Background: an optimization exercise with open tools, aiming at small area and a short achievable clock period. Do not read the settings as production practice. At most, simulation tests tie the RTL to the original design; equivalence was not proved. Some runs may be left out. An edit can pass the tests and still lose a function that they never use. No functional check of the RTL was part of runs 2 to 4.

<file path="run.sh">
#!/bin/bash
# synth_recipe.tcl (not shown) runs the flow's synth.tcl, then flattens the netlist and writes it again
# the make line also repeats each setting of config.mk as NAME=value (left out here)
make -C /OpenROAD-flow-scripts/flow DESIGN_CONFIG=/design/flow/config.mk WORK_HOME=/design/flow/orfs CLKGATE_MAP_FILE= SYNTH_SCRIPT=/design/flow/synth_recipe.tcl finish
</file>
<file path="config.mk">
export PLATFORM = sky130hd
export DESIGN_NAME = TNS_dec_33
export DESIGN_NICKNAME = TNS_dec_33
export VERILOG_FILES = /design/flow/design.v
export SDC_FILE = /design/flow/constraint.sdc
export NUM_CORES = 4
export LEC_CHECK = 0
export ABC_AREA = 1
export CAP_MARGIN = 20
export CORE_MARGIN = 2
export CORE_UTILIZATION = 40
export SLEW_MARGIN = 20
</file>
<file path="constraint.sdc">
create_clock -name core_clock -period 12.0 [get_ports {clk}]
set_input_delay 2.4000 -clock core_clock [delete_from_list [all_inputs] [get_ports {clk}]]
set_output_delay 2.4000 -clock core_clock [all_outputs]
set_load 0.01 [all_outputs]
</file>
<file path="design.v">
`timescale 1ns / 1ps
module TNS_dec_33(
    input wire clk,
    input wire rst_n,
    input wire [32:0] codein,
    output reg [30 - 1 : 0] dataout
    );
    wire [30 - 1 : 0] dataout_wire;
    assign dataout_wire = (codein[32]*847425747) + (codein[31]*564950498) + (codein[30]*282475249) + 
                    (codein[29]*121060821) + (codein[28]*80707214) + (codein[27]*40353607) + 
                    (codein[26]*17294403) + (codein[25]*11529602) + (codein[24]*5764801) + 
                    (codein[23]*2470629) + (codein[22]*1647086) + (codein[21]*823543) + 
                    (codein[20]*352947) + (codein[19]*235298) + (codein[18]*117649) + (codein[17]*50421) + (codein[16]*33614) + 
                    (codein[15]*16807) + (codein[14]*7203) + (codein[13]*4802) + (codein[12]*2401) + (codein[11]*1029) +
                    (codein[10]*686) + (codein[9]*343) + (codein[8]*147) + (codein[7]*98) + (codein[6]*49) +
                    (codein[5]*21) + (codein[4]*14) + (codein[3]*7) + (codein[2]*3) + (codein[1]*2) +
                    (codein[0]*1);
    always @(posedge clk or negedge rst_n) begin
        if (~rst_n) begin
            dataout <= 0;
        end
        else begin
            dataout <= dataout_wire;
        end
    end
endmodule
</file>
==> run summary, run 1 <==
status=no timing/DRC/antenna violations; CTS tree=yes; clock root buffer=clkbuf_16; I/O pin count=65; Synth area leader=fa_1; cell area after layout=11,390 um2; All-Layer GR Usage=roughly a fifth; post-DP HPWL=about 22,000 um; relative slew slack=a little under three fifths; Synth Area in Compound Gates=about 1.3%; period utilisation layout=72.50%; antenna-violating nets left=0; xor/xnor share of the synthesized area=around 1.3%; Ys Warns=1; PostCTS Resize Cnt=0; Worst Hold Class=in2async; final setup TNS=0 ns; vias in the first global route=between 7k and 8k; CP Depth=24; DRC=0; total grt overflow=0; CTS clk-pin slew, worst paths=0.05 ns; f_max=around 110 MHz; CP max stage cell=fa_1; Fin. Hold Viols=0; adder-cell share of the synthesized area=63.88%; mux share of post-synthesis cell area=0%; worst setup path start=codein[27]; crit start category=input port; share of post-route cells with drive strength above 1=2.975%; Post-CTS Repair Setup Buffers=0; CP most frequent cell=fa_1; kind of critical path=in2reg; clock sinks=30; end point of the critical path=dataout[17]; Syn Area/Cell=8.937 um2; max FFs per register=30; Routed WL per cell=roughly 15 um; CTS Buf Count=5; crit path cell chain=clkdlybuf4s50_1 > fa_1 > inv_1 > fa_1 > fa_1 > inv_1 > fa_1 > fa_1 > fa_1 > inv_1 > fa_1 > inv_1 > fa_1 > ha_1 > inv_1 > fa_1 > inv_1 > nand3_1 > nand3_2 > nand2_1 > nand2_2 > nand3_1 > nand3_1 > nand2_1; DR vias/cell=between 4 and 5; registers with the most flip-flops=dataout (30); met1 Use GR=approximately a quarter; Seq/Total Area, Yosys=under 10%; initial antenna violation count=0; Synth area leaders=fa_1, ha_1, inv_1, dfrtp_1, nand2_1; Die ar.=roughly 27,000 um2; layout overhead on the synthesized area=12.08%; max-capacitance violation count=0; global placement routability congestion=0.9548; unrepaired setup endpoints after global routing=no; Max clock buf depth=2; Placed Area=~11,000 um2; largest net degree at the start of global routing=31; Buffers & Inverters on Critical Path=7; # hold bufs at CTS=0; Syn Inst Count=1,137; number of diodes=0; Initial Util=40.58%; Crit Path Max Fanout=6; row count=slightly below 60; drt first-iter violations=about 340; # nets final=around 1.6k; CP peak stage delay=about 0.79 ns; Max Slew Vio Count=0; simple-gate share of the synthesized area=about 11%; core area=about 25,000 um2; Setup crit end kind=flip-flop; Synth cell types=22; Synth Cell Area=10,160 um2; commonest non-fill, non-tap cell in the layout=inv_1; Die X-Extent=around 160 um; share of the synthesized area in the top cell type=roughly two fifths; crit path DAT=between 8 and 9 ns; GR peak layer=met2; port bufs=64; main combinational cell family by area after synthesis=adder cells; H-tree Lvls=2; minimum clock period=approximately 8.7 ns; Yosys reg bits=30; first-pass GRT wire length=around 39,000 um; Setup Viol. Count Final=0; Die Span Y=between 150 and 200 um; data required time at the worst endpoint=approximately 12 ns; Worst Max-Slew Pin Slew=~0.64 ns; delay-heaviest family, CP=adder cells; most flop-heavy register=dataout; first-pass iteration count of the detailed router=5; most used cells in the layout excluding fill and tap cells=inv_1, ha_1, fa_1
## run 1: metal layers
| layer | part of all wire [%] | up-vias |
|---|---|---|
| met5 | 0 | - |
| met4 | 0.69 | 0 |
| met3 | 3.3 | 10 |
| met2 | 50 | 99 |
| met1 | 46 | 3484 |
| li1 | - | 3431 |
## run 1: cell type report
| class | count | area [um2] |
|---|---|---|
| repair buffers | 65 | 648.1 |
| multi-input cells | 701 | 7886 |
| well taps | 330 | 412.9 |
| flip-flops and latches | 30 | 750.7 |
| inverters | 406 | 1524 |
| fillers | 2455 | 13650 |
| clock buffers | 8 | 166.4 |
## run 1: Yosys cell counts
library cell	instances
or2_2	3
fa_1	193
nand2_2	9
nand4_1	8
ha_1	210
and3_1	2
a21oi_1	18
a31o_2	1
inv_1	406
nor2_2	10
xnor2_1	6
and2_1	4
dfrtp_1	30
xor2_1	9
nor2_1	23
nand2_1	166
nand3_2	3
o21bai_1	5
nor2_4	1
nand3_1	28
nor3_1	1
or2_1	1
## run 1: worst min-delay path by stage
| stage | from | end | slack, ns | cells past startpoint |
|---|---|---|---|---|
| 2_1_floorplan | rst_n | dataout[0] | 2.10 | 0 |
| 3_3_place_gp | rst_n | dataout[21] | 2.82 | 2 |
| 3_5_place_dp | rst_n | dataout[21] | 2.82 | 2 |
| 4_1_cts | rst_n | dataout[28] | 2.53 | 2 |
| 5_1_grt | rst_n | dataout[27] | 2.57 | 2 |
| 6_report | rst_n | dataout[25] | 2.51 | 2 |
## run 1: through the flow
stage	hold WS, ns	setup slack (ns)	utilization [%]	std cells
2_1_floorplan	2.104	4.284	-	1137
3_3_place_gp	2.824	3.076	44.82	1532
3_5_place_dp	2.825	3.008	44.82	1532
4_1_cts	2.526	3.303	45.49	1540
5_1_grt	2.566	2.893	45.49	1540
6_report	2.509	3.300	45.49	1540
## run 1: cell families after synthesis
kind of cell,Yosys count
and+or+nand+nor,259
xor gates and xnor gates,15
adders and majority gates,403
DFF,30
AOI/OAI and AO/OA,24
buffers and inverters,406
run_1/m1.png
Scale bar: 50 um. Supply wires on this layer in gray. Cells faint in the background.
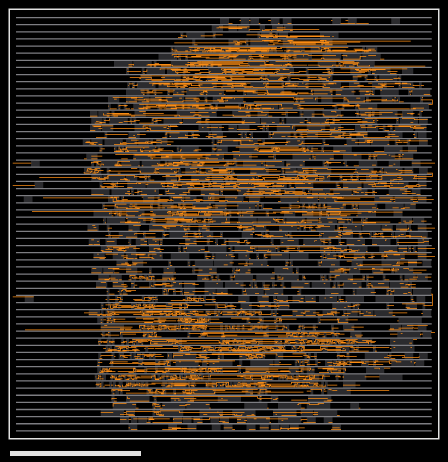
The layer carries 10,700 um of wire. The wires run mostly horizontal. The layer holds 46% of the routed length. 1,539 nets have wire on it.

run_1/m2.png
Cells faint in the background.
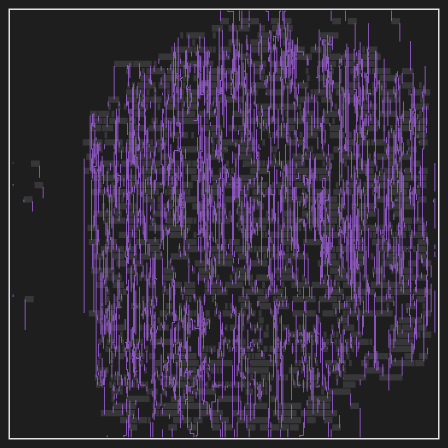
1,375 nets have wire on it. The layer holds 50% of the routed length. The layer carries 11,700 um of wire. The wires run mostly vertical.
vias: 7,024
drt total wl: 23,340 um
met2 capacity usage during global routing: 32.82%

run_1/m3.png
Cells faint in the background.
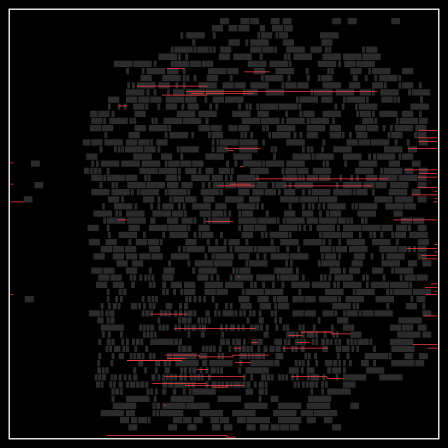
The layer carries 774 um of wire. 59 nets have wire on it. The layer holds 3.3% of the routed length. The wires run mostly horizontal.
GRT met3 Usage: 1.981%

## Run 2: files that changed since run 1, shown whole
removed: run.sh
==> design.v <==
`timescale 1ns / 1ps
module TNS_dec_33(
    input wire clk,
    input wire rst_n,
    input wire [32:0] codein,
    output reg [30 - 1 : 0] dataout
    );
    wire [29:0] sum;
    wire ci3;
    wire ci4;
    wire ci9;
    wire ci10;
    wire ci14;
    wire ci15;
    wire ci16;
    wire ci17;
    wire ci18;
    wire ci19;
    wire ci21;
    wire ci22;
    wire ci23;
    wire ci24;
    wire ci25;
    wire ci26;
    wire ci27;
    wire ci28;
    wire ci29;
    wire ci30;
    wire ci31;
    wire ci32;
    wire s1, c2;
    wire s3, c4;
    wire s5, c6;
    wire s7, c8;
    wire s9, c10;
    wire s11, c12;
    wire s13, c14;
    wire s15, c16;
    wire s17, c18;
    wire s19, c20;
    wire s21, c22;
    wire s23, c24;
    wire s25, c26;
    wire s27, c28;
    wire s29, c30;
    wire s31, c32;
    wire s33, c34;
    wire s35, c36;
    wire s37, c38;
    wire s39, c40;
    wire s41, c42;
    wire s43, c44;
    wire s45, c46;
    wire s47, c48;
    wire s49, c50;
    wire s51, c52;
    wire s53, c54;
    wire s55, c56;
    wire s57, c58;
    wire s59, c60;
    wire s61, c62;
    wire s63, c64;
    wire s65, c66;
    wire s67, c68;
    wire s69, c70;
    wire s71, c72;
    wire s73, c74;
    wire s75, c76;
    wire s77, c78;
    wire s79, c80;
    wire s81, c82;
    wire s83, c84;
    wire s85, c86;
    wire s87, c88;
    wire s89, c90;
    wire s91, c92;
    wire s93, c94;
    wire s95, c96;
    wire s97, c98;
    wire s99, c100;
    wire s101, c102;
    wire s103, c104;
    wire s105, c106;
    wire s107, c108;
    wire s109, c110;
    wire s111, c112;
    wire s113, c114;
    wire s115, c116;
    wire s117, c118;
    wire s119, c120;
    wire s121, c122;
    wire s123, c124;
    wire s125, c126;
    wire s127, c128;
    wire s129, c130;
    wire s131, c132;
    wire s133, c134;
    wire s135, c136;
    wire s137, c138;
    wire s139, c140;
    wire s141, c142;
    wire s143, c144;
    wire s145, c146;
    wire s147, c148;
    wire s149, c150;
    wire s151, c152;
    wire s153, c154;
    wire s155, c156;
    wire s157, c158;
    wire s159, c160;
    wire s161, c162;
    wire s163, c164;
    wire s165, c166;
    wire s167, c168;
    wire s169, c170;
    wire s171, c172;
    wire s173, c174;
    wire s175, c176;
    wire s177, c178;
    wire s179, c180;
    wire s181, c182;
    wire s183, c184;
    wire s185, c186;
    wire s187, c188;
    wire s189, c190;
    wire s191, c192;
    wire s193, c194;
    wire s195, c196;
    wire s197, c198;
    wire s199, c200;
    wire s201, c202;
    wire s203, c204;
    wire s205, c206;
    wire s207, c208;
    wire s209, c210;
    wire s211, c212;
    wire s213, c214;
    wire s215, c216;
    wire s217, c218;
    wire s219, c220;
    wire s221, c222;
    wire s223, c224;
    wire s225, c226;
    wire s227, c228;
    wire s229, c230;
    wire s231, c232;
    wire s233, c234;
    wire s235, c236;
    wire s237, c238;
    wire s239, c240;
    wire s241, c242;
    wire s243, c244;
    wire s245, c246;
    wire s247, c248;
    wire s249, c250;
    wire s251, c252;
    wire s253, c254;
    wire s255, c256;
    wire s257, c258;
    wire s259, c260;
    wire s261, c262;
    wire s263, c264;
    wire s265, c266;
    wire s267, c268;
    wire s269, c270;
    wire s271, c272;
    wire s273, c274;
    wire s275, c276;
    wire s277, c278;
    wire s279, c280;
    wire s281, c282;
    wire s283, c284;
    wire s285, c286;
    wire s287, c288;
    wire s289, c290;
    wire s291, c292;
    wire s293, c294;
    wire s295, c296;
    wire s297, c298;
    wire s299, c300;
    wire s301, c302;
    wire s303, c304;
    wire s305, c306;
    wire s307, c308;
    wire s309, c310;
    wire s311, c312;
    wire s313, c314;
    wire s315, c316;
    wire s317, c318;
    wire s319, c320;
    wire s321, c322;
    wire s323, c324;
    wire s325, c326;
    wire s327, c328;
    wire s329, c330;
    wire s331, c332;
    wire s333, c334;
    wire s335, c336;
    wire s337, c338;
    wire s339, c340;
    wire s341, c342;
    wire s343, c344;
    wire s345, c346;
    wire s347, c348;
    wire s349, c350;
    wire s351, c352;
    wire s353, c354;
    wire s355, c356;
    wire g0, p0;
    wire g1, p1;
    wire g2, p2;
    wire g3, p3;
    wire g4, p4;
    wire g5, p5;
    wire g6, p6;
    wire g7, p7;
    wire g8, p8;
    wire g9, p9;
    wire g10, p10;
    wire g11, p11;
    wire g12, p12;
    wire g13, p13;
    wire g14, p14;
    wire g15, p15;
    wire g16, p16;
    wire g17, p17;
    wire g18, p18;
    wire g19, p19;
    wire g20, p20;
    wire g21, p21;
    wire g22, p22;
    wire g23, p23;
    wire g24, p24;
    wire g25, p25;
    wire g26, p26;
    wire g27, p27;
    wire g28, p28;
    wire g29, p29;
    wire gg357;
    wire gp358;
    wire gg359;
    wire gp360;
    wire gg361;
    wire gp362;
    wire gg363;
    wire gp364;
    wire gg365;
    wire gp366;
    wire gg367;
    wire gp368;
    wire gg369;
    wire gp370;
    wire gg371;
    wire gp372;
    wire gg373;
    wire gp374;
    wire gg375;
    wire gp376;
    wire gg377;
    wire gp378;
    wire gg379;
    wire gp380;
    wire gg381;
    wire gp382;
    wire gg383;
    wire gp384;
    wire gg385;
    wire gp386;
    wire gg387;
    wire gp388;
    wire gg389;
    wire gp390;
    wire gg391;
    wire gp392;
    wire gg393;
    wire gp394;
    wire gg395;
    wire gp396;
    wire gg397;
    wire gp398;
    wire gg399;
    wire gp400;
    wire gg401;
    wire gp402;
    wire gg403;
    wire gp404;
    wire gg405;
    wire gp406;
    wire gg407;
    wire gp408;
    wire gg409;
    wire gp410;
    wire gg411;
    wire gp412;
    wire gg413;
    wire gp414;
    wire gg415;
    wire gp416;
    wire gg417;
    wire gp418;
    wire gg419;
    wire gp420;
    wire gg421;
    wire gp422;
    wire gg423;
    wire gp424;
    wire gg425;
    wire gp426;
    wire gg427;
    wire gp428;
    wire gg429;
    wire gp430;
    wire gg431;
    wire gp432;
    wire gg433;
    wire gp434;
    wire gg435;
    wire gp436;
    wire gg437;
    wire gp438;
    wire gg439;
    wire gp440;
    wire gg441;
    wire gp442;
    wire gg443;
    wire gp444;
    wire gg445;
    wire gp446;
    wire gg447;
    wire gp448;
    wire gg449;
    wire gp450;
    wire gg451;
    wire gp452;
    wire gg453;
    wire gp454;
    wire gg455;
    wire gp456;
    wire gg457;
    wire gp458;
    wire gg459;
    wire gp460;
    wire gg461;
    wire gp462;
    wire gg463;
    wire gp464;
    wire gg465;
    wire gp466;
    wire gg467;
    wire gp468;
    wire gg469;
    wire gp470;
    assign ci3 = ~codein[3];
    assign ci4 = ~codein[4];
    assign ci9 = ~codein[9];
    assign ci10 = ~codein[10];
    assign ci14 = ~codein[14];
    assign ci15 = ~codein[15];
    assign ci16 = ~codein[16];
    assign ci17 = ~codein[17];
    assign ci18 = ~codein[18];
    assign ci19 = ~codein[19];
    assign ci21 = ~codein[21];
    assign ci22 = ~codein[22];
    assign ci23 = ~codein[23];
    assign ci24 = ~codein[24];
    assign ci25 = ~codein[25];
    assign ci26 = ~codein[26];
    assign ci27 = ~codein[27];
    assign ci28 = ~codein[28];
    assign ci29 = ~codein[29];
    assign ci30 = ~codein[30];
    assign ci31 = ~codein[31];
    assign ci32 = ~codein[32];
    TNS_fa u_s1 (.a(codein[0]), .b(codein[2]), .ci(codein[5]), .s(s1), .co(c2));
    TNS_fa u_s3 (.a(codein[6]), .b(codein[8]), .ci(codein[11]), .s(s3), .co(c4));
    TNS_fa u_s5 (.a(codein[12]), .b(codein[17]), .ci(codein[18]), .s(s5), .co(c6));
    TNS_fa u_s7 (.a(codein[20]), .b(codein[23]), .ci(codein[24]), .s(s7), .co(c8));
    TNS_fa u_s9 (.a(codein[29]), .b(codein[30]), .ci(ci3), .s(s9), .co(c10));
    TNS_fa u_s11 (.a(ci9), .b(ci14), .ci(ci15), .s(s11), .co(c12));
    TNS_fa u_s13 (.a(ci21), .b(ci26), .ci(ci27), .s(s13), .co(c14));
    TNS_fa u_s15 (.a(ci32), .b(s1), .ci(s3), .s(s15), .co(c16));
    TNS_fa u_s17 (.a(s5), .b(s7), .ci(s9), .s(s17), .co(c18));
    TNS_fa u_s19 (.a(s11), .b(s13), .ci(s15), .s(s19), .co(c20));
    TNS_ha u_s21 (.a(s17), .b(s19), .s(s21), .co(c22));
    assign s23 = ~(codein[1] ^ codein[2]);
    TNS_or u_c24 (.a(codein[1]), .b(codein[2]), .y(c24));
    TNS_fa u_s25 (.a(codein[7]), .b(codein[8]), .ci(codein[13]), .s(s25), .co(c26));
    TNS_fa u_s27 (.a(codein[19]), .b(codein[20]), .ci(codein[25]), .s(s27), .co(c28));
    TNS_fa u_s29 (.a(codein[31]), .b(ci4), .ci(ci10), .s(s29), .co(c30));
    TNS_fa u_s31 (.a(ci16), .b(ci22), .ci(ci28), .s(s31), .co(c32));
    TNS_fa u_s33 (.a(s23), .b(c2), .ci(c4), .s(s33), .co(c34));
    TNS_fa u_s35 (.a(c6), .b(c8), .ci(s25), .s(s35), .co(c36));
    TNS_fa u_s37 (.a(s27), .b(c10), .ci(c12), .s(s37), .co(c38));
    TNS_fa u_s39 (.a(c14), .b(s29), .ci(s31), .s(s39), .co(c40));
    TNS_fa u_s41 (.a(c16), .b(s33), .ci(s35), .s(s41), .co(c42));
    TNS_fa u_s43 (.a(c18), .b(s37), .ci(s39), .s(s43), .co(c44));
    TNS_fa u_s45 (.a(c20), .b(s41), .ci(s43), .s(s45), .co(c46));
    TNS_ha u_s47 (.a(c22), .b(s45), .s(s47), .co(c48));
    assign s49 = ~(codein[5] ^ codein[11]);
    TNS_or u_c50 (.a(codein[5]), .b(codein[11]), .y(c50));
    TNS_fa u_s51 (.a(codein[14]), .b(codein[17]), .ci(codein[23]), .s(s51), .co(c52));
    TNS_fa u_s53 (.a(codein[26]), .b(codein[29]), .ci(codein[32]), .s(s53), .co(c54));
    TNS_fa u_s55 (.a(c24), .b(s49), .ci(c26), .s(s55), .co(c56));
    TNS_fa u_s57 (.a(c28), .b(s51), .ci(s53), .s(s57), .co(c58));
    TNS_fa u_s59 (.a(c30), .b(c32), .ci(c34), .s(s59), .co(c60));
    TNS_fa u_s61 (.a(c36), .b(s55), .ci(s57), .s(s61), .co(c62));
    TNS_fa u_s63 (.a(c38), .b(c40), .ci(s59), .s(s63), .co(c64));
    TNS_fa u_s65 (.a(c42), .b(s61), .ci(c44), .s(s65), .co(c66));
    TNS_fa u_s67 (.a(s63), .b(s65), .ci(c46), .s(s67), .co(c68));
    TNS_ha u_s69 (.a(c48), .b(s67), .s(s69), .co(c70));
    assign s71 = ~(codein[3] ^ codein[15]);
    TNS_or u_c72 (.a(codein[3]), .b(codein[15]), .y(c72));
    TNS_fa u_s73 (.a(codein[27]), .b(c50), .ci(ci9), .s(s73), .co(c74));
    TNS_fa u_s75 (.a(ci21), .b(s71), .ci(c52), .s(s75), .co(c76));
    TNS_fa u_s77 (.a(c54), .b(s73), .ci(c56), .s(s77), .co(c78));
    TNS_fa u_s79 (.a(c58), .b(s75), .ci(c60), .s(s79), .co(c80));
    TNS_fa u_s81 (.a(s77), .b(c62), .ci(c64), .s(s81), .co(c82));
    TNS_fa u_s83 (.a(s79), .b(c66), .ci(s81), .s(s83), .co(c84));
    TNS_fa u_s85 (.a(c68), .b(s83), .ci(c70), .s(s85), .co(c86));
    assign s87 = ~(codein[4] ^ codein[5]);
    TNS_or u_c88 (.a(codein[4]), .b(codein[5]), .y(c88));
    TNS_fa u_s89 (.a(codein[6]), .b(codein[8]), .ci(codein[16]), .s(s89), .co(c90));
    TNS_fa u_s91 (.a(codein[18]), .b(codein[20]), .ci(codein[28]), .s(s91), .co(c92));
    TNS_fa u_s93 (.a(codein[29]), .b(codein[32]), .ci(c72), .s(s93), .co(c94));
    TNS_fa u_s95 (.a(ci10), .b(ci17), .ci(ci22), .s(s95), .co(c96));
    TNS_fa u_s97 (.a(ci30), .b(s87), .ci(s89), .s(s97), .co(c98));
    TNS_fa u_s99 (.a(s91), .b(c74), .ci(s93), .s(s99), .co(c100));
    TNS_fa u_s101 (.a(s95), .b(c76), .ci(s97), .s(s101), .co(c102));
    TNS_fa u_s103 (.a(s99), .b(c78), .ci(s101), .s(s103), .co(c104));
    TNS_fa u_s105 (.a(c80), .b(s103), .ci(c82), .s(s105), .co(c106));
    TNS_fa u_s107 (.a(c84), .b(s105), .ci(c86), .s(s107), .co(c108));
    assign s109 = ~(codein[6] ^ codein[7]);
    TNS_or u_c110 (.a(codein[6]), .b(codein[7]), .y(c110));
    TNS_fa u_s111 (.a(codein[12]), .b(codein[14]), .ci(codein[15]), .s(s111), .co(c112));
    TNS_fa u_s113 (.a(codein[19]), .b(codein[20]), .ci(c88), .s(s113), .co(c114));
    TNS_fa u_s115 (.a(ci9), .b(ci23), .ci(ci31), .s(s115), .co(c116));
    TNS_fa u_s117 (.a(s109), .b(c90), .ci(c92), .s(s117), .co(c118));
    TNS_fa u_s119 (.a(s111), .b(c94), .ci(c96), .s(s119), .co(c120));
    TNS_fa u_s121 (.a(s113), .b(s115), .ci(c98), .s(s121), .co(c122));
    TNS_fa u_s123 (.a(s117), .b(c100), .ci(s119), .s(s123), .co(c124));
    TNS_fa u_s125 (.a(c102), .b(s121), .ci(s123), .s(s125), .co(c126));
    TNS_fa u_s127 (.a(c104), .b(s125), .ci(c106), .s(s127), .co(c128));
    TNS_fa u_s129 (.a(codein[7]), .b(codein[12]), .ci(codein[13]), .s(s129), .co(c130));
    TNS_fa u_s131 (.a(codein[16]), .b(codein[26]), .ci(codein[27]), .s(s131), .co(c132));
    TNS_fa u_s133 (.a(c110), .b(ci10), .ci(ci24), .s(s133), .co(c134));
    TNS_fa u_s135 (.a(ci29), .b(ci32), .ci(c112), .s(s135), .co(c136));
    TNS_fa u_s137 (.a(s129), .b(s131), .ci(c114), .s(s137), .co(c138));
    TNS_fa u_s139 (.a(c116), .b(s133), .ci(c118), .s(s139), .co(c140));
    TNS_fa u_s141 (.a(s135), .b(c120), .ci(s137), .s(s141), .co(c142));
    TNS_fa u_s143 (.a(c122), .b(s139), .ci(c124), .s(s143), .co(c144));
    TNS_fa u_s145 (.a(s141), .b(s143), .ci(c126), .s(s145), .co(c146));
    TNS_fa u_s147 (.a(codein[8]), .b(codein[13]), .ci(codein[20]), .s(s147), .co(c148));
    TNS_fa u_s149 (.a(codein[28]), .b(ci9), .ci(ci15), .s(s149), .co(c150));
    TNS_fa u_s151 (.a(ci18), .b(ci25), .ci(c130), .s(s151), .co(c152));
    TNS_fa u_s153 (.a(c132), .b(s147), .ci(c134), .s(s153), .co(c154));
    TNS_fa u_s155 (.a(s149), .b(c136), .ci(s151), .s(s155), .co(c156));
    TNS_fa u_s157 (.a(c138), .b(s153), .ci(c140), .s(s157), .co(c158));
    TNS_fa u_s159 (.a(s155), .b(c142), .ci(s157), .s(s159), .co(c160));
    TNS_fa u_s161 (.a(c144), .b(s159), .ci(c146), .s(s161), .co(c162));
    assign s163 = ~(codein[12] ^ codein[17]);
    TNS_or u_c164 (.a(codein[12]), .b(codein[17]), .y(c164));
    TNS_fa u_s165 (.a(codein[21]), .b(codein[32]), .ci(ci10), .s(s165), .co(c166));
    TNS_fa u_s167 (.a(ci16), .b(ci19), .ci(ci23), .s(s167), .co(c168));
    TNS_fa u_s169 (.a(ci24), .b(ci27), .ci(ci30), .s(s169), .co(c170));
    TNS_fa u_s171 (.a(s163), .b(c148), .ci(c150), .s(s171), .co(c172));
    TNS_fa u_s173 (.a(s165), .b(s167), .ci(s169), .s(s173), .co(c174));
    TNS_fa u_s175 (.a(c152), .b(c154), .ci(s171), .s(s175), .co(c176));
    TNS_fa u_s177 (.a(s173), .b(c156), .ci(s175), .s(s177), .co(c178));
    TNS_fa u_s179 (.a(c158), .b(s177), .ci(c160), .s(s179), .co(c180));
    TNS_fa u_s181 (.a(codein[9]), .b(codein[13]), .ci(codein[15]), .s(s181), .co(c182));
    TNS_fa u_s183 (.a(codein[20]), .b(codein[22]), .ci(c164), .s(s183), .co(c184));
    TNS_fa u_s185 (.a(ci25), .b(ci28), .ci(ci29), .s(s185), .co(c186));
    TNS_fa u_s187 (.a(ci31), .b(s181), .ci(c166), .s(s187), .co(c188));
    TNS_fa u_s189 (.a(c168), .b(c170), .ci(s183), .s(s189), .co(c190));
    TNS_fa u_s191 (.a(s185), .b(c172), .ci(c174), .s(s191), .co(c192));
    TNS_fa u_s193 (.a(s187), .b(s189), .ci(c176), .s(s193), .co(c194));
    TNS_fa u_s195 (.a(s191), .b(s193), .ci(c178), .s(s195), .co(c196));
    TNS_fa u_s197 (.a(codein[10]), .b(codein[11]), .ci(codein[16]), .s(s197), .co(c198));
    TNS_fa u_s199 (.a(codein[17]), .b(codein[23]), .ci(codein[26]), .s(s199), .co(c200));
    TNS_fa u_s201 (.a(ci14), .b(ci18), .ci(ci30), .s(s201), .co(c202));
    TNS_fa u_s203 (.a(c182), .b(s197), .ci(s199), .s(s203), .co(c204));
    TNS_fa u_s205 (.a(c184), .b(c186), .ci(s201), .s(s205), .co(c206));
    TNS_fa u_s207 (.a(s203), .b(c188), .ci(c190), .s(s207), .co(c208));
    TNS_fa u_s209 (.a(s205), .b(c192), .ci(s207), .s(s209), .co(c210));
    TNS_fa u_s211 (.a(c194), .b(s209), .ci(c196), .s(s211), .co(c212));
    assign s213 = ~(codein[12] ^ ci19);
    TNS_or u_c214 (.a(codein[12]), .b(ci19), .y(c214));
    TNS_fa u_s215 (.a(ci24), .b(ci31), .ci(c198), .s(s215), .co(c216));
    TNS_fa u_s217 (.a(c200), .b(s213), .ci(c202), .s(s217), .co(c218));
    TNS_fa u_s219 (.a(c204), .b(s215), .ci(c206), .s(s219), .co(c220));
    TNS_fa u_s221 (.a(s217), .b(c208), .ci(s219), .s(s221), .co(c222));
    TNS_fa u_s223 (.a(c210), .b(s221), .ci(c212), .s(s223), .co(c224));
    assign s225 = ~(codein[13] ^ codein[18]);
    TNS_or u_c226 (.a(codein[13]), .b(codein[18]), .y(c226));
    TNS_fa u_s227 (.a(codein[21]), .b(ci23), .ci(ci25), .s(s227), .co(c228));
    TNS_fa u_s229 (.a(ci32), .b(s225), .ci(c214), .s(s229), .co(c230));
    TNS_fa u_s231 (.a(s227), .b(c216), .ci(s229), .s(s231), .co(c232));
    TNS_fa u_s233 (.a(c218), .b(s231), .ci(c220), .s(s233), .co(c234));
    TNS_fa u_s235 (.a(s233), .b(c222), .ci(c224), .s(s235), .co(c236));
    assign s237 = ~(codein[14] ^ codein[19]);
    TNS_or u_c238 (.a(codein[14]), .b(codein[19]), .y(c238));
    TNS_fa u_s239 (.a(codein[20]), .b(codein[22]), .ci(c226), .s(s239), .co(c240));
    TNS_fa u_s241 (.a(ci26), .b(s237), .ci(c228), .s(s241), .co(c242));
    TNS_fa u_s243 (.a(s239), .b(c230), .ci(s241), .s(s243), .co(c244));
    TNS_fa u_s245 (.a(c232), .b(s243), .ci(c234), .s(s245), .co(c246));
    TNS_fa u_s247 (.a(codein[15]), .b(codein[20]), .ci(codein[29]), .s(s247), .co(c248));
    TNS_fa u_s249 (.a(codein[30]), .b(c238), .ci(ci17), .s(s249), .co(c250));
    TNS_fa u_s251 (.a(ci18), .b(ci23), .ci(ci27), .s(s251), .co(c252));
    TNS_fa u_s253 (.a(ci32), .b(s247), .ci(c240), .s(s253), .co(c254));
    TNS_fa u_s255 (.a(s249), .b(s251), .ci(c242), .s(s255), .co(c256));
    TNS_fa u_s257 (.a(s253), .b(c244), .ci(s255), .s(s257), .co(c258));
    TNS_fa u_s259 (.a(codein[16]), .b(codein[21]), .ci(codein[31]), .s(s259), .co(c260));
    TNS_fa u_s261 (.a(ci19), .b(ci28), .ci(c248), .s(s261), .co(c262));
    TNS_fa u_s263 (.a(s259), .b(c250), .ci(c252), .s(s263), .co(c264));
    TNS_fa u_s265 (.a(s261), .b(c254), .ci(s263), .s(s265), .co(c266));
    TNS_fa u_s267 (.a(c256), .b(s265), .ci(c258), .s(s267), .co(c268));
    assign s269 = ~(codein[17] ^ codein[20]);
    TNS_or u_c270 (.a(codein[17]), .b(codein[20]), .y(c270));
    TNS_fa u_s271 (.a(codein[22]), .b(ci29), .ci(ci32), .s(s271), .co(c272));
    TNS_fa u_s273 (.a(s269), .b(c260), .ci(s271), .s(s273), .co(c274));
    TNS_fa u_s275 (.a(c262), .b(c264), .ci(s273), .s(s275), .co(c276));
    TNS_fa u_s277 (.a(c266), .b(s275), .ci(c268), .s(s277), .co(c278));
    assign s279 = ~(codein[18] ^ c270);
    TNS_or u_c280 (.a(codein[18]), .b(c270), .y(c280));
    TNS_fa u_s281 (.a(ci23), .b(ci30), .ci(s279), .s(s281), .co(c282));
    TNS_fa u_s283 (.a(c272), .b(s281), .ci(c274), .s(s283), .co(c284));
    TNS_fa u_s285 (.a(c276), .b(s283), .ci(c278), .s(s285), .co(c286));
    assign s287 = ~(codein[19] ^ codein[20]);
    TNS_or u_c288 (.a(codein[19]), .b(codein[20]), .y(c288));
    TNS_fa u_s289 (.a(codein[32]), .b(ci21), .ci(ci31), .s(s289), .co(c290));
    TNS_fa u_s291 (.a(s287), .b(c280), .ci(s289), .s(s291), .co(c292));
    TNS_fa u_s293 (.a(c282), .b(s291), .ci(c284), .s(s293), .co(c294));
    assign s295 = ~(codein[23] ^ codein[26]);
    TNS_or u_c296 (.a(codein[23]), .b(codein[26]), .y(c296));
    TNS_fa u_s297 (.a(codein[27]), .b(c288), .ci(ci22), .s(s297), .co(c298));
    TNS_fa u_s299 (.a(ci24), .b(ci29), .ci(ci30), .s(s299), .co(c300));
    TNS_fa u_s301 (.a(s295), .b(c290), .ci(s297), .s(s301), .co(c302));
    TNS_fa u_s303 (.a(s299), .b(c292), .ci(s301), .s(s303), .co(c304));
    TNS_fa u_s305 (.a(codein[21]), .b(codein[28]), .ci(c296), .s(s305), .co(c306));
    TNS_fa u_s307 (.a(ci25), .b(ci31), .ci(c298), .s(s307), .co(c308));
    TNS_fa u_s309 (.a(c300), .b(s305), .ci(c302), .s(s309), .co(c310));
    TNS_fa u_s311 (.a(s307), .b(c304), .ci(s309), .s(s311), .co(c312));
    TNS_fa u_s313 (.a(codein[22]), .b(codein[23]), .ci(ci24), .s(s313), .co(c314));
    TNS_fa u_s315 (.a(ci27), .b(ci30), .ci(c306), .s(s315), .co(c316));
    TNS_fa u_s317 (.a(s313), .b(c308), .ci(s315), .s(s317), .co(c318));
    TNS_fa u_s319 (.a(c310), .b(s317), .ci(c312), .s(s319), .co(c320));
    TNS_fa u_s321 (.a(codein[29]), .b(ci25), .ci(ci28), .s(s321), .co(c322));
    TNS_fa u_s323 (.a(ci31), .b(c314), .ci(s321), .s(s323), .co(c324));
    TNS_fa u_s325 (.a(c316), .b(s323), .ci(c318), .s(s325), .co(c326));
    assign s327 = ~(codein[24] ^ codein[27]);
    TNS_or u_c328 (.a(codein[24]), .b(codein[27]), .y(c328));
    TNS_fa u_s329 (.a(codein[32]), .b(s327), .ci(c322), .s(s329), .co(c330));
    TNS_fa u_s331 (.a(c324), .b(s329), .ci(c326), .s(s331), .co(c332));
    assign s333 = ~(codein[25] ^ codein[26]);
    TNS_or u_c334 (.a(codein[25]), .b(codein[26]), .y(c334));
    TNS_fa u_s335 (.a(codein[28]), .b(codein[30]), .ci(c328), .s(s335), .co(c336));
    TNS_fa u_s337 (.a(ci29), .b(s333), .ci(s335), .s(s337), .co(c338));
    TNS_fa u_s339 (.a(c330), .b(s337), .ci(c332), .s(s339), .co(c340));
    TNS_fa u_s341 (.a(codein[27]), .b(codein[31]), .ci(codein[32]), .s(s341), .co(c342));
    TNS_fa u_s343 (.a(c334), .b(s341), .ci(c336), .s(s343), .co(c344));
    TNS_fa u_s345 (.a(c338), .b(s343), .ci(c340), .s(s345), .co(c346));
    assign s347 = ~(codein[28] ^ c342);
    TNS_or u_c348 (.a(codein[28]), .b(c342), .y(c348));
    TNS_fa u_s349 (.a(s347), .b(c344), .ci(c346), .s(s349), .co(c350));
    assign s351 = ~(codein[29] ^ c348);
    TNS_or u_c352 (.a(codein[29]), .b(c348), .y(c352));
    TNS_fa u_s353 (.a(codein[30]), .b(ci32), .ci(c352), .s(s353), .co(c354));
    assign s355 = ~(codein[31] ^ c354);
    TNS_or u_c356 (.a(codein[31]), .b(c354), .y(c356));
    assign g0 = s21 & 1'b0;
    assign p0 = s21 ^ 1'b0;
    assign g1 = s47 & 1'b0;
    assign p1 = s47 ^ 1'b0;
    assign g2 = s69 & 1'b0;
    assign p2 = s69 ^ 1'b0;
    assign g3 = s85 & 1'b0;
    assign p3 = s85 ^ 1'b0;
    assign g4 = s107 & 1'b0;
    assign p4 = s107 ^ 1'b0;
    assign g5 = c108 & s127;
    assign p5 = c108 ^ s127;
    assign g6 = c128 & s145;
    assign p6 = c128 ^ s145;
    assign g7 = s161 & 1'b0;
    assign p7 = s161 ^ 1'b0;
    assign g8 = c162 & s179;
    assign p8 = c162 ^ s179;
    assign g9 = c180 & s195;
    assign p9 = c180 ^ s195;
    assign g10 = s211 & 1'b0;
    assign p10 = s211 ^ 1'b0;
    assign g11 = s223 & 1'b0;
    assign p11 = s223 ^ 1'b0;
    assign g12 = s235 & 1'b0;
    assign p12 = s235 ^ 1'b0;
    assign g13 = c236 & s245;
    assign p13 = c236 ^ s245;
    assign g14 = c246 & s257;
    assign p14 = c246 ^ s257;
    assign g15 = s267 & 1'b0;
    assign p15 = s267 ^ 1'b0;
    assign g16 = s277 & 1'b0;
    assign p16 = s277 ^ 1'b0;
    assign g17 = s285 & 1'b0;
    assign p17 = s285 ^ 1'b0;
    assign g18 = c286 & s293;
    assign p18 = c286 ^ s293;
    assign g19 = c294 & s303;
    assign p19 = c294 ^ s303;
    assign g20 = s311 & 1'b0;
    assign p20 = s311 ^ 1'b0;
    assign g21 = s319 & 1'b0;
    assign p21 = s319 ^ 1'b0;
    assign g22 = c320 & s325;
    assign p22 = c320 ^ s325;
    assign g23 = s331 & 1'b0;
    assign p23 = s331 ^ 1'b0;
    assign g24 = s339 & 1'b0;
    assign p24 = s339 ^ 1'b0;
    assign g25 = s345 & 1'b0;
    assign p25 = s345 ^ 1'b0;
    assign g26 = s349 & 1'b0;
    assign p26 = s349 ^ 1'b0;
    assign g27 = c350 & s351;
    assign p27 = c350 ^ s351;
    assign g28 = s353 & 1'b0;
    assign p28 = s353 ^ 1'b0;
    assign g29 = s355 & 1'b0;
    assign p29 = s355 ^ 1'b0;
    assign gg357 = g5 | (p5 & g4);
    assign gp358 = p5 & p4;
    assign gg359 = g7 | (p7 & g6);
    assign gp360 = p7 & p6;
    assign gg361 = g9 | (p9 & g8);
    assign gp362 = p9 & p8;
    assign gg363 = g11 | (p11 & g10);
    assign gp364 = p11 & p10;
    assign gg365 = g13 | (p13 & g12);
    assign gp366 = p13 & p12;
    assign gg367 = g15 | (p15 & g14);
    assign gp368 = p15 & p14;
    assign gg369 = g17 | (p17 & g16);
    assign gp370 = p17 & p16;
    assign gg371 = g19 | (p19 & g18);
    assign gp372 = p19 & p18;
    assign gg373 = g21 | (p21 & g20);
    assign gp374 = p21 & p20;
    assign gg375 = g23 | (p23 & g22);
    assign gp376 = p23 & p22;
    assign gg377 = g25 | (p25 & g24);
    assign gp378 = p25 & p24;
    assign gg379 = g27 | (p27 & g26);
    assign gp380 = p27 & p26;
    assign gg381 = g29 | (p29 & g28);
    assign gp382 = p29 & p28;
    assign gg383 = g6 | (p6 & gg357);
    assign gp384 = p6 & gp358;
    assign gg385 = gg359 | (gp360 & gg357);
    assign gp386 = gp360 & gp358;
    assign gg387 = g10 | (p10 & gg361);
    assign gp388 = p10 & gp362;
    assign gg389 = gg363 | (gp364 & gg361);
    assign gp390 = gp364 & gp362;
    assign gg391 = g14 | (p14 & gg365);
    assign gp392 = p14 & gp366;
    assign gg393 = gg367 | (gp368 & gg365);
    assign gp394 = gp368 & gp366;
    assign gg395 = g18 | (p18 & gg369);
    assign gp396 = p18 & gp370;
    assign gg397 = gg371 | (gp372 & gg369);
    assign gp398 = gp372 & gp370;
    assign gg399 = g22 | (p22 & gg373);
    assign gp400 = p22 & gp374;
    assign gg401 = gg375 | (gp376 & gg373);
    assign gp402 = gp376 & gp374;
    assign gg403 = g26 | (p26 & gg377);
    assign gp404 = p26 & gp378;
    assign gg405 = gg379 | (gp380 & gg377);
    assign gp406 = gp380 & gp378;
    assign gg407 = g8 | (p8 & gg385);
    assign gp408 = p8 & gp386;
    assign gg409 = gg361 | (gp362 & gg385);
    assign gp410 = gp362 & gp386;
    assign gg411 = gg387 | (gp388 & gg385);
    assign gp412 = gp388 & gp386;
    assign gg413 = gg389 | (gp390 & gg385);
    assign gp414 = gp390 & gp386;
    assign gg415 = g16 | (p16 & gg393);
    assign gp416 = p16 & gp394;
    assign gg417 = gg369 | (gp370 & gg393);
    assign gp418 = gp370 & gp394;
    assign gg419 = gg395 | (gp396 & gg393);
    assign gp420 = gp396 & gp394;
    assign gg421 = gg397 | (gp398 & gg393);
    assign gp422 = gp398 & gp394;
    assign gg423 = g24 | (p24 & gg401);
    assign gp424 = p24 & gp402;
    assign gg425 = gg377 | (gp378 & gg401);
    assign gp426 = gp378 & gp402;
    assign gg427 = gg403 | (gp404 & gg401);
    assign gp428 = gp404 & gp402;
    assign gg429 = gg405 | (gp406 & gg401);
    assign gp430 = gp406 & gp402;
    assign gg431 = g12 | (p12 & gg413);
    assign gp432 = p12 & gp414;
    assign gg433 = gg365 | (gp366 & gg413);
    assign gp434 = gp366 & gp414;
    assign gg435 = gg391 | (gp392 & gg413);
    assign gp436 = gp392 & gp414;
    assign gg437 = gg393 | (gp394 & gg413);
    assign gp438 = gp394 & gp414;
    assign gg439 = gg415 | (gp416 & gg413);
    assign gp440 = gp416 & gp414;
    assign gg441 = gg417 | (gp418 & gg413);
    assign gp442 = gp418 & gp414;
    assign gg443 = gg419 | (gp420 & gg413);
    assign gp444 = gp420 & gp414;
    assign gg445 = gg421 | (gp422 & gg413);
    assign gp446 = gp422 & gp414;
    assign gg447 = g28 | (p28 & gg429);
    assign gp448 = p28 & gp430;
    assign gg449 = gg381 | (gp382 & gg429);
    assign gp450 = gp382 & gp430;
    assign gg451 = g20 | (p20 & gg445);
    assign gp452 = p20 & gp446;
    assign gg453 = gg373 | (gp374 & gg445);
    assign gp454 = gp374 & gp446;
    assign gg455 = gg399 | (gp400 & gg445);
    assign gp456 = gp400 & gp446;
    assign gg457 = gg401 | (gp402 & gg445);
    assign gp458 = gp402 & gp446;
    assign gg459 = gg423 | (gp424 & gg445);
    assign gp460 = gp424 & gp446;
    assign gg461 = gg425 | (gp426 & gg445);
    assign gp462 = gp426 & gp446;
    assign gg463 = gg427 | (gp428 & gg445);
    assign gp464 = gp428 & gp446;
    assign gg465 = gg429 | (gp430 & gg445);
    assign gp466 = gp430 & gp446;
    assign gg467 = gg447 | (gp448 & gg445);
    assign gp468 = gp448 & gp446;
    assign gg469 = gg449 | (gp450 & gg445);
    assign gp470 = gp450 & gp446;
    assign sum[0] = p0;
    assign sum[1] = p1 ^ 1'b0;
    assign sum[2] = p2 ^ 1'b0;
    assign sum[3] = p3 ^ 1'b0;
    assign sum[4] = p4 ^ 1'b0;
    assign sum[5] = p5 ^ g4;
    assign sum[6] = p6 ^ gg357;
    assign sum[7] = p7 ^ gg383;
    assign sum[8] = p8 ^ gg385;
    assign sum[9] = p9 ^ gg407;
    assign sum[10] = p10 ^ gg409;
    assign sum[11] = p11 ^ gg411;
    assign sum[12] = p12 ^ gg413;
    assign sum[13] = p13 ^ gg431;
    assign sum[14] = p14 ^ gg433;
    assign sum[15] = p15 ^ gg435;
    assign sum[16] = p16 ^ gg437;
    assign sum[17] = p17 ^ gg439;
    assign sum[18] = p18 ^ gg441;
    assign sum[19] = p19 ^ gg443;
    assign sum[20] = p20 ^ gg445;
    assign sum[21] = p21 ^ gg451;
    assign sum[22] = p22 ^ gg453;
    assign sum[23] = p23 ^ gg455;
    assign sum[24] = p24 ^ gg457;
    assign sum[25] = p25 ^ gg459;
    assign sum[26] = p26 ^ gg461;
    assign sum[27] = p27 ^ gg463;
    assign sum[28] = p28 ^ gg465;
    assign sum[29] = p29 ^ gg467;
    always @(posedge clk or negedge rst_n) begin
        if (~rst_n) begin
            dataout <= 0;
        end
        else begin
            dataout <= sum;
        end
    end
endmodule
module TNS_fa(
    input wire a,
    input wire b,
    input wire ci,
    output wire s,
    output wire co
    );
    assign s = a ^ b ^ ci;
    assign co = (a & b) | (a & ci) | (b & ci);
endmodule
module TNS_ha(
    input wire a,
    input wire b,
    output wire s,
    output wire co
    );
    assign s = a ^ b;
    assign co = a & b;
endmodule
module TNS_or(
    input wire a,
    input wire b,
    output wire y
    );
    assign y = a | b;
endmodule
==> flow/run.sh <==
#!/bin/bash
# Standard ORFS layout with two changes: ports get buf_2 buffers instead of
# the resizer's default pick (a delay cell), and CTS uses small clock
# buffers without dummy loads.
set -euo pipefail
cd "$(dirname "$0")/.."
export BUFFER_PORTS_ARGS="-buffer_cell sky130_fd_sc_hd__buf_2"
export CTS_ARGS="-sink_clustering_enable -repair_clock_nets -dont_use_dummy_load -buf_list {sky130_fd_sc_hd__clkbuf_4 sky130_fd_sc_hd__clkbuf_8}"
bash standard.sh > flow_standard.log 2>&1
==> standard.sh <==
#!/bin/bash
# synth_recipe.tcl (not shown) runs the flow's synth.tcl, then flattens the netlist and writes it again
# the make line also repeats each setting of config.mk as NAME=value (left out here)
make -C /OpenROAD-flow-scripts/flow DESIGN_CONFIG=/design/flow/config.mk WORK_HOME=/design/flow/orfs CLKGATE_MAP_FILE= SYNTH_SCRIPT=/design/flow/synth_recipe.tcl "${@:-finish}"
==> config.mk <==
export PLATFORM = sky130hd
export DESIGN_NAME = TNS_dec_33
export DESIGN_NICKNAME = TNS_dec_33
export VERILOG_FILES = /design/flow/design.v
export SDC_FILE = /design/flow/constraint.sdc
export NUM_CORES = 4
export LEC_CHECK = 0
export ABC_AREA = 1
export CAP_MARGIN = 20
export CORE_MARGIN = 2
export CORE_UTILIZATION = 40
export SLEW_MARGIN = 20
export SYNTH_HIERARCHICAL = 1
export SYNTH_MINIMUM_KEEP_SIZE = 0
run_2/placed.png
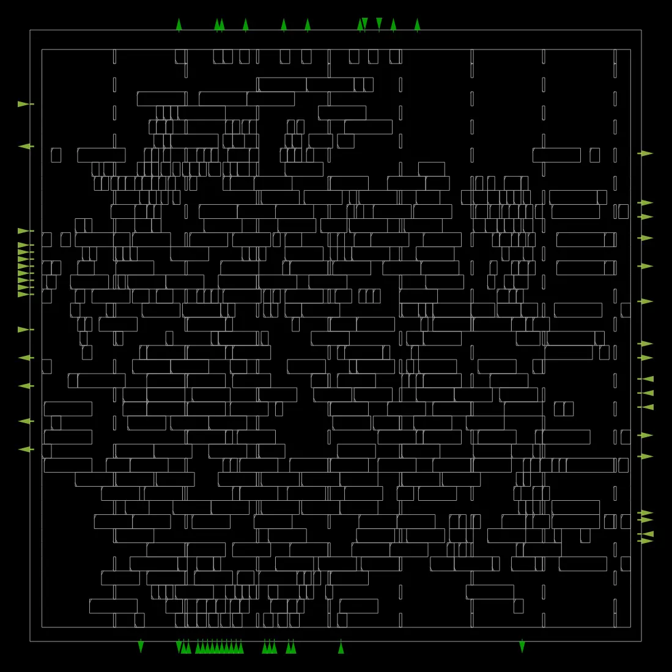
fin cells: 675
core area: 12,670 um2
# Taps: 172
row count: 41

run_2/m1.png
Scale bar: 20 um. Supply wires on this layer in gray. Cells faint in the background.
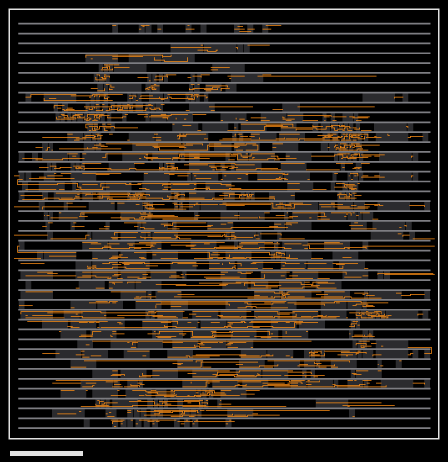
620 nets have wire on it. The longest straight run is 64.4 um. The layer carries 5,150 um of wire. The layer holds 44% of the routed length. The wires run mostly horizontal.
vias: 3,174
drt total wl: 11,740 um

==> run 2 against run 1 <==
Setup slack gained 1.4 ns; largest cell class unchanged; still clean; count of clock-buffer cells in the layout shrank 3; sequential cell count did not move.
==> run summary, run 2 <==
status=no timing/DRC/antenna violations; CTS clk-pin slew, worst paths=0.07 ns; adder-cell share of the synthesized area=between 60% and 70%; # nets final=714; Syn Area/Cell=11.95 um2; final hold slack=between 2 and 2.5 ns; max-capacitance violation count=0; drt first-iter violations=141; first-pass GRT wire length=slightly below 20,000 um; area of the multi-input gates=a little over 4000 um2; Seq/Total Area, Yosys=14.44%; # hold bufs at CTS=0; Die X-Extent=118.0 um; Die ar.=13,930 um2; minimum clock period=between 7 and 8 ns; Yosys reg bits=30; PostCTS Resize Cnt=0; xor/xnor share of the synthesized area=slightly above 4%; Post-CTS Repair Setup Buffers=0; commonest non-fill, non-tap cell in the layout=fa_1; number of flops mapped to enable cells by yosys=0; Routed WL per cell=~17 um; most flop-heavy register=dataout; vias in the first global route=between 3k and 4k; Synth Cell Area=between 5000 and 6000 um2; data required time at the worst endpoint=12.18 ns; global placement routability congestion=between 0.9 and 1; largest net degree at the start of global routing=31; kind of critical path=in2reg; max FFs per register=30; top cells by count, synth=fa_1, inv_1, nand2_1, dfrtp_1, nor2_1; period utilisation layout=between 60 and 70%; cell area after layout=about 5800 um2; Fin. Hold Viols=0; All-Layer GR Usage=a little under a fifth; port bufs=64; CTS tree=yes; f_max=136.4 MHz; Die Span Y=118.0 um; post-DP HPWL=slightly above 10,000 um; FFs w/ async S/R, synth=100.0%; top_reg_cell synth=dfrtp_1; Crit Path Max Fanout=12; Synth area leaders=fa_1, dfrtp_1, inv_1, nand2_1, ha_1; main combinational cell family by area after synthesis=adder cells; Worst Max-Slew Pin Slew=between 0.7 and 0.8 ns; DRC=0; total grt overflow=0; Synth cell types=22; first-pass iteration count of the detailed router=6; top-count cell post-synth=fa_1; crit start category=input port; Seq. cell area=about 750 um2; unrepaired setup endpoints after global routing=no; relative slew slack=50.73%; Initial Util=about two fifths; initial antenna violation count=0; DR vias/cell=approximately 4.7; share of the synthesized area in the top cell type=61.23%; number of diodes=0; registers with the most flip-flops=dataout (30); Setup Viol. Count Final=0; final setup TNS=0 ns; Placed Area=between 5000 and 6000 um2; Max Slew Vio Count=0; Worst Hold Class=in2async; most used cells in the layout excluding fill and tap cells=fa_1, inv_1, buf_2; Setup crit end kind=flip-flop; Max clock buf depth=2; Fillers=1,184; antenna-violating nets left=0; layout overhead on the synthesized area=11.41%; H-tree Lvls=2; I/O pin count=65; clock root buffer=clkbuf_8; clock sinks=30; Ys Warns=7; share of post-route cells with drive strength above 1=between 10% and 20%; mux share of post-synthesis cell area=0%; Synth area leader=fa_1; Syn Inst Count=about 440; simple-gate share of the synthesized area=under 10%; crit path DAT=~7.5 ns; CTS Buf Count=5; Synth Area in Compound Gates=about 1.5%
run_2/m2.png
Cells faint in the background.
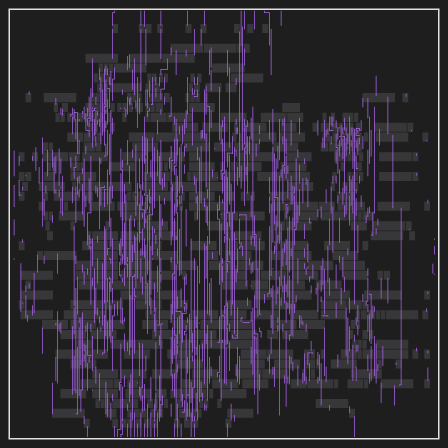
605 nets have wire on it. The layer carries 5,790 um of wire.
met2 capacity usage during global routing: 30.74%

run 2: critical path, cell delays in order:
cell,delay [ns]
buf_2,0.38
fa_1,0.54
fa_1,0.53
fa_1,0.42
fa_1,0.52
fa_1,0.44
ha_1,0.21
fa_1,0.38
fa_1,0.38
ha_1,0.28
nand3_1,0.09
nand2_1,0.07
nand2_1,0.10
nand2_4,0.10
nand2_2,0.07
nand2_2,0.17
ha_1,0.26
xor2_1,0.15
run 2: stage by stage:
step           std cells  setup slack [ns]  utilization, %
2_1_floorplan        435             5.026               -
3_3_place_gp         670             4.410           45.17
3_5_place_dp         670             4.317           45.17
4_1_cts              675             4.650           45.71
5_1_grt              675             4.398           45.71
6_report             675             4.669           45.71
run 2: path summary, 6_finish.rpt:
| kind | from | depth (start not counted) | to |
|---|---|---|---|
| min in group core_clock | codein[31] | 4 | dataout[29] |
| min | rst_n | 1 | dataout[24] |
| max in group asynchronous | rst_n | 1 | dataout[19] |
| max | codein[20] | 18 | dataout[21] |
run 2: Yosys stat by module (local to each module, per instance):
module / flip-flops and latches / area, um2 / cells inside / copies in the design
TNS_fa: 0 / 20.02 / 1 / 157
TNS_ha: 0 / 12.51 / 1 / 3
TNS_dec_33: 30 / 1827 / 224 / 1
TNS_or: 0 / 11.26 / 3 / 17
run 2: per-layer routing:
layer	wire, um	GRT usage [%]	part of all wire (%)
met5	0	0	0
met4	182	4.593	1.6
met2	5794	30.74	49
met1	5150	25.70	44
met3	611	3.343	5.2
run 2: cell type report:
class                   count  share of cell area [%]
multi-input cells         320                   71.16
well taps                 172                   3.716
flip-flops and latches     30                   12.96
repair buffers             64                   5.530
inverters                  84                   5.444
clock buffers               5                   1.188
run 2: kinds of logic after synthesis:
logic type | Yosys count
DFF | 30
and+or+nand+nor | 108
AOI/OAI and AO/OA | 14
buffers and inverters | 85
xor gates and xnor gates | 24
adders and majority gates | 174
## Run 3: what changed since run 2
--- a/config.mk
+++ b/config.mk
@@ -9,6 +9,7 @@
 export CAP_MARGIN = 20
 export CORE_MARGIN = 2
 export CORE_UTILIZATION = 40
+export SETUP_SLACK_MARGIN = 5
 export SLEW_MARGIN = 20
 export SYNTH_HIERARCHICAL = 1
 export SYNTH_MINIMUM_KEEP_SIZE = 0
run_3/m4.png
Scale bar: 20 um. Supply wires on this layer in gray. Cells faint in the background.
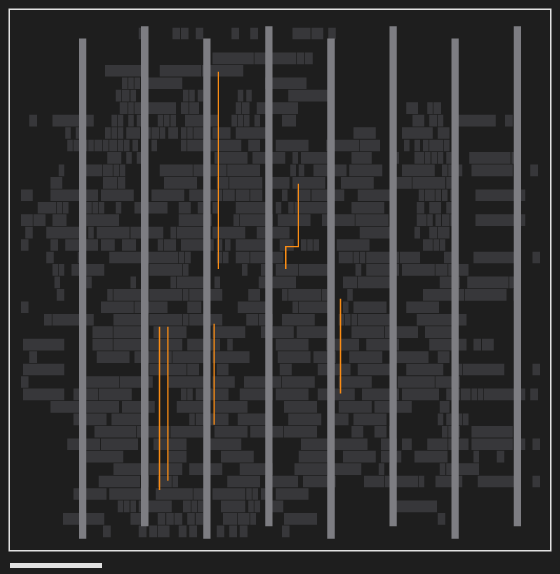
The layer carries 175 um of wire. The longest straight run is 42.8 um. The wires run mostly vertical. 6 nets have wire on it. The layer holds 1.4% of the routed length.

run_3/placed.png
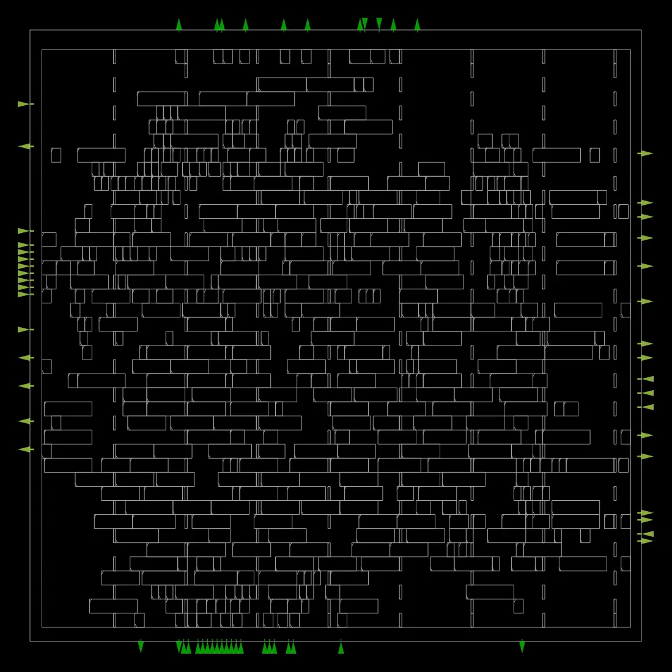
sequential share of cell area: 12.21%
fin cells: 692
Fillers: 1,155
flip-flop and latch count: 30
post-layout util: 48.53%

==> run 3 against run 2 <==
Count of clock-buffer cells in the layout did not move; global-route usage rose by 0.37 points; sequential cell count did not move; setup slack improved by 0.47 ns; sequential share of layout area fell by 0.75 points; hold slack improved by 0.0017 ns; maximum frequency rose by 6.8%; critical path type unchanged; critical path depth did not move; non-clock buffer count rose by 16; critical endpoint unchanged.
==> run summary, run 3 <==
Max clock buf depth=2; vias=3,255; delay-heaviest family, CP=adder cells; share of post-route cells with drive strength above 1=roughly 27%; CTS Buf Count=5; FFs w/ async S/R, synth=100.0%; unrepaired setup endpoints after global routing=yes; number of flops mapped to enable cells by yosys=0; Ys Warns=7; status=no timing/DRC/antenna violations; first-pass GRT wire length=~20,000 um; first-pass iteration count of the detailed router=7; final setup TNS=0 ns; Initial Util=about two fifths; port bufs=64; vias in the first global route=3,764; drt total wl=approximately 12,000 um; DR vias/cell=about 4.7; core area=12,670 um2; post-DP HPWL=between 10,000 and 15,000 um; registers with the most flip-flops=dataout (30); DRC=0; Synth cell types=22; Max Slew Vio Count=0; CTS tree=yes; total grt overflow=0; kind of critical path=in2reg; largest net degree at the start of global routing=31; Die ar.=~14,000 um2; Synth area leader=fa_1; Worst Hold Class=in2async; All-Layer GR Usage=between 10% and 20%; CP peak stage delay=between 0.5 and 0.6 ns; clock root buffer=clkbuf_8; Routed WL per cell=17.64 um; CP max stage cell=fa_1; data required time at the worst endpoint=roughly 12 ns; Seq/Total Area, Yosys=14.44%; H-tree Lvls=2; CP most frequent cell=fa_1; final hold slack=between 2 and 2.5 ns; Worst Max-Slew Pin Slew=about 0.74 ns; top-count cell post-synth=fa_1; Syn Inst Count=435; Buffers & Inverters on Critical Path=1; Setup Viol. Count Final=0; Die X-Extent=~120 um; Fin. Hold Viols=0; # nets final=roughly 730; minimum clock period=between 6 and 7 ns; most flop-heavy register=dataout; initial antenna violation count=0; max-capacitance violation count=0; row count=just over 40; Syn Area/Cell=around 12 um2; Synth area leaders=fa_1, dfrtp_1, inv_1, nand2_1, ha_1; period utilisation layout=57.21%; Synth Cell Area=roughly 5200 um2; Inst Count DP=between 600 and 700; global placement routability congestion=a little over 0.9; max FFs per register=30; layout overhead on the synthesized area=18.29%; antenna-violating nets left=0; setup ws final=about 5 ns; Yosys reg bits=30; top cells by count, synth=fa_1, inv_1, nand2_1, dfrtp_1, nor2_1; Die Span Y=around 120 um; crit path cell chain=buf_8 > fa_1 > fa_1 > fa_1 > fa_1 > fa_1 > ha_2 > fa_2 > fa_2 > ha_4 > nand3_2 > nand2_2 > nand2_2 > nand2_4 > nand2_8 > nand2_8 > ha_4 > xor2_1; top_reg_cell synth=dfrtp_1; clock sinks=30; Setup crit end kind=flip-flop; relative slew slack=roughly half; number of diodes=0; most used cells in the layout excluding fill and tap cells=fa_1, inv_1, nand2_1; Placed Area=5723 um2; I/O pin count=65; commonest non-fill, non-tap cell in the layout=fa_1; # hold bufs at CTS=0; crit path DAT=slightly above 7 ns; drt first-iter violations=138; f_max=between 100 and 150 MHz; CTS clk-pin slew, worst paths=approximately 0.070 ns; crit start category=input port; Crit Path Max Fanout=8; dpl ws=4.317 ns; cell area after layout=about 6100 um2; share of the synthesized area in the top cell type=about three fifths; CP Depth=18
run_3/m3.png
Cells faint in the background.
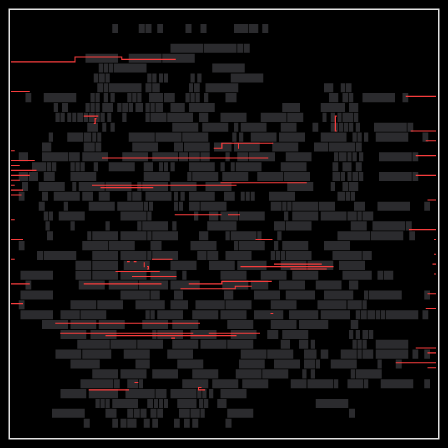
The wires run mostly horizontal. The layer carries 613 um of wire.

[run 3: cell types whose count changed in the layout (fill, tap and decap cells not counted), moves of 4 or more]
cell        delta
buf_4         +25
fa_2          +21
ha_1           -4
buf_2         -13
clkinvlp_4     +4
inv_1         -10
fa_1          -21
inv_2          +6
[run 3: worst max path at each step]
stage               start          end  slack (ns)
6_report       codein[17]  dataout[21]        5.13
5_1_grt        codein[17]  dataout[21]        4.99
3_3_place_gp   codein[20]  dataout[21]        4.41
2_1_floorplan   codein[0]  dataout[21]        5.03
3_5_place_dp   codein[20]  dataout[21]        4.32
4_1_cts         codein[9]  dataout[21]        5.00
[run 3: cells by family (layout without fill, tap and decap cells)]
logic type / Yosys count / in the layout / synth area share [%]
and+or+nand+nor: 108 / 109 / 8.905
AOI/OAI and AO/OA: 14 / 14 / 1.492
adders and majority gates: 174 / 174 / 64.84
buffers and inverters: 85 / 169 / 6.282
xor gates and xnor gates: 24 / 24 / 4.043
DFF: 30 / 30 / 14.44
[run 3: routing by layer]
layer | up-vias | wire length (um) | part of all wire (%) | GRT usage (%)
met2 | 91 | 6151 | 50 | 31.40
li1 | 1443 | - | - | -
met3 | 12 | 612 | 5.0 | 3.634
met5 | - | 0 | 0 | 0
met1 | 1709 | 5264 | 43 | 26.02
met4 | 0 | 174 | 1.4 | 4.669
[run 3: what timing repair did]
item                       in CTS  in global routing
resized for setup              31                 40
hold endpoints to repair        0                  0
setup buffers                   4                 12
pin swaps                       9                 21
cloned                          1                  0
setup endpoints to repair      15                 14
[run 3: Yosys stat by module (local to each module, per instance)]
module,cells inside,area [um2]
TNS_dec_33,224,1827
TNS_fa,1,20.02
TNS_ha,1,12.51
TNS_or,3,11.26
[run 3: cell type report]
cell class | instances | area, um2
clock buffer | 5 | 68.82
inverter | 84 | 330.3
tap | 172 | 215.2
sequential | 30 | 750.7
multi-input combinational | 321 | 4293
fill | 1155 | 6521
timing repair buffer | 80 | 491.7
## Run 4: large edit since run 3, in outline
design.v: 809 -> 768 lines; modules unchanged: 2
  TNS_dec_33: edited, 782 -> 748 lines
  removed: TNS_or
--- a/config.mk
+++ b/config.mk
@@ -10,5 +10,4 @@
 export CORE_MARGIN = 2
 export CORE_UTILIZATION = 40
-export SETUP_SLACK_MARGIN = 5
 export SLEW_MARGIN = 20
 export SYNTH_HIERARCHICAL = 1
run_4/closeup.png
Region (51, 26) to (71, 46) um. Cells in gray, sequential cells in the stronger gray; small squares are vias.
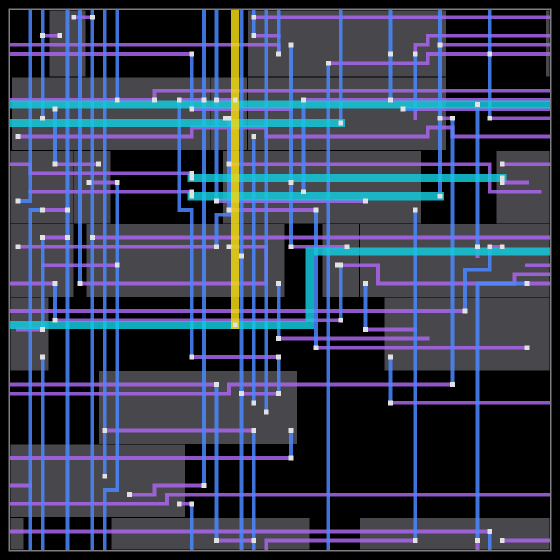
Key: M4 = yellow; M1 = purple; M3 = cyan; M2 = blue
Most frequent: fa_1 (9), inv_1 (4). 13 logic cells have their middle in the window. Sequential cells in the window: 0.

run_4/m1.png
Scale bar: 20 um. Supply wires on this layer in gray. Cells faint in the background.
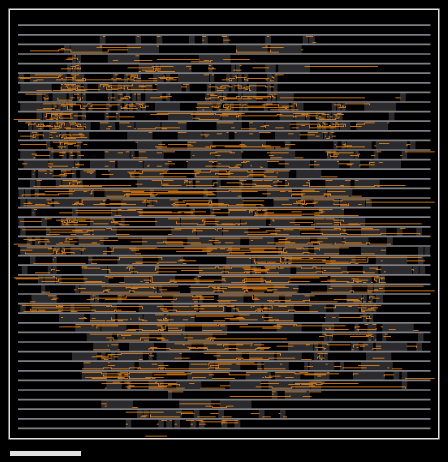
The longest straight run is 40.5 um. The wires run mostly horizontal.

==> run 4 against run 3 <==
Setup slack got worse by 0.25 ns; first-iteration DRC count rose by 18%; sequential cell count did not move; sequential share of layout area is essentially flat; still clean; maximum frequency shrank 3.4%; utilization is 2.5 points lower.
==> run summary, run 4 <==
# nets final=between 700 and 800; Crit Path Max Fanout=9; CP most frequent cell=fa_1; relative slew slack=about 51%; period utilisation layout=59.25%; Synth area leaders=fa_1, dfrtp_1, inv_1, nand2_1, ha_1; status=no timing/DRC/antenna violations; unrepaired setup endpoints after global routing=no; most flop-heavy register=dataout; initial antenna violation count=0; max FFs per register=30; final setup TNS=0 ns; # hold bufs at CTS=0; area of the multi-input gates=~4500 um2; antenna-violating nets left=0; top-count cell post-synth=fa_1; f_max=between 100 and 150 MHz; Die ar.=~15,000 um2; layout overhead on the synthesized area=11.76%; top cells by count, synth=fa_1, inv_1, nand2_1, dfrtp_1, ha_1; Placed Area=between 6000 and 7000 um2; share of post-route cells with drive strength above 1=17.87%; DRC=0; drt total wl=12,770 um; largest net degree at the start of global routing=31; CTS clk-pin slew, worst paths=about 0.08 ns; total grt overflow=0; commonest non-fill, non-tap cell in the layout=fa_1; Syn Inst Count=~450; drt first-iter violations=approximately 160; Max clock buf depth=2; Worst Hold Class=in2async; DR vias/cell=a little under 5; FFs w/ async S/R, synth=100.0%; minimum clock period=7.110 ns; Routed WL per cell=about 18 um; share of the synthesized area in the top cell type=between 60% and 70%; Die Span Y=about 120 um; Setup crit end kind=flip-flop; Synth Cell Area=between 5000 and 6000 um2; port bufs=64; I/O pin count=65; Post-CTS Repair Setup Buffers=0; clock sinks=30; CTS tree=yes; crit start category=input port; most used cells in the layout excluding fill and tap cells=fa_1, inv_1, nand2_1; Fillers=about 1.3k; post-DP HPWL=between 10,000 and 15,000 um; crit path DAT=about 7.3 ns; clock root buffer=clkbuf_8; Initial Util=41.21%; Seq/Total Area, Yosys=a little over an eighth; Seq. cell area=750.7 um2; worst setup path start=codein[28]; PostCTS Resize Cnt=0; Worst Max-Slew Pin Slew=0.7322 ns; CP peak stage delay=0.50 ns; All-Layer GR Usage=between 10% and 20%; H-tree Lvls=2; post-layout util=a little under half; number of diodes=0; Synth area leader=fa_1; cell area after layout=between 6000 and 7000 um2; end point of the critical path=dataout[21]; top_reg_cell synth=dfrtp_1; Die X-Extent=121.3 um; number of flops mapped to enable cells by yosys=0; Syn Area/Cell=roughly 12 um2; Yosys reg bits=30; CTS Buf Count=5; first-pass GRT wire length=between 20,000 and 25,000 um; Ys Warns=7; CP max stage cell=fa_1; Fin. Hold Viols=0; registers with the most flip-flops=dataout (30)
run_4/critical_path.png
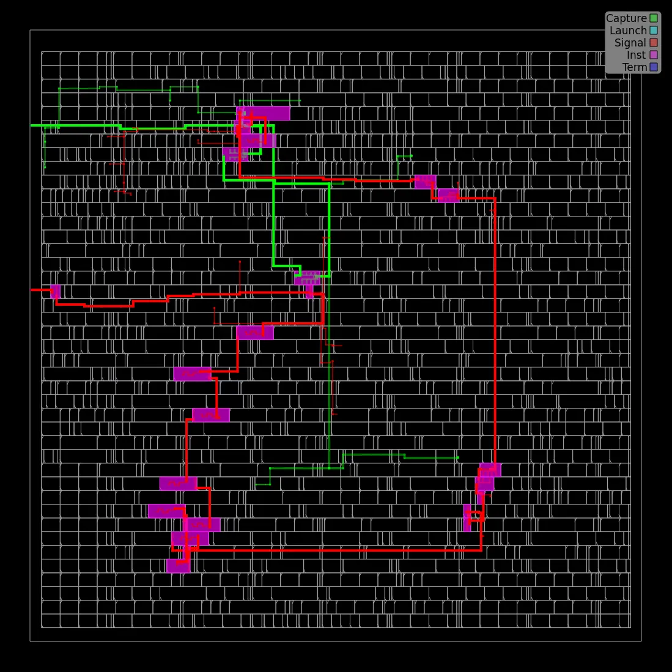
setup ws final: 4.890 ns
fin cells: 702

-- run 4: metrics by stage --
| step | cells | worst slack (ns) | hold WS (ns) |
|---|---|---|---|
| 6_report | 702 | 4.890 | 2.139 |
| 5_1_grt | 702 | 4.644 | 2.224 |
| 4_1_cts | 702 | 4.878 | 2.179 |
| 3_5_place_dp | 697 | 4.558 | 2.524 |
| 3_3_place_gp | 697 | 4.639 | 2.519 |
| 2_1_floorplan | 457 | 5.138 | 2.104 |
-- run 4: worst min path at each step --
stage               depth (start not counted)  slack (ns)    endpoint
finish                                      1        2.14  dataout[0]
global route                                1        2.22  dataout[0]
CTS                                         1        2.18  dataout[0]
detailed placement                          1        2.52  dataout[6]
global placement                            1        2.52  dataout[6]
floorplan                                   0        2.10  dataout[0]
-- run 4: critical path: cells and delay by family --
kind          cells  cell delay [ns]
xor+xnor          1             0.13
fa+ha+maj         9             3.62
buf+inv           5             0.63
simple gates      6             0.50
-- run 4: Yosys stat by module (local to each module, per instance) --
module,cells,flip-flops and latches
TNS_ha,1,0
TNS_dec_33,278,30
TNS_fa,1,0
-- run 4: cell families (layout without fill, tap and decap cells) --
logic type	Yosys count	in the layout	synth area share (%)
fa+ha+maj	193	193	67.52
other cells	1	11	0.06818
buf+inv	84	153	5.733
xor+xnor	8	8	1.274
flops	30	30	13.65
compound gates	13	13	1.501
simple gates	118	118	10.26
-- run 4: cell type report --
type | instances | area share [%]
Inverter | 84 | 5.129
Tap cell | 176 | 3.582
Timing Repair Buffer | 64 | 5.211
Clock buffer | 5 | 1.119
Multi-Input combinational cell | 343 | 72.75
Sequential cell | 30 | 12.21
-- run 4: metal layers --
layer	GRT usage, %	wire, um	up-vias
met5	0	0	-
met4	3.520	114	0
met3	4.793	804	7
met2	32.62	6408	96
met1	27.49	5438	1835
li1	-	-	1452
--- run 5: outline of the changes from run 4 ---
design.v: 768 -> 839 lines; modules unchanged: 1
  TNS_dec_33: edited, 748 -> 828 lines
  removed: TNS_ha
run_5/m1.png
Scale bar: 20 um. Supply wires on this layer in gray. Cells faint in the background.
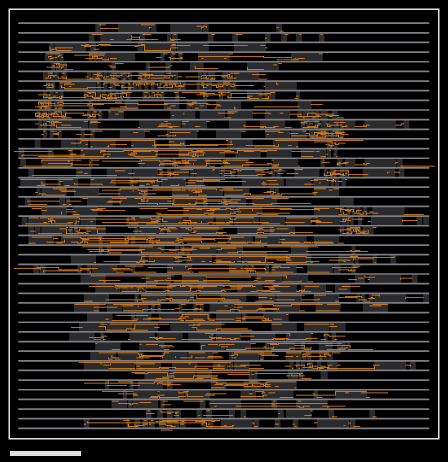
The wires run mostly horizontal. The layer carries 5,100 um of wire. The longest straight run is 42.8 um. 694 nets have wire on it. The layer holds 42% of the routed length.
drt total wl: 12,120 um
met1 Use GR: 25.05%
vias: 3,413

run_5/m4.png
Scale bar: 20 um. Supply wires on this layer in gray. Cells faint in the background.
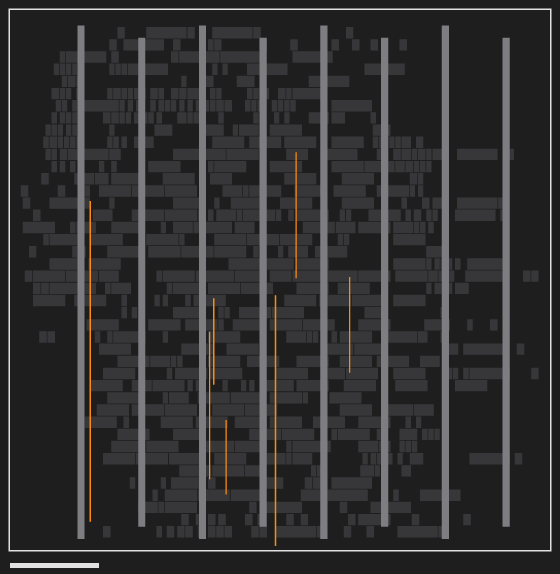
The layer holds 2.0% of the routed length. 6 nets have wire on it. The wires run mostly vertical.

==> run 5 against run 4 <==
Still clean on timing, DRC and antenna; count of clock-buffer cells in the layout did not move; setup slack got worse by 0.28 ns; critical endpoint is now dataout[17].
==> run summary, run 5 <==
crit path cell chain=buf_2 > inv_1 > fa_1 > fa_1 > fa_1 > fa_1 > fa_1 > fa_1 > fa_1 > fa_1 > ha_1 > nand2_1 > inv_1 > nand2_2 > nor2_1 > nor2_2 > nand2_4 > ha_1 > xor2_1; top-count cell post-synth=fa_1; first-pass GRT wire length=~20,000 um; Ys Warns=7; PostCTS Resize Cnt=0; # hold bufs at CTS=0; max-capacitance violation count=0; Die ar.=14,560 um2; crit start category=input port; fin cells=between 700 and 800; final setup TNS=0 ns; Initial Util=slightly above 40%; status=no timing/DRC/antenna violations; Max clock buf depth=2; Routed WL per cell=about 17 um; CTS tree=yes; crit path DAT=~7.6 ns; Post-CTS Repair Setup Buffers=0; clock sinks=30; top cells by count, synth=fa_1, inv_1, nand2_1, ha_1, dfrtp_1; Setup crit end kind=flip-flop; top_reg_cell synth=dfrtp_1; Synth area leader=fa_1; registers with the most flip-flops=dataout (30); max FFs per register=30; Synth area leaders=fa_1, dfrtp_1, inv_1, ha_1, nand2_1; Inst Count DP=720; period utilisation layout=around 62%; relative slew slack=49.70%; antenna-violating nets left=0; CP most frequent cell=fa_1; largest net degree at the start of global routing=31; share of post-route cells with drive strength above 1=15.66%; Fin. Hold Viols=0; delay-heaviest family, CP=adder cells; clock root buffer=clkbuf_8; Fillers=about 1.2k; most used cells in the layout excluding fill and tap cells=fa_1, inv_1, nand2_1; initial antenna violation count=0; drt first-iter violations=roughly 160; vias in the first global route=3,983; CTS clk-pin slew, worst paths=~0.080 ns; global placement routability congestion=~0.91; DRC=0; Synth Cell Area=5445 um2; total grt overflow=0; Die X-Extent=between 100 and 150 um; Synth cell types=20; commonest non-fill, non-tap cell in the layout=fa_1; number of flops mapped to enable cells by yosys=0; Crit Path Max Fanout=16; Setup Viol. Count Final=0; Max Slew Vio Count=0; unrepaired setup endpoints after global routing=no; kind of critical path=in2reg; most flop-heavy register=dataout; CP max stage cell=fa_1; dpl ws=~4.3 ns; share of the synthesized area in the top cell type=slightly below 60%; Worst Max-Slew Pin Slew=between 0.7 and 0.8 ns; # nets final=775; Yosys reg bits=30; DR vias/cell=~4.7; first-pass iteration count of the detailed router=7; Syn Inst Count=481; Die Span Y=between 100 and 150 um; CTS Buf Count=5; data required time at the worst endpoint=12.18 ns; CP peak stage delay=about 0.49 ns; post-DP HPWL=10,670 um; core area=13,240 um2; f_max=approximately 140 MHz; final hold slack=roughly 2.2 ns; port bufs=64; Worst Hold Class=in2async; Syn Area/Cell=roughly 11 um2; I/O pin count=between 60 and 70; H-tree Lvls=2; All-Layer GR Usage=18.72%; FFs w/ async S/R, synth=100.0%; layout overhead on the synthesized area=10.82%; Buffers & Inverters on Critical Path=3; row count=42; Seq/Total Area, Yosys=roughly 14%; number of diodes=0
run_5/critical_path.png
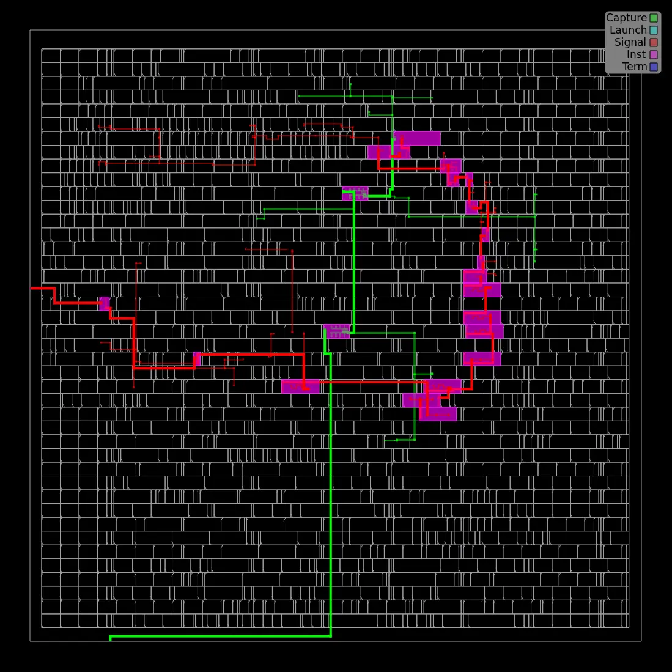
setup ws final: 4.612 ns
post-layout util: 45.57%
minimum clock period: 7.388 ns

==> run 5: cell count changes after synthesis, sizes merged, moves of 2 or more <==
cell / change
inv: +25
fa: -16
nor2: +13
ha: +12
o21ai: +4
xor2: +4
xnor2: -3
a21oi: -2
and2: -2
nand3: +2
o21bai: -2
==> run 5: path summary, 6_finish.rpt <==
| check | from | endpoint | slack (ns) | cells after the start |
|---|---|---|---|---|
| max in group asynchronous | rst_n | dataout[11] | 9.33 | 1 |
| worst min-delay path | rst_n | dataout[26] | 2.16 | 1 |
| worst max-delay path | codein[29] | dataout[17] | 4.61 | 19 |
| min in group core_clock | codein[31] | dataout[29] | 2.59 | 4 |
==> run 5: routing by layer <==
| layer | share of wire, % | up-vias | GRT usage, % | wire (um) |
|---|---|---|---|---|
| met4 | 2.0 | 0 | 5.087 | 244 |
| met5 | 0 | - | 0 | 0 |
| li1 | - | 1535 | - | - |
| met3 | 5.4 | 16 | 3.349 | 653 |
| met2 | 51 | 90 | 31.57 | 6129 |
| met1 | 42 | 1772 | 25.05 | 5097 |
==> run 5: final cells by class <==
cell class / count / area, um2 / area share, %
multi-input combinational: 341 / 4265 / 70.68
tap: 176 / 220.2 / 3.649
inverter: 109 / 409.1 / 6.780
sequential: 30 / 750.7 / 12.44
timing repair buffer: 64 / 320.3 / 5.308
clock buffer: 5 / 68.82 / 1.140
==> run 5: Yosys stat by module, one instance, submodules excluded <==
module	copies in the design	cells	area, um2
TNS_dec_33	1	326	2342
TNS_fa	155	1	20.02
==> run 5: cell families after synthesis <==
family	count (synthesis)	share of synthesized area, %
DFF	30	13.79
adders and majority gates	189	65.07
and+or+nand+nor	131	10.71
xor gates and xnor gates	9	1.448
buffers and inverters	110	7.882
AOI/OAI and AO/OA	12	1.103
==> run 5: stage by stage <==
stage	area (um2)
floorplan	5445
global placement	5966
detailed placement	5966
CTS	6035
global route	6035
finish	6035
## Run 6: what changed since run 5
==> run.sh (new file) <==
#!/bin/bash
# synth_recipe.tcl (not shown) runs the flow's synth.tcl, then flattens the netlist and writes it again
# the make line also repeats each setting of config.mk as NAME=value (left out here)
make -C /OpenROAD-flow-scripts/flow DESIGN_CONFIG=/design/flow/config.mk WORK_HOME=/design/flow/orfs CLKGATE_MAP_FILE= SYNTH_SCRIPT=/design/flow/synth_recipe.tcl finish
removed: flow/run.sh
removed: standard.sh
run_6/m2.png
Cells faint in the background.
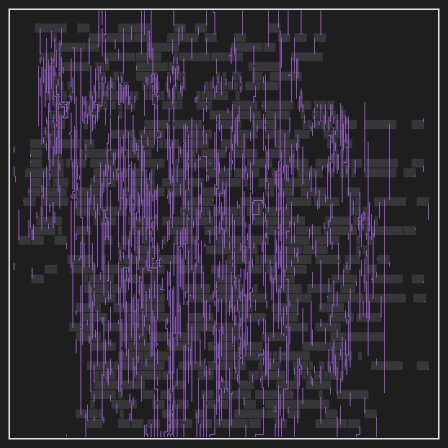
The wires run mostly vertical. The layer holds 51% of the routed length.
drt total wl: 11,990 um
vias: 3,409

run_6/placed.png
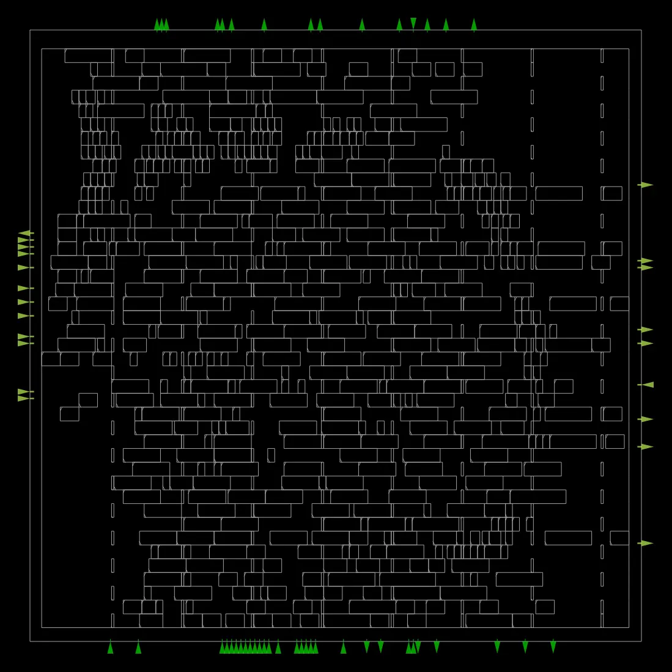
post-layout util: 49.03%
fin cells: 729
Fillers: 1,210
core area: 13,240 um2

==> run 6 against run 5 <==
Synthesized area did not move; hold slack improved by 0.35 ns; sequential cell count did not move; maximum frequency fell by 8.5%; cell area rose by 7.6%; non-clock buffer count rose by 1; synthesized cell count did not move; global-route usage barely moved; sequential share of layout area fell by 0.88 points; via count fell by 0.12%; first-iteration DRC count rose by 9.0%; highest routed layer unchanged.
==> run summary, run 6 <==
# hold bufs at CTS=0; layout overhead on the synthesized area=19.23%; Max Slew Vio Count=0; Ys Warns=7; Routed WL per cell=around 16 um; Synth Cell Area=between 5000 and 6000 um2; period utilisation layout=roughly two thirds; total grt overflow=0; share of post-route cells with drive strength above 1=4.702%; most used cells in the layout excluding fill and tap cells=fa_1, inv_1, nand2_1; top_reg_cell synth=dfrtp_1; status=no timing/DRC/antenna violations; registers with the most flip-flops=dataout (30); crit path DAT=between 8 and 9 ns; Inst Count DP=721; data required time at the worst endpoint=approximately 12 ns; global placement routability congestion=about 0.9; CTS clk-pin slew, worst paths=~0.05 ns; CP most frequent cell=fa_1; vias in the first global route=between 3k and 4k; top-count cell post-synth=fa_1; first-pass GRT wire length=a little over 20,000 um; Worst Max-Slew Pin Slew=~0.73 ns; number of diodes=0; Post-CTS Repair Setup Buffers=0; I/O pin count=65; DR vias/cell=between 4 and 5; setup ws final=3.925 ns; Syn Inst Count=481; # nets final=just under 800; row count=42; Buffers & Inverters on Critical Path=3; crit start category=input port; crit path cell chain=clkdlybuf4s50_1 > inv_1 > fa_1 > fa_1 > fa_1 > fa_1 > fa_1 > fa_1 > fa_1 > fa_1 > ha_1 > nand2_1 > inv_1 > nand2_2 > nor2_1 > nor2_2 > nand2_4 > ha_1 > xor2_1; Synth cell types=20; DRC=0; delay-heaviest family, CP=adder cells; post-DP HPWL=roughly 11,000 um; Setup Viol. Count Final=0; drt first-iter violations=about 170; CP peak stage delay=0.78 ns; Yosys reg bits=30; Crit Path Max Fanout=16; Fin. Hold Viols=0; Setup crit end kind=flip-flop; max FFs per register=30; CTS Buf Count=5; kind of critical path=in2reg; CP max stage cell=clkdlybuf4s50_1; H-tree Lvls=2; largest net degree at the start of global routing=31; Syn Area/Cell=about 11 um2; antenna-violating nets left=0; FFs w/ async S/R, synth=100.0%; Synth area leaders=fa_1, dfrtp_1, inv_1, ha_1, nand2_1; f_max=around 120 MHz
run_6/m1.png
Scale bar: 20 um. Supply wires on this layer in gray. Cells faint in the background.
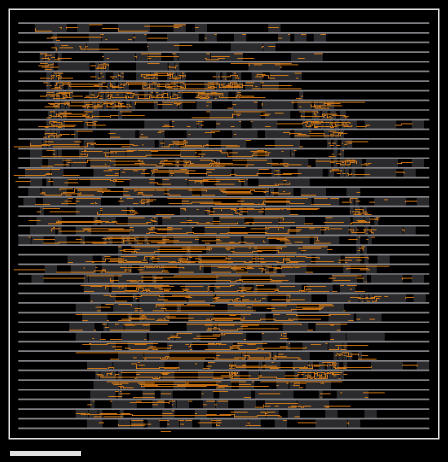
The layer carries 5,100 um of wire. 701 nets have wire on it. The longest straight run is 54.7 um. The layer holds 43% of the routed length. The wires run mostly horizontal.
met1 Use GR: 24.37%

## run 6: cell counts after synthesis
Identical to the previous run, type by type.
## run 6: worst max path at each step
stage,cells past startpoint,end,from
6_report,19,dataout[17],codein[29]
2_1_floorplan,19,dataout[17],codein[24]
3_3_place_gp,19,dataout[17],codein[29]
4_1_cts,19,dataout[17],codein[29]
3_5_place_dp,19,dataout[17],codein[29]
5_1_grt,19,dataout[17],codein[29]
## run 6: cells by family (layout without fill, tap and decap cells)
group | Yosys count | count (layout) | share of synthesized area, %
XOR/XNOR | 9 | 9 | 1.448
adder cells (fa/ha/maj) | 189 | 189 | 65.07
AO/OA/AOI/OAI | 12 | 12 | 1.103
buffers and inverters | 110 | 182 | 7.882
AND/OR/NAND/NOR | 131 | 131 | 10.71
flip-flops | 30 | 30 | 13.79
## run 6: through the flow
stage | cell area, um2 | utilization (%)
after floorplan | 5445 | -
after global placement | 6294 | 47.52
after detailed placement | 6294 | 47.52
final | 6492 | 49.03
after CTS | 6492 | 49.03
after global routing | 6492 | 49.03
## run 6: final cells by class
type | count | area (um2)
multi-input cells | 341 | 4265
clock buffers | 6 | 138.9
clock inverters | 2 | 60.06
repair buffers | 65 | 648.1
fillers | 1210 | 6750
well taps | 176 | 220.2
inverters | 109 | 409.1
flip-flops and latches | 30 | 750.7
## run 6: layer usage
| metal | GRT usage [%] | wire length (um) | vias up |
|---|---|---|---|
| li1 | - | - | 1549 |
| met1 | 24.37 | 5099 | 1772 |
| met2 | 31.57 | 6099 | 74 |
| met3 | 4.057 | 578 | 14 |
| met4 | 5.741 | 210 | 0 |
| met5 | 0 | 0 | - |
## run 6: Yosys stat by module, one instance, submodules excluded
module,area (um2),times used,flip-flops and latches
TNS_dec_33,2342,1,30
TNS_fa,20.02,155,0
--- run 7: outline of the changes from run 6 ---
design.v: 839 -> 754 lines; modules unchanged: 1
  TNS_dec_33: edited, 828 -> 734 lines
  TNS_ha: new, 9 lines
==> module TNS_ha as of run 7 <==
module TNS_ha(
    input wire a,
    input wire b,
    output wire s,
    output wire co
    );
    assign s = a ^ b;
    assign co = a & b;
endmodule
==> flow/run.sh (new file) <==
#!/bin/bash
# Standard ORFS layout with two changes: ports get buf_2 buffers instead of
# the resizer's default pick (a delay cell), and CTS uses small clock
# buffers without dummy loads.
set -euo pipefail
cd "$(dirname "$0")/.."
export BUFFER_PORTS_ARGS="-buffer_cell sky130_fd_sc_hd__buf_2"
export CTS_ARGS="-sink_clustering_enable -repair_clock_nets -dont_use_dummy_load -buf_list {sky130_fd_sc_hd__clkbuf_4 sky130_fd_sc_hd__clkbuf_8}"
bash standard.sh > flow_standard.log 2>&1
==> standard.sh (new file) <==
#!/bin/bash
# synth_recipe.tcl (not shown) runs the flow's synth.tcl, then flattens the netlist and writes it again
# the make line also repeats each setting of config.mk as NAME=value (left out here)
make -C /OpenROAD-flow-scripts/flow DESIGN_CONFIG=/design/flow/config.mk WORK_HOME=/design/flow/orfs CLKGATE_MAP_FILE= SYNTH_SCRIPT=/design/flow/synth_recipe.tcl "${@:-finish}"
--- a/config.mk
+++ b/config.mk
@@ -6,5 +6,5 @@
 export NUM_CORES = 4
 export LEC_CHECK = 0
-export ABC_AREA = 1
+export ABC_AREA = 0
 export CAP_MARGIN = 20
 export CORE_MARGIN = 2
removed: run.sh
run_7/m1.png
Scale bar: 20 um. Supply wires on this layer in gray. Cells faint in the background.
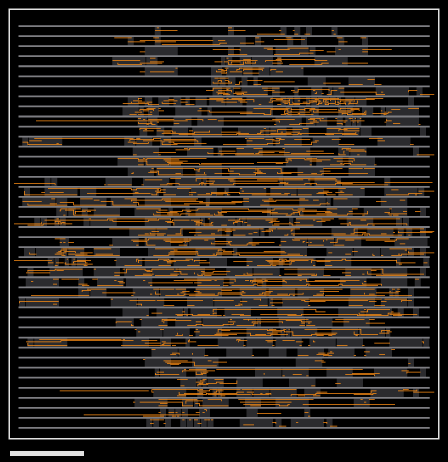
The layer holds 42% of the routed length. The wires run mostly horizontal. 553 nets have wire on it. The layer carries 4,820 um of wire.
met1 Use GR: 27.48%
drt total wl: 11,460 um
vias: 2,874

run_7/placed.png
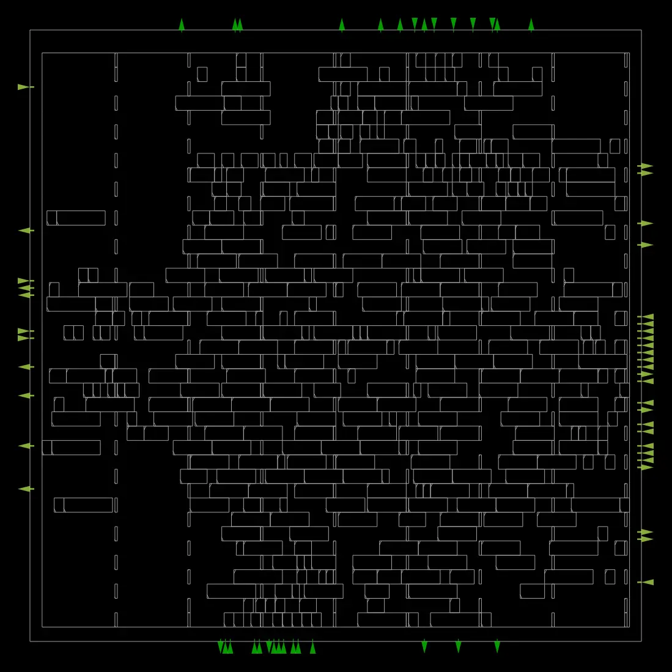
# Taps: 168
fin cells: 576

==> run 7 against run 6 <==
Hold slack lost 0.36 ns; sequential share of layout area grew 1.8 points; setup slack gained 0.41 ns; non-clock buffer count shrank 1; cell area shrank 13%; global-route usage grew 1.3 points; wire length shrank 4.4%; synthesized cell count shrank 30%; die area shrank 7.8%; largest cell class unchanged; still clean; critical path depth shrank 3; highest routed layer unchanged.
==> run summary, run 7 <==
H-tree Lvls=2; CTS clk-pin slew, worst paths=~0.07 ns; Syn Inst Count=335; crit start category=input port; Synth area leader=fa_1; max-capacitance violation count=0; CP max stage cell=fa_1; final hold slack=approximately 2.2 ns; CP peak stage delay=between 0.5 and 0.6 ns; total grt overflow=0; minimum clock period=roughly 7.7 ns; Synth area leaders=fa_1, dfrtp_1, ha_1, inv_1, xnor2_1; Die Span Y=approximately 120 um; kind of critical path=in2reg; clock sinks=30; Max Slew Vio Count=0; layout overhead on the synthesized area=12.27%; Seq/Total Area, Yosys=15.00%; All-Layer GR Usage=between 20% and 30%; most used cells in the layout excluding fill and tap cells=fa_1, buf_2, inv_1; number of flops mapped to enable cells by yosys=0; Max clock buf depth=2; Die X-Extent=115.9 um; global placement routability congestion=0.8838; # nets final=roughly 630; commonest non-fill, non-tap cell in the layout=fa_1; Die ar.=13,430 um2; max FFs per register=30; f_max=roughly 130 MHz; Setup Viol. Count Final=0; clock root buffer=clkbuf_8; Worst Hold Class=in2async; vias in the first global route=3,539; final setup TNS=0 ns; # hold bufs at CTS=0; first-pass iteration count of the detailed router=4; relative slew slack=50.84%; Inst Count DP=approximately 570; drt first-iter violations=roughly 120; Fillers=1,132; initial antenna violation count=0; DRC=0; FFs w/ async S/R, synth=100.0%; Syn Area/Cell=14.94 um2; number of diodes=0; CP most frequent cell=fa_1; post-layout util=a little under half; data required time at the worst endpoint=about 12 ns; largest net degree at the start of global routing=31; Post-CTS Repair Setup Buffers=0; share of the synthesized area in the top cell type=between 60% and 70%; post-DP HPWL=10,110 um; top cells by count, synth=fa_1, inv_1, dfrtp_1, ha_1, xnor2_1; Initial Util=about 41%; port bufs=64; Synth Cell Area=approximately 5000 um2; unrepaired setup endpoints after global routing=no; PostCTS Resize Cnt=0; Yosys reg bits=30; Worst Max-Slew Pin Slew=0.7375 ns; status=no timing/DRC/antenna violations; DR vias/cell=between 4 and 5; Fin. Hold Viols=0; Synth cell types=40; Routed WL per cell=between 15 and 20 um; CTS Buf Count=5; antenna-violating nets left=0; Setup crit end kind=flip-flop; Crit Path Max Fanout=6; crit path DAT=7.85 ns; core area=around 12,000 um2; crit path cell chain=buf_2 > fa_1 > fa_1 > fa_1 > fa_1 > fa_1 > fa_1 > fa_1 > fa_1 > ha_1 > a31oi_2 > a22o_1 > o32a_4 > and2_4 > fa_1 > xnor2_1; first-pass GRT wire length=around 19,000 um; top-count cell post-synth=fa_1; most flop-heavy register=dataout; period utilisation layout=63.83%; registers with the most flip-flops=dataout (30); CTS tree=yes; Ys Warns=7; I/O pin count=65; top_reg_cell synth=dfrtp_1; row count=40; share of post-route cells with drive strength above 1=approximately a fifth
run_7/m2.png
Cells faint in the background.
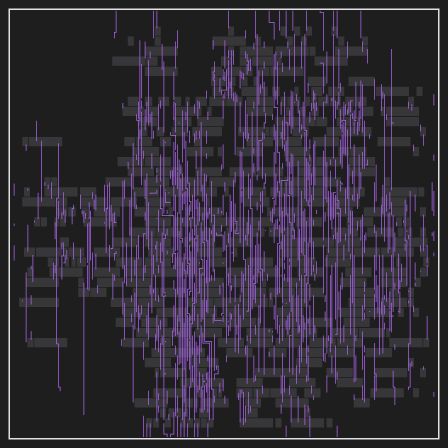
The longest straight run is 42.5 um. The wires run mostly vertical. 569 nets have wire on it. The layer carries 5,690 um of wire.
met2 capacity usage during global routing: 31.85%

[run 7: changes by cell type after synthesis, sizes merged, moves of 3 or more]
cell,delta
nand3,-10
and3,+3
nand2,-80
and2,+3
inv,-65
nor2,-27
fa,+6
ha,-12
o311ai,+3
xnor2,+10
[run 7: kinds of logic after synthesis]
group	synth area share [%]
fa+ha+maj	70.18
xor+xnor	3.299
buf+inv	3.299
other cells	0.07491
compound gates	5.024
simple gates	3.124
flops	15.00
[run 7: modules after synthesis, one instance, submodules excluded]
module      cell area (um2)  cells  flops+latches  copies in the design
TNS_dec_33             1778    173             30                     1
TNS_ha                12.51      1              0                     2
TNS_fa                20.02      1              0                   160
[run 7: critical path: cells and delay by family]
kind | cells | cell delay [ns]
fa+ha+maj | 10 | 3.98
compound gates | 3 | 0.94
buf+inv | 1 | 0.22
simple gates | 1 | 0.19
xor+xnor | 1 | 0.14
[run 7: routing by layer]
metal | global-route usage, % | vias to the layer above | wire length, um
li1 | - | 1196 | -
met1 | 27.48 | 1567 | 4822
met2 | 31.85 | 95 | 5690
met3 | 4.812 | 16 | 678
met4 | 6.905 | 0 | 270
met5 | 0 | - | 0
[run 7: area by class of cell]
| cell class | count | area, um2 | area share [%] |
|---|---|---|---|
| sequential | 30 | 750.7 | 13.36 |
| multi-input combinational | 265 | 4105 | 73.04 |
| clock buffer | 5 | 68.82 | 1.224 |
| tap | 168 | 210.2 | 3.740 |
| inverter | 44 | 165.2 | 2.939 |
| timing repair buffer | 64 | 320.3 | 5.699 |
[run 7: how the worst max path moves through the flow]
stage / slack [ns] / endpoint / startpoint / depth (start not counted)
floorplan: 4.48 / dataout[21] / codein[0] / 15
CTS: 4.35 / dataout[21] / codein[17] / 16
global placement: 4.09 / dataout[21] / codein[17] / 16
finish: 4.34 / dataout[21] / codein[17] / 16
detailed placement: 4.01 / dataout[21] / codein[17] / 16
global route: 4.19 / dataout[13] / codein[17] / 15
[run 7: through the flow]
stage          worst slack, ns  area, um2
3_5_place_dp             4.007       5552
4_1_cts                  4.354       5620
2_1_floorplan            4.484       5021
5_1_grt                  4.191       5620
6_report                 4.340       5620
3_3_place_gp             4.091       5552
## Run 8: what changed since run 7
--- a/config.mk
+++ b/config.mk
@@ -5,7 +5,7 @@
 export SDC_FILE = /design/flow/constraint.sdc
 export NUM_CORES = 4
 export LEC_CHECK = 0
-export ABC_AREA = 0
+export ABC_AREA = 1
 export CAP_MARGIN = 20
 export CORE_MARGIN = 2
 export CORE_UTILIZATION = 40
run_8/m3.png
Cells faint in the background.
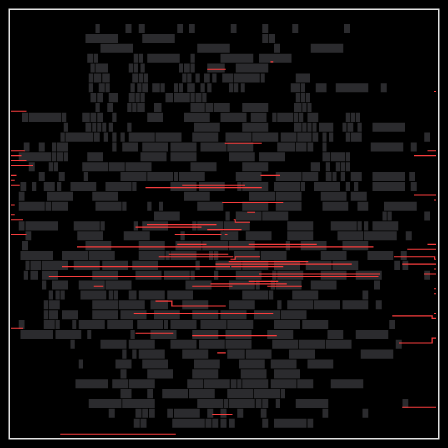
The longest straight run is 90.6 um. The layer carries 843 um of wire. 58 nets have wire on it. The wires run mostly horizontal. The layer holds 7.2% of the routed length.

run_8/m1.png
Scale bar: 20 um. Supply wires on this layer in gray. Cells faint in the background.
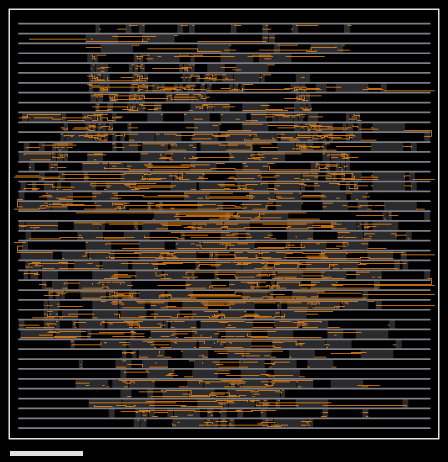
The wires run mostly horizontal. The longest straight run is 61.2 um. 631 nets have wire on it.
vias: 3,040
met1 Use GR: 26.68%
drt total wl: 11,640 um

==> run 8 against run 7 <==
Synthesized cell count rose by 22%; setup slack better by 0.43 ns; maximum frequency increased by 6.0%; first-iteration DRC count is 3.4% higher; sequential cell count stayed put; largest cell class unchanged; hold slack got worse by 0.0019 ns; via count grew 5.8%; utilization is 0.49 points lower.
==> run summary, run 8 <==
status=no timing/DRC/antenna violations; vias in the first global route=~3.6k; end point of the critical path=dataout[21]; total grt overflow=0; clock root buffer=clkbuf_8; crit start category=input port; CTS tree=yes; kind of critical path=in2reg; Max Slew Vio Count=0; drt first-iter violations=about 120; global placement routability congestion=around 1.0; commonest non-fill, non-tap cell in the layout=fa_1; period utilisation layout=about three fifths; Syn Area/Cell=12.74 um2; port bufs=64; delay-heaviest family, CP=adder cells; Buffers & Inverters on Critical Path=2; CP most frequent cell=fa_1; Post-CTS Repair Setup Buffers=0; largest net degree at the start of global routing=31; # hold bufs at CTS=0; Worst Hold Class=in2async; registers with the most flip-flops=dataout (30); Syn Inst Count=just over 400; FFs w/ async S/R, synth=100.0%; CTS Buf Count=5; cell area after layout=just under 6000 um2; most used cells in the layout excluding fill and tap cells=fa_1, inv_1, buf_2; GR peak layer=met2; Synth cell types=26; Setup Viol. Count Final=0; CP max stage cell=fa_1; GRT met3 Usage=about 4.6%; top cells by count, synth=fa_1, inv_1, nand2_1, dfrtp_1, ha_1; core area=~13,000 um2; final setup TNS=0 ns; unrepaired setup endpoints after global routing=no; max FFs per register=30; crit path cell chain=buf_2 > fa_1 > fa_1 > fa_1 > fa_1 > fa_1 > fa_1 > fa_1 > fa_1 > ha_1 > nand3_1 > nand2_1 > nand2_1 > nand2_2 > nand2_4 > nand2_4 > inv_1 > fa_1 > xnor2_1; Fin. Hold Viols=0; CP Depth=19; # nets final=701; initial antenna violation count=0; top-count cell post-synth=fa_1; crit path DAT=about 7.4 ns; share of the synthesized area in the top cell type=about 63%; Initial Util=between 40% and 50%; max-capacitance violation count=0; DRC=0; antenna-violating nets left=0; most flop-heavy register=dataout; H-tree Lvls=2; Worst Max-Slew Pin Slew=slightly above 0.7 ns; share of post-route cells with drive strength above 1=roughly a fifth; PostCTS Resize Cnt=0; f_max=~140 MHz; Die X-Extent=118.0 um; relative slew slack=between 50% and 60%; CP peak stage delay=around 0.47 ns; All-Layer GR Usage=18.96%; Setup crit end kind=flip-flop; first-pass GRT wire length=~20,000 um; Synth area leaders=fa_1, dfrtp_1, inv_1, ha_1, nand2_1; I/O pin count=between 60 and 70; layout overhead on the synthesized area=11.91%; Fillers=1,186; row count=between 40 and 50; worst setup path start=codein[17]; Ys Warns=7; Crit Path Max Fanout=9; Max clock buf depth=2; Yosys reg bits=30; data required time at the worst endpoint=between 10 and 15 ns; clock sinks=30; Die Span Y=between 100 and 150 um; Synth area leader=fa_1; post-DP HPWL=10,540 um; number of diodes=0; Seq/Total Area, Yosys=14.44%; number of flops mapped to enable cells by yosys=0; top_reg_cell synth=dfrtp_1; Die ar.=~14,000 um2; first-pass iteration count of the detailed router=4; Routed WL per cell=17.83 um; Placed Area=~5700 um2; DR vias/cell=roughly 4.7; Synth Cell Area=around 5200 um2; CTS clk-pin slew, worst paths=~0.07 ns; met2 capacity usage during global routing=about 30%
run_8/critical_path.png
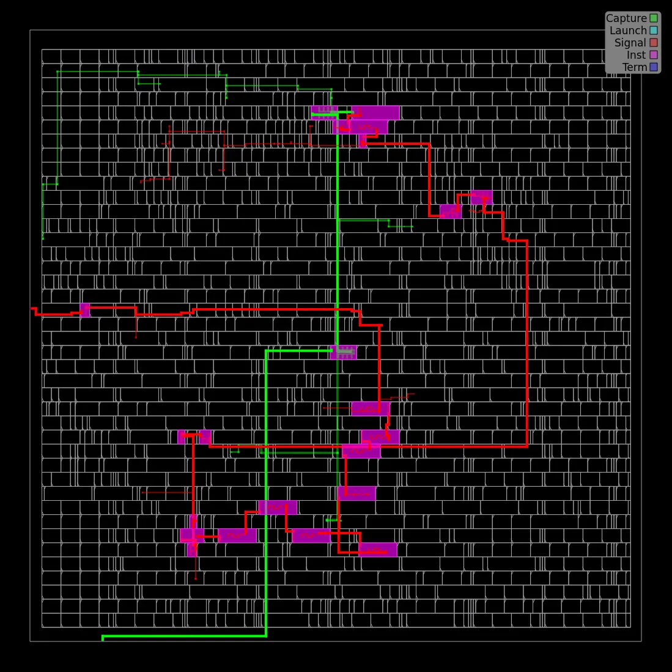
post-layout util: 45.92%
minimum clock period: 7.229 ns
fin cells: 653

-- run 8: cell type report --
cell class / count / area, um2 / share of cell area, %
clock buffers: 5 / 68.82 / 1.183
inverters: 72 / 270.3 / 4.645
multi-input cells: 310 / 4193 / 72.06
flip-flops and latches: 30 / 750.7 / 12.90
well taps: 172 / 215.2 / 3.699
repair buffers: 64 / 320.3 / 5.505
-- run 8: worst min-delay path by stage --
stage	from	to	slack (ns)	cells after the start
after CTS	rst_n	dataout[13]	2.19	1
after detailed placement	rst_n	dataout[2]	2.52	1
after floorplan	rst_n	dataout[0]	2.10	0
after global routing	rst_n	dataout[5]	2.24	1
after global placement	rst_n	dataout[2]	2.51	1
final	rst_n	dataout[5]	2.16	1
-- run 8: routing by layer --
| layer | wire length [um] | vias up |
|---|---|---|
| met5 | 0 | - |
| met4 | 205 | 0 |
| met3 | 843 | 12 |
| met2 | 5662 | 97 |
| met1 | 4933 | 1584 |
| li1 | - | 1347 |
-- run 8: stage by stage --
stage                     cells  hold slack, ns  utilization, %  setup slack [ns]
after floorplan             412           2.104               -             4.947
after global placement      648           2.515           45.37             4.503
after detailed placement    648           2.523           45.37             4.425
after CTS                   653           2.189           45.92             4.746
after global routing        653           2.237           45.92             4.559
final                       653           2.155           45.92             4.771
-- run 8: cells by family after synthesis --
family / Yosys count / share of synthesized area [%]
buffers and inverters: 72 / 5.199
adder cells (fa/ha/maj): 183 / 67.58
other: 1 / 0.07213
AND/OR/NAND/NOR: 99 / 9.410
AO/OA/AOI/OAI: 14 / 1.781
flip-flops: 30 / 14.44
XOR/XNOR: 9 / 1.516
-- run 8: Yosys stat by module (local to each module, per instance) --
module      flip-flops and latches  cell area (um2)
TNS_dec_33                      30             1971
TNS_fa                           0            20.02
TNS_ha                           0            12.51
## Run 9: what changed since run 8
==> flow/run.sh (replaced) <==
#!/bin/bash
# Standard ORFS layout with these changes: ports get plain buffers instead of
# the resizer's default pick (a delay cell), resized before detailed placement
# (buf_4 on inputs, buf_1 on outputs); CTS uses small clock buffers without
# dummy loads.
set -euo pipefail
cd "$(dirname "$0")/.."
export BUFFER_PORTS_ARGS="-buffer_cell sky130_fd_sc_hd__buf_2"
export PRE_DETAIL_PLACE_TCL="$PWD/flow/bufsize.tcl"
export CTS_ARGS="-sink_clustering_enable -repair_clock_nets -dont_use_dummy_load -buf_list {sky130_fd_sc_hd__clkbuf_4 sky130_fd_sc_hd__clkbuf_8}"
bash standard.sh > flow_standard.log 2>&1
==> flow/bufsize.tcl (new file) <==
# Resize the port buffers: inputs feed many full adders, outputs only a pad load.
foreach inst [get_cells input*] {
  if {[get_property [get_lib_cells -of_objects $inst] name] == "sky130_fd_sc_hd__buf_2"} {
    replace_cell $inst sky130_fd_sc_hd__buf_4
  }
}
foreach inst [get_cells output*] {
  if {[get_property [get_lib_cells -of_objects $inst] name] == "sky130_fd_sc_hd__buf_2"} {
    replace_cell $inst sky130_fd_sc_hd__buf_1
  }
}
run_9/m3.png
Cells faint in the background.
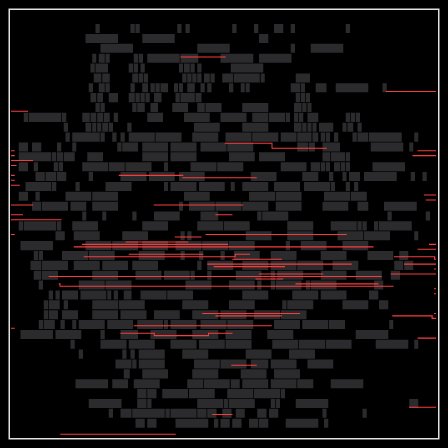
51 nets have wire on it. The layer carries 955 um of wire.

run_9/placed.png
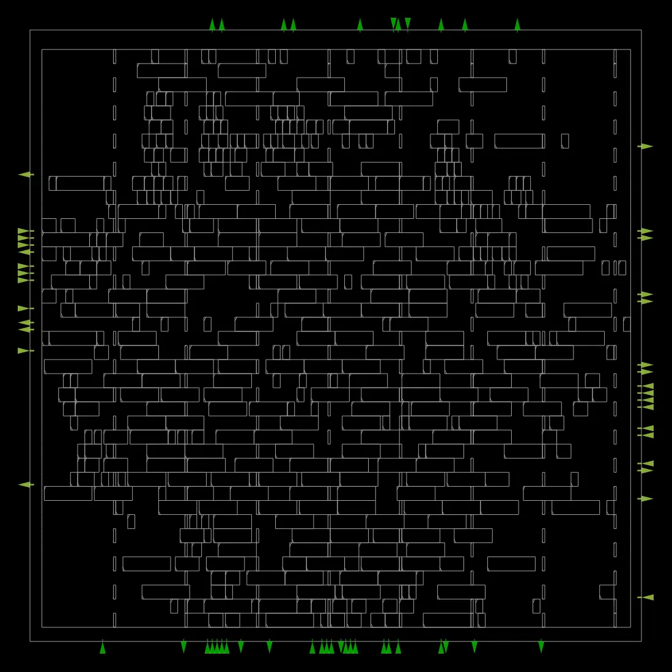
# Taps: 172
Fillers: 1,192
core area: 12,670 um2
sequential share of cell area: 12.80%
post-layout util: 46.29%

==> run 9 against run 8 <==
Synthesized area stayed put; utilization is 0.38 points higher; via count is 0.16% higher; sequential share of layout area is 0.10 points lower; still clean on timing, DRC and antenna; non-clock buffer count stayed put; critical path depth is 2 lower; maximum frequency is 0.77% higher; synthesized cell count stayed put; largest cell class unchanged; first-iteration DRC count is 40% lower; global-route usage is 0.066 points higher.
==> run summary, run 9 <==
All-Layer GR Usage=a little under a fifth; Die X-Extent=about 120 um; top cells by count, synth=fa_1, inv_1, nand2_1, dfrtp_1, ha_1; largest net degree at the start of global routing=31; clock sinks=30; Post-CTS Repair Setup Buffers=0; Initial Util=between 40% and 50%; crit start category=input port; initial antenna violation count=0; data required time at the worst endpoint=12.20 ns; relative slew slack=around 65%; first-pass iteration count of the detailed router=4; Ys Warns=7; PostCTS Resize Cnt=0; Fin. Hold Viols=0; # hold bufs at CTS=0; top-count cell post-synth=fa_1; first-pass GRT wire length=19,690 um; crit path DAT=7.37 ns; CTS tree=yes; commonest non-fill, non-tap cell in the layout=fa_1; Worst Max-Slew Pin Slew=a little over 0.5 ns; Inst Count DP=roughly 650; antenna-violating nets left=0; Yosys reg bits=30; drt total wl=11,760 um; Max clock buf depth=2; Synth Cell Area=5199 um2; # nets final=approximately 700; Setup crit end kind=flip-flop; period utilisation layout=between 50% and 60%; Setup Viol. Count Final=0; Worst Hold Class=in2async; number of flops mapped to enable cells by yosys=0; global placement routability congestion=a little over 1; clock root buffer=clkbuf_8; share of post-route cells with drive strength above 1=about an eighth; DRC=0; H-tree Lvls=2; Syn Area/Cell=12.74 um2; port bufs=64; Seq/Total Area, Yosys=between 10% and 20%; Die ar.=between 10,000 and 15,000 um2; registers with the most flip-flops=dataout (30); most flop-heavy register=dataout; Routed WL per cell=18.01 um; Crit Path Max Fanout=9; drt first-iter violations=73; CTS Buf Count=5; Synth area leaders=fa_1, dfrtp_1, inv_1, ha_1, nand2_1; top_reg_cell synth=dfrtp_1; number of diodes=0; max FFs per register=30; total grt overflow=0; share of the synthesized area in the top cell type=62.77%; Synth area leader=fa_1; FFs w/ async S/R, synth=100.0%; max-capacitance violation count=0; fin cells=between 600 and 700; Synth cell types=26; unrepaired setup endpoints after global routing=no; most used cells in the layout excluding fill and tap cells=fa_1, inv_1, nand2_1; vias=slightly above 3k; f_max=about 140 MHz; DR vias/cell=4.663; row count=around 40; CTS clk-pin slew, worst paths=roughly 0.070 ns; I/O pin count=65; Die Span Y=between 100 and 150 um; layout overhead on the synthesized area=12.83%; Max Slew Vio Count=0; post-DP HPWL=between 10,000 and 15,000 um; vias in the first global route=~3.7k; kind of critical path=in2reg; status=no timing/DRC/antenna violations; Syn Inst Count=408
run_9/critical_path.png
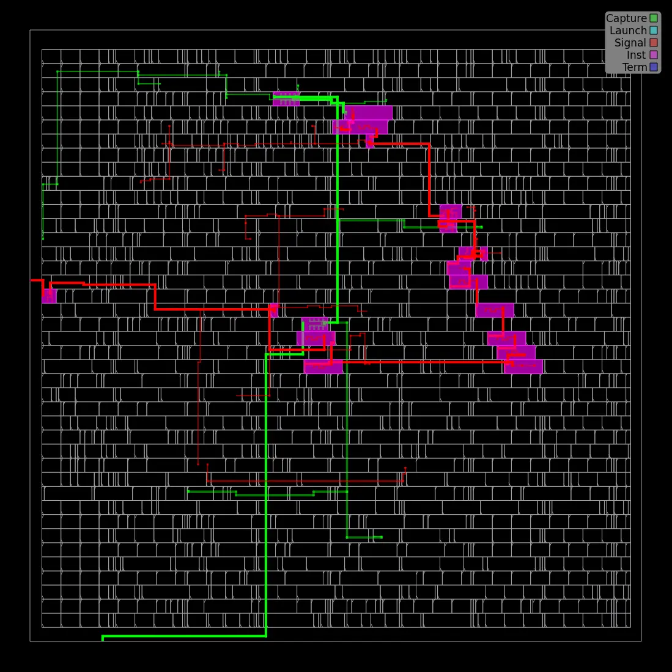
final setup TNS: 0 ns
minimum clock period: 7.173 ns
setup ws final: 4.827 ns

## run 9: cell counts after synthesis
No cell type changed its count.
## run 9: worst max-delay path: stages
cell	delay, ns
buf_4	0.17
inv_1	0.34
fa_1	0.51
fa_1	0.45
fa_1	0.43
fa_1	0.39
fa_1	0.39
fa_1	0.39
fa_1	0.38
ha_1	0.32
nand2_1	0.08
o21bai_1	0.29
a21oi_2	0.12
nand2_4	0.16
inv_1	0.07
fa_1	0.37
xnor2_1	0.13
## run 9: modules after synthesis, one instance, submodules excluded
module / cells / area, um2 / flops+latches
TNS_dec_33: 246 / 1971 / 30
TNS_fa: 1 / 20.02 / 0
TNS_ha: 1 / 12.51 / 0
## run 9: cells by family after synthesis
kind of cell,after synthesis,synth area share (%)
DFF,30,14.44
and+or+nand+nor,99,9.410
AOI/OAI and AO/OA,14,1.781
xor gates and xnor gates,9,1.516
adders and majority gates,183,67.58
buffers and inverters,72,5.199
other,1,0.07213
## run 9: through the flow
stage	utilization, %	hold WS [ns]	cell area [um2]	setup WS, ns
after floorplan	-	2.104	5214	4.947
after global placement	45.37	2.515	5749	4.503
after detailed placement	45.75	2.381	5797	4.464
after CTS	46.29	2.035	5866	4.823
after global routing	46.29	2.061	5866	4.607
final	46.29	2.024	5866	4.827
## run 9: final timing paths
kind / slack (ns) / from / end / depth (start not counted)
max: 4.83 / codein[31] / dataout[21] / 17
min: 2.02 / rst_n / dataout[29] / 1
max in group asynchronous: 9.66 / rst_n / dataout[4] / 1
min in group core_clock: 2.68 / codein[31] / dataout[29] / 5
## run 9: final cells by class
cell class / count / area, um2 / share of cell area, %
Clock buffer: 5 / 68.82 / 1.173
Inverter: 72 / 270.3 / 4.608
Multi-Input combinational cell: 310 / 4193 / 71.48
Sequential cell: 30 / 750.7 / 12.80
Tap cell: 172 / 215.2 / 3.669
Timing Repair Buffer: 64 / 367.9 / 6.271
## run 9: layer usage
layer	global-route usage [%]	up-vias	wire, um
met3	6.831	10	955
met2	30.41	80	5750
met4	5.196	0	182
met5	0	-	0
li1	-	1349	-
met1	24.69	1606	4872

==> layout pictures side by side <==
Placement view.
shot_01.png
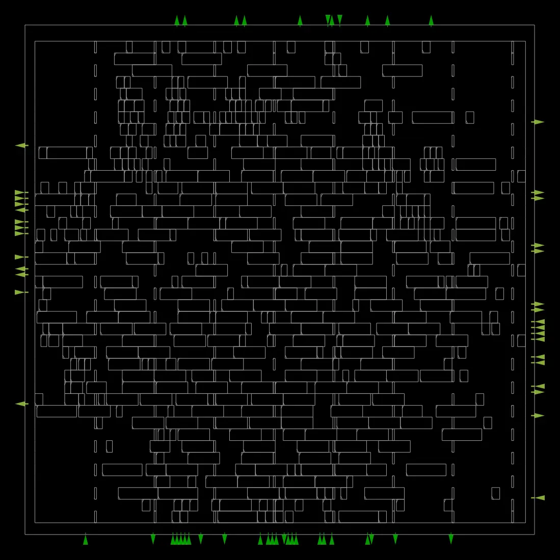
shot_02.png
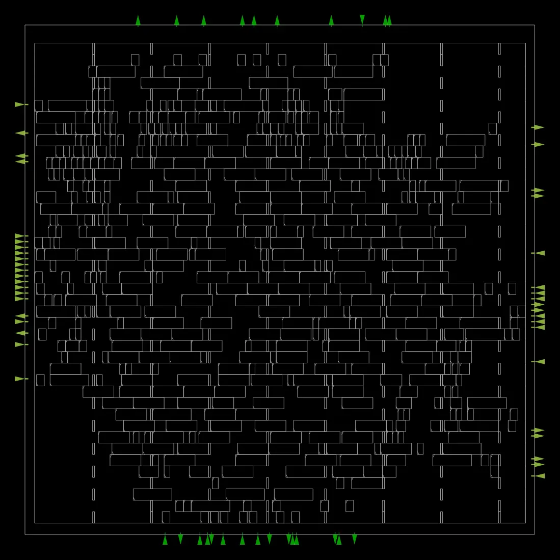
shot_03.png
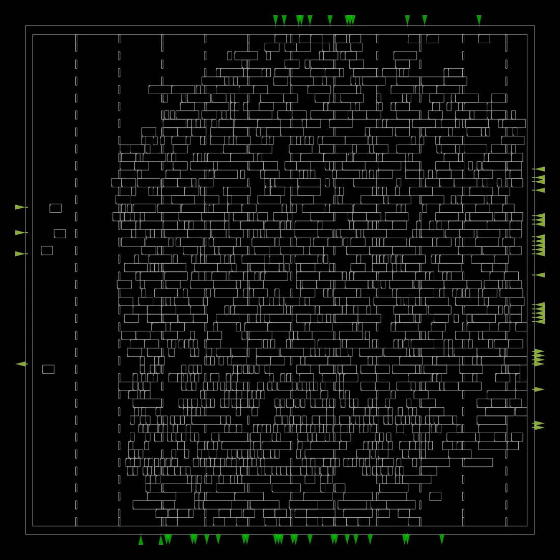
shot_03.png: run 1
shot_02.png: run 4
shot_01.png: run 8


==> screenshots <==
Met4 routing.
Scale bar: 20 um. Supply wires on this layer in gray. Cells faint in the background.
image #1
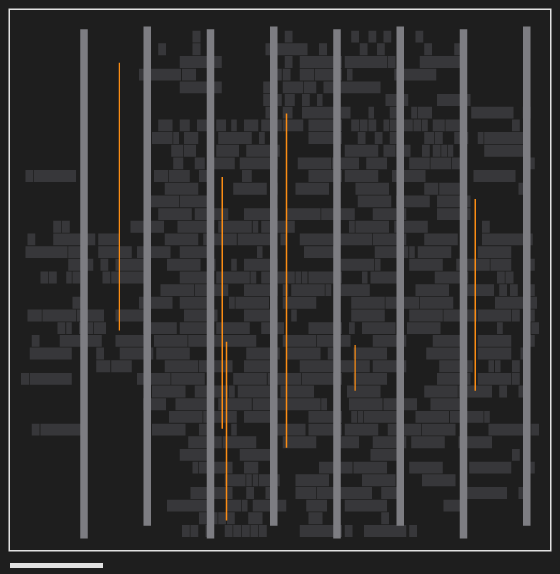
image #2
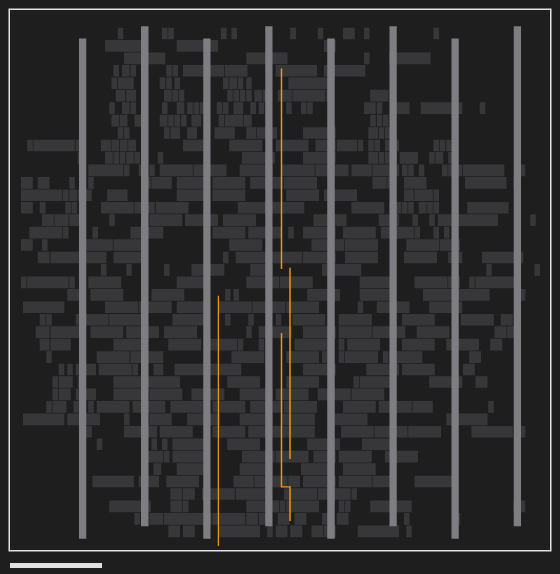
Image #1 comes from run 7.
Image #2 comes from run 9.

Key to image #1:
The layer carries 271 um of wire. The longest straight run is 71.4 um.

-- what the ideal ports hide --
How much do the figures lean on ideal ports? The routed layouts below were timed once more, with nothing changed but the port constraints.
Step 1: set_driving_cell puts a clkbuf_16 on clk and a buf_2 on each other input, an assumption about the parent block.
Step 2 moves the port delays by t, midway between the first and last clock arrival at a register: inputs arrive t later, outputs are due t later. That takes back most of the time a late clock gives input paths.
Three values: no drivers, after step 1, after step 2; two values: the first two.
run	shift t [ns]	slack for setup (ns)	slew at the worst register clock pin (ns)
run 1	0.310	3.300 / 3.309 / 2.999	0.05 / 0.05
run 2	0.321	4.669 / 4.683 / 4.363	0.07 / 0.07
run 3	0.320	5.135 / 5.131 / 4.811	0.07 / 0.07
run 4	0.335	4.890 / 4.894 / 4.560	0.08 / 0.08
run 5	0.324	4.612 / 4.618 / 4.294	0.08 / 0.08
run 6	0.327	3.925 / 3.943 / 3.616	0.05 / 0.05
run 7	0.331	4.340 / 4.354 / 4.024	0.07 / 0.07
run 8	0.326	4.771 / 4.779 / 4.453	0.07 / 0.07
run 9	0.337	4.827 / 4.840 / 4.503	0.07 / 0.07
After both steps setup and hold are still met in every run listed. The setup slack of run 4, which loses most, moves by +0.004 ns with the drivers and by -0.330 ns with both steps.
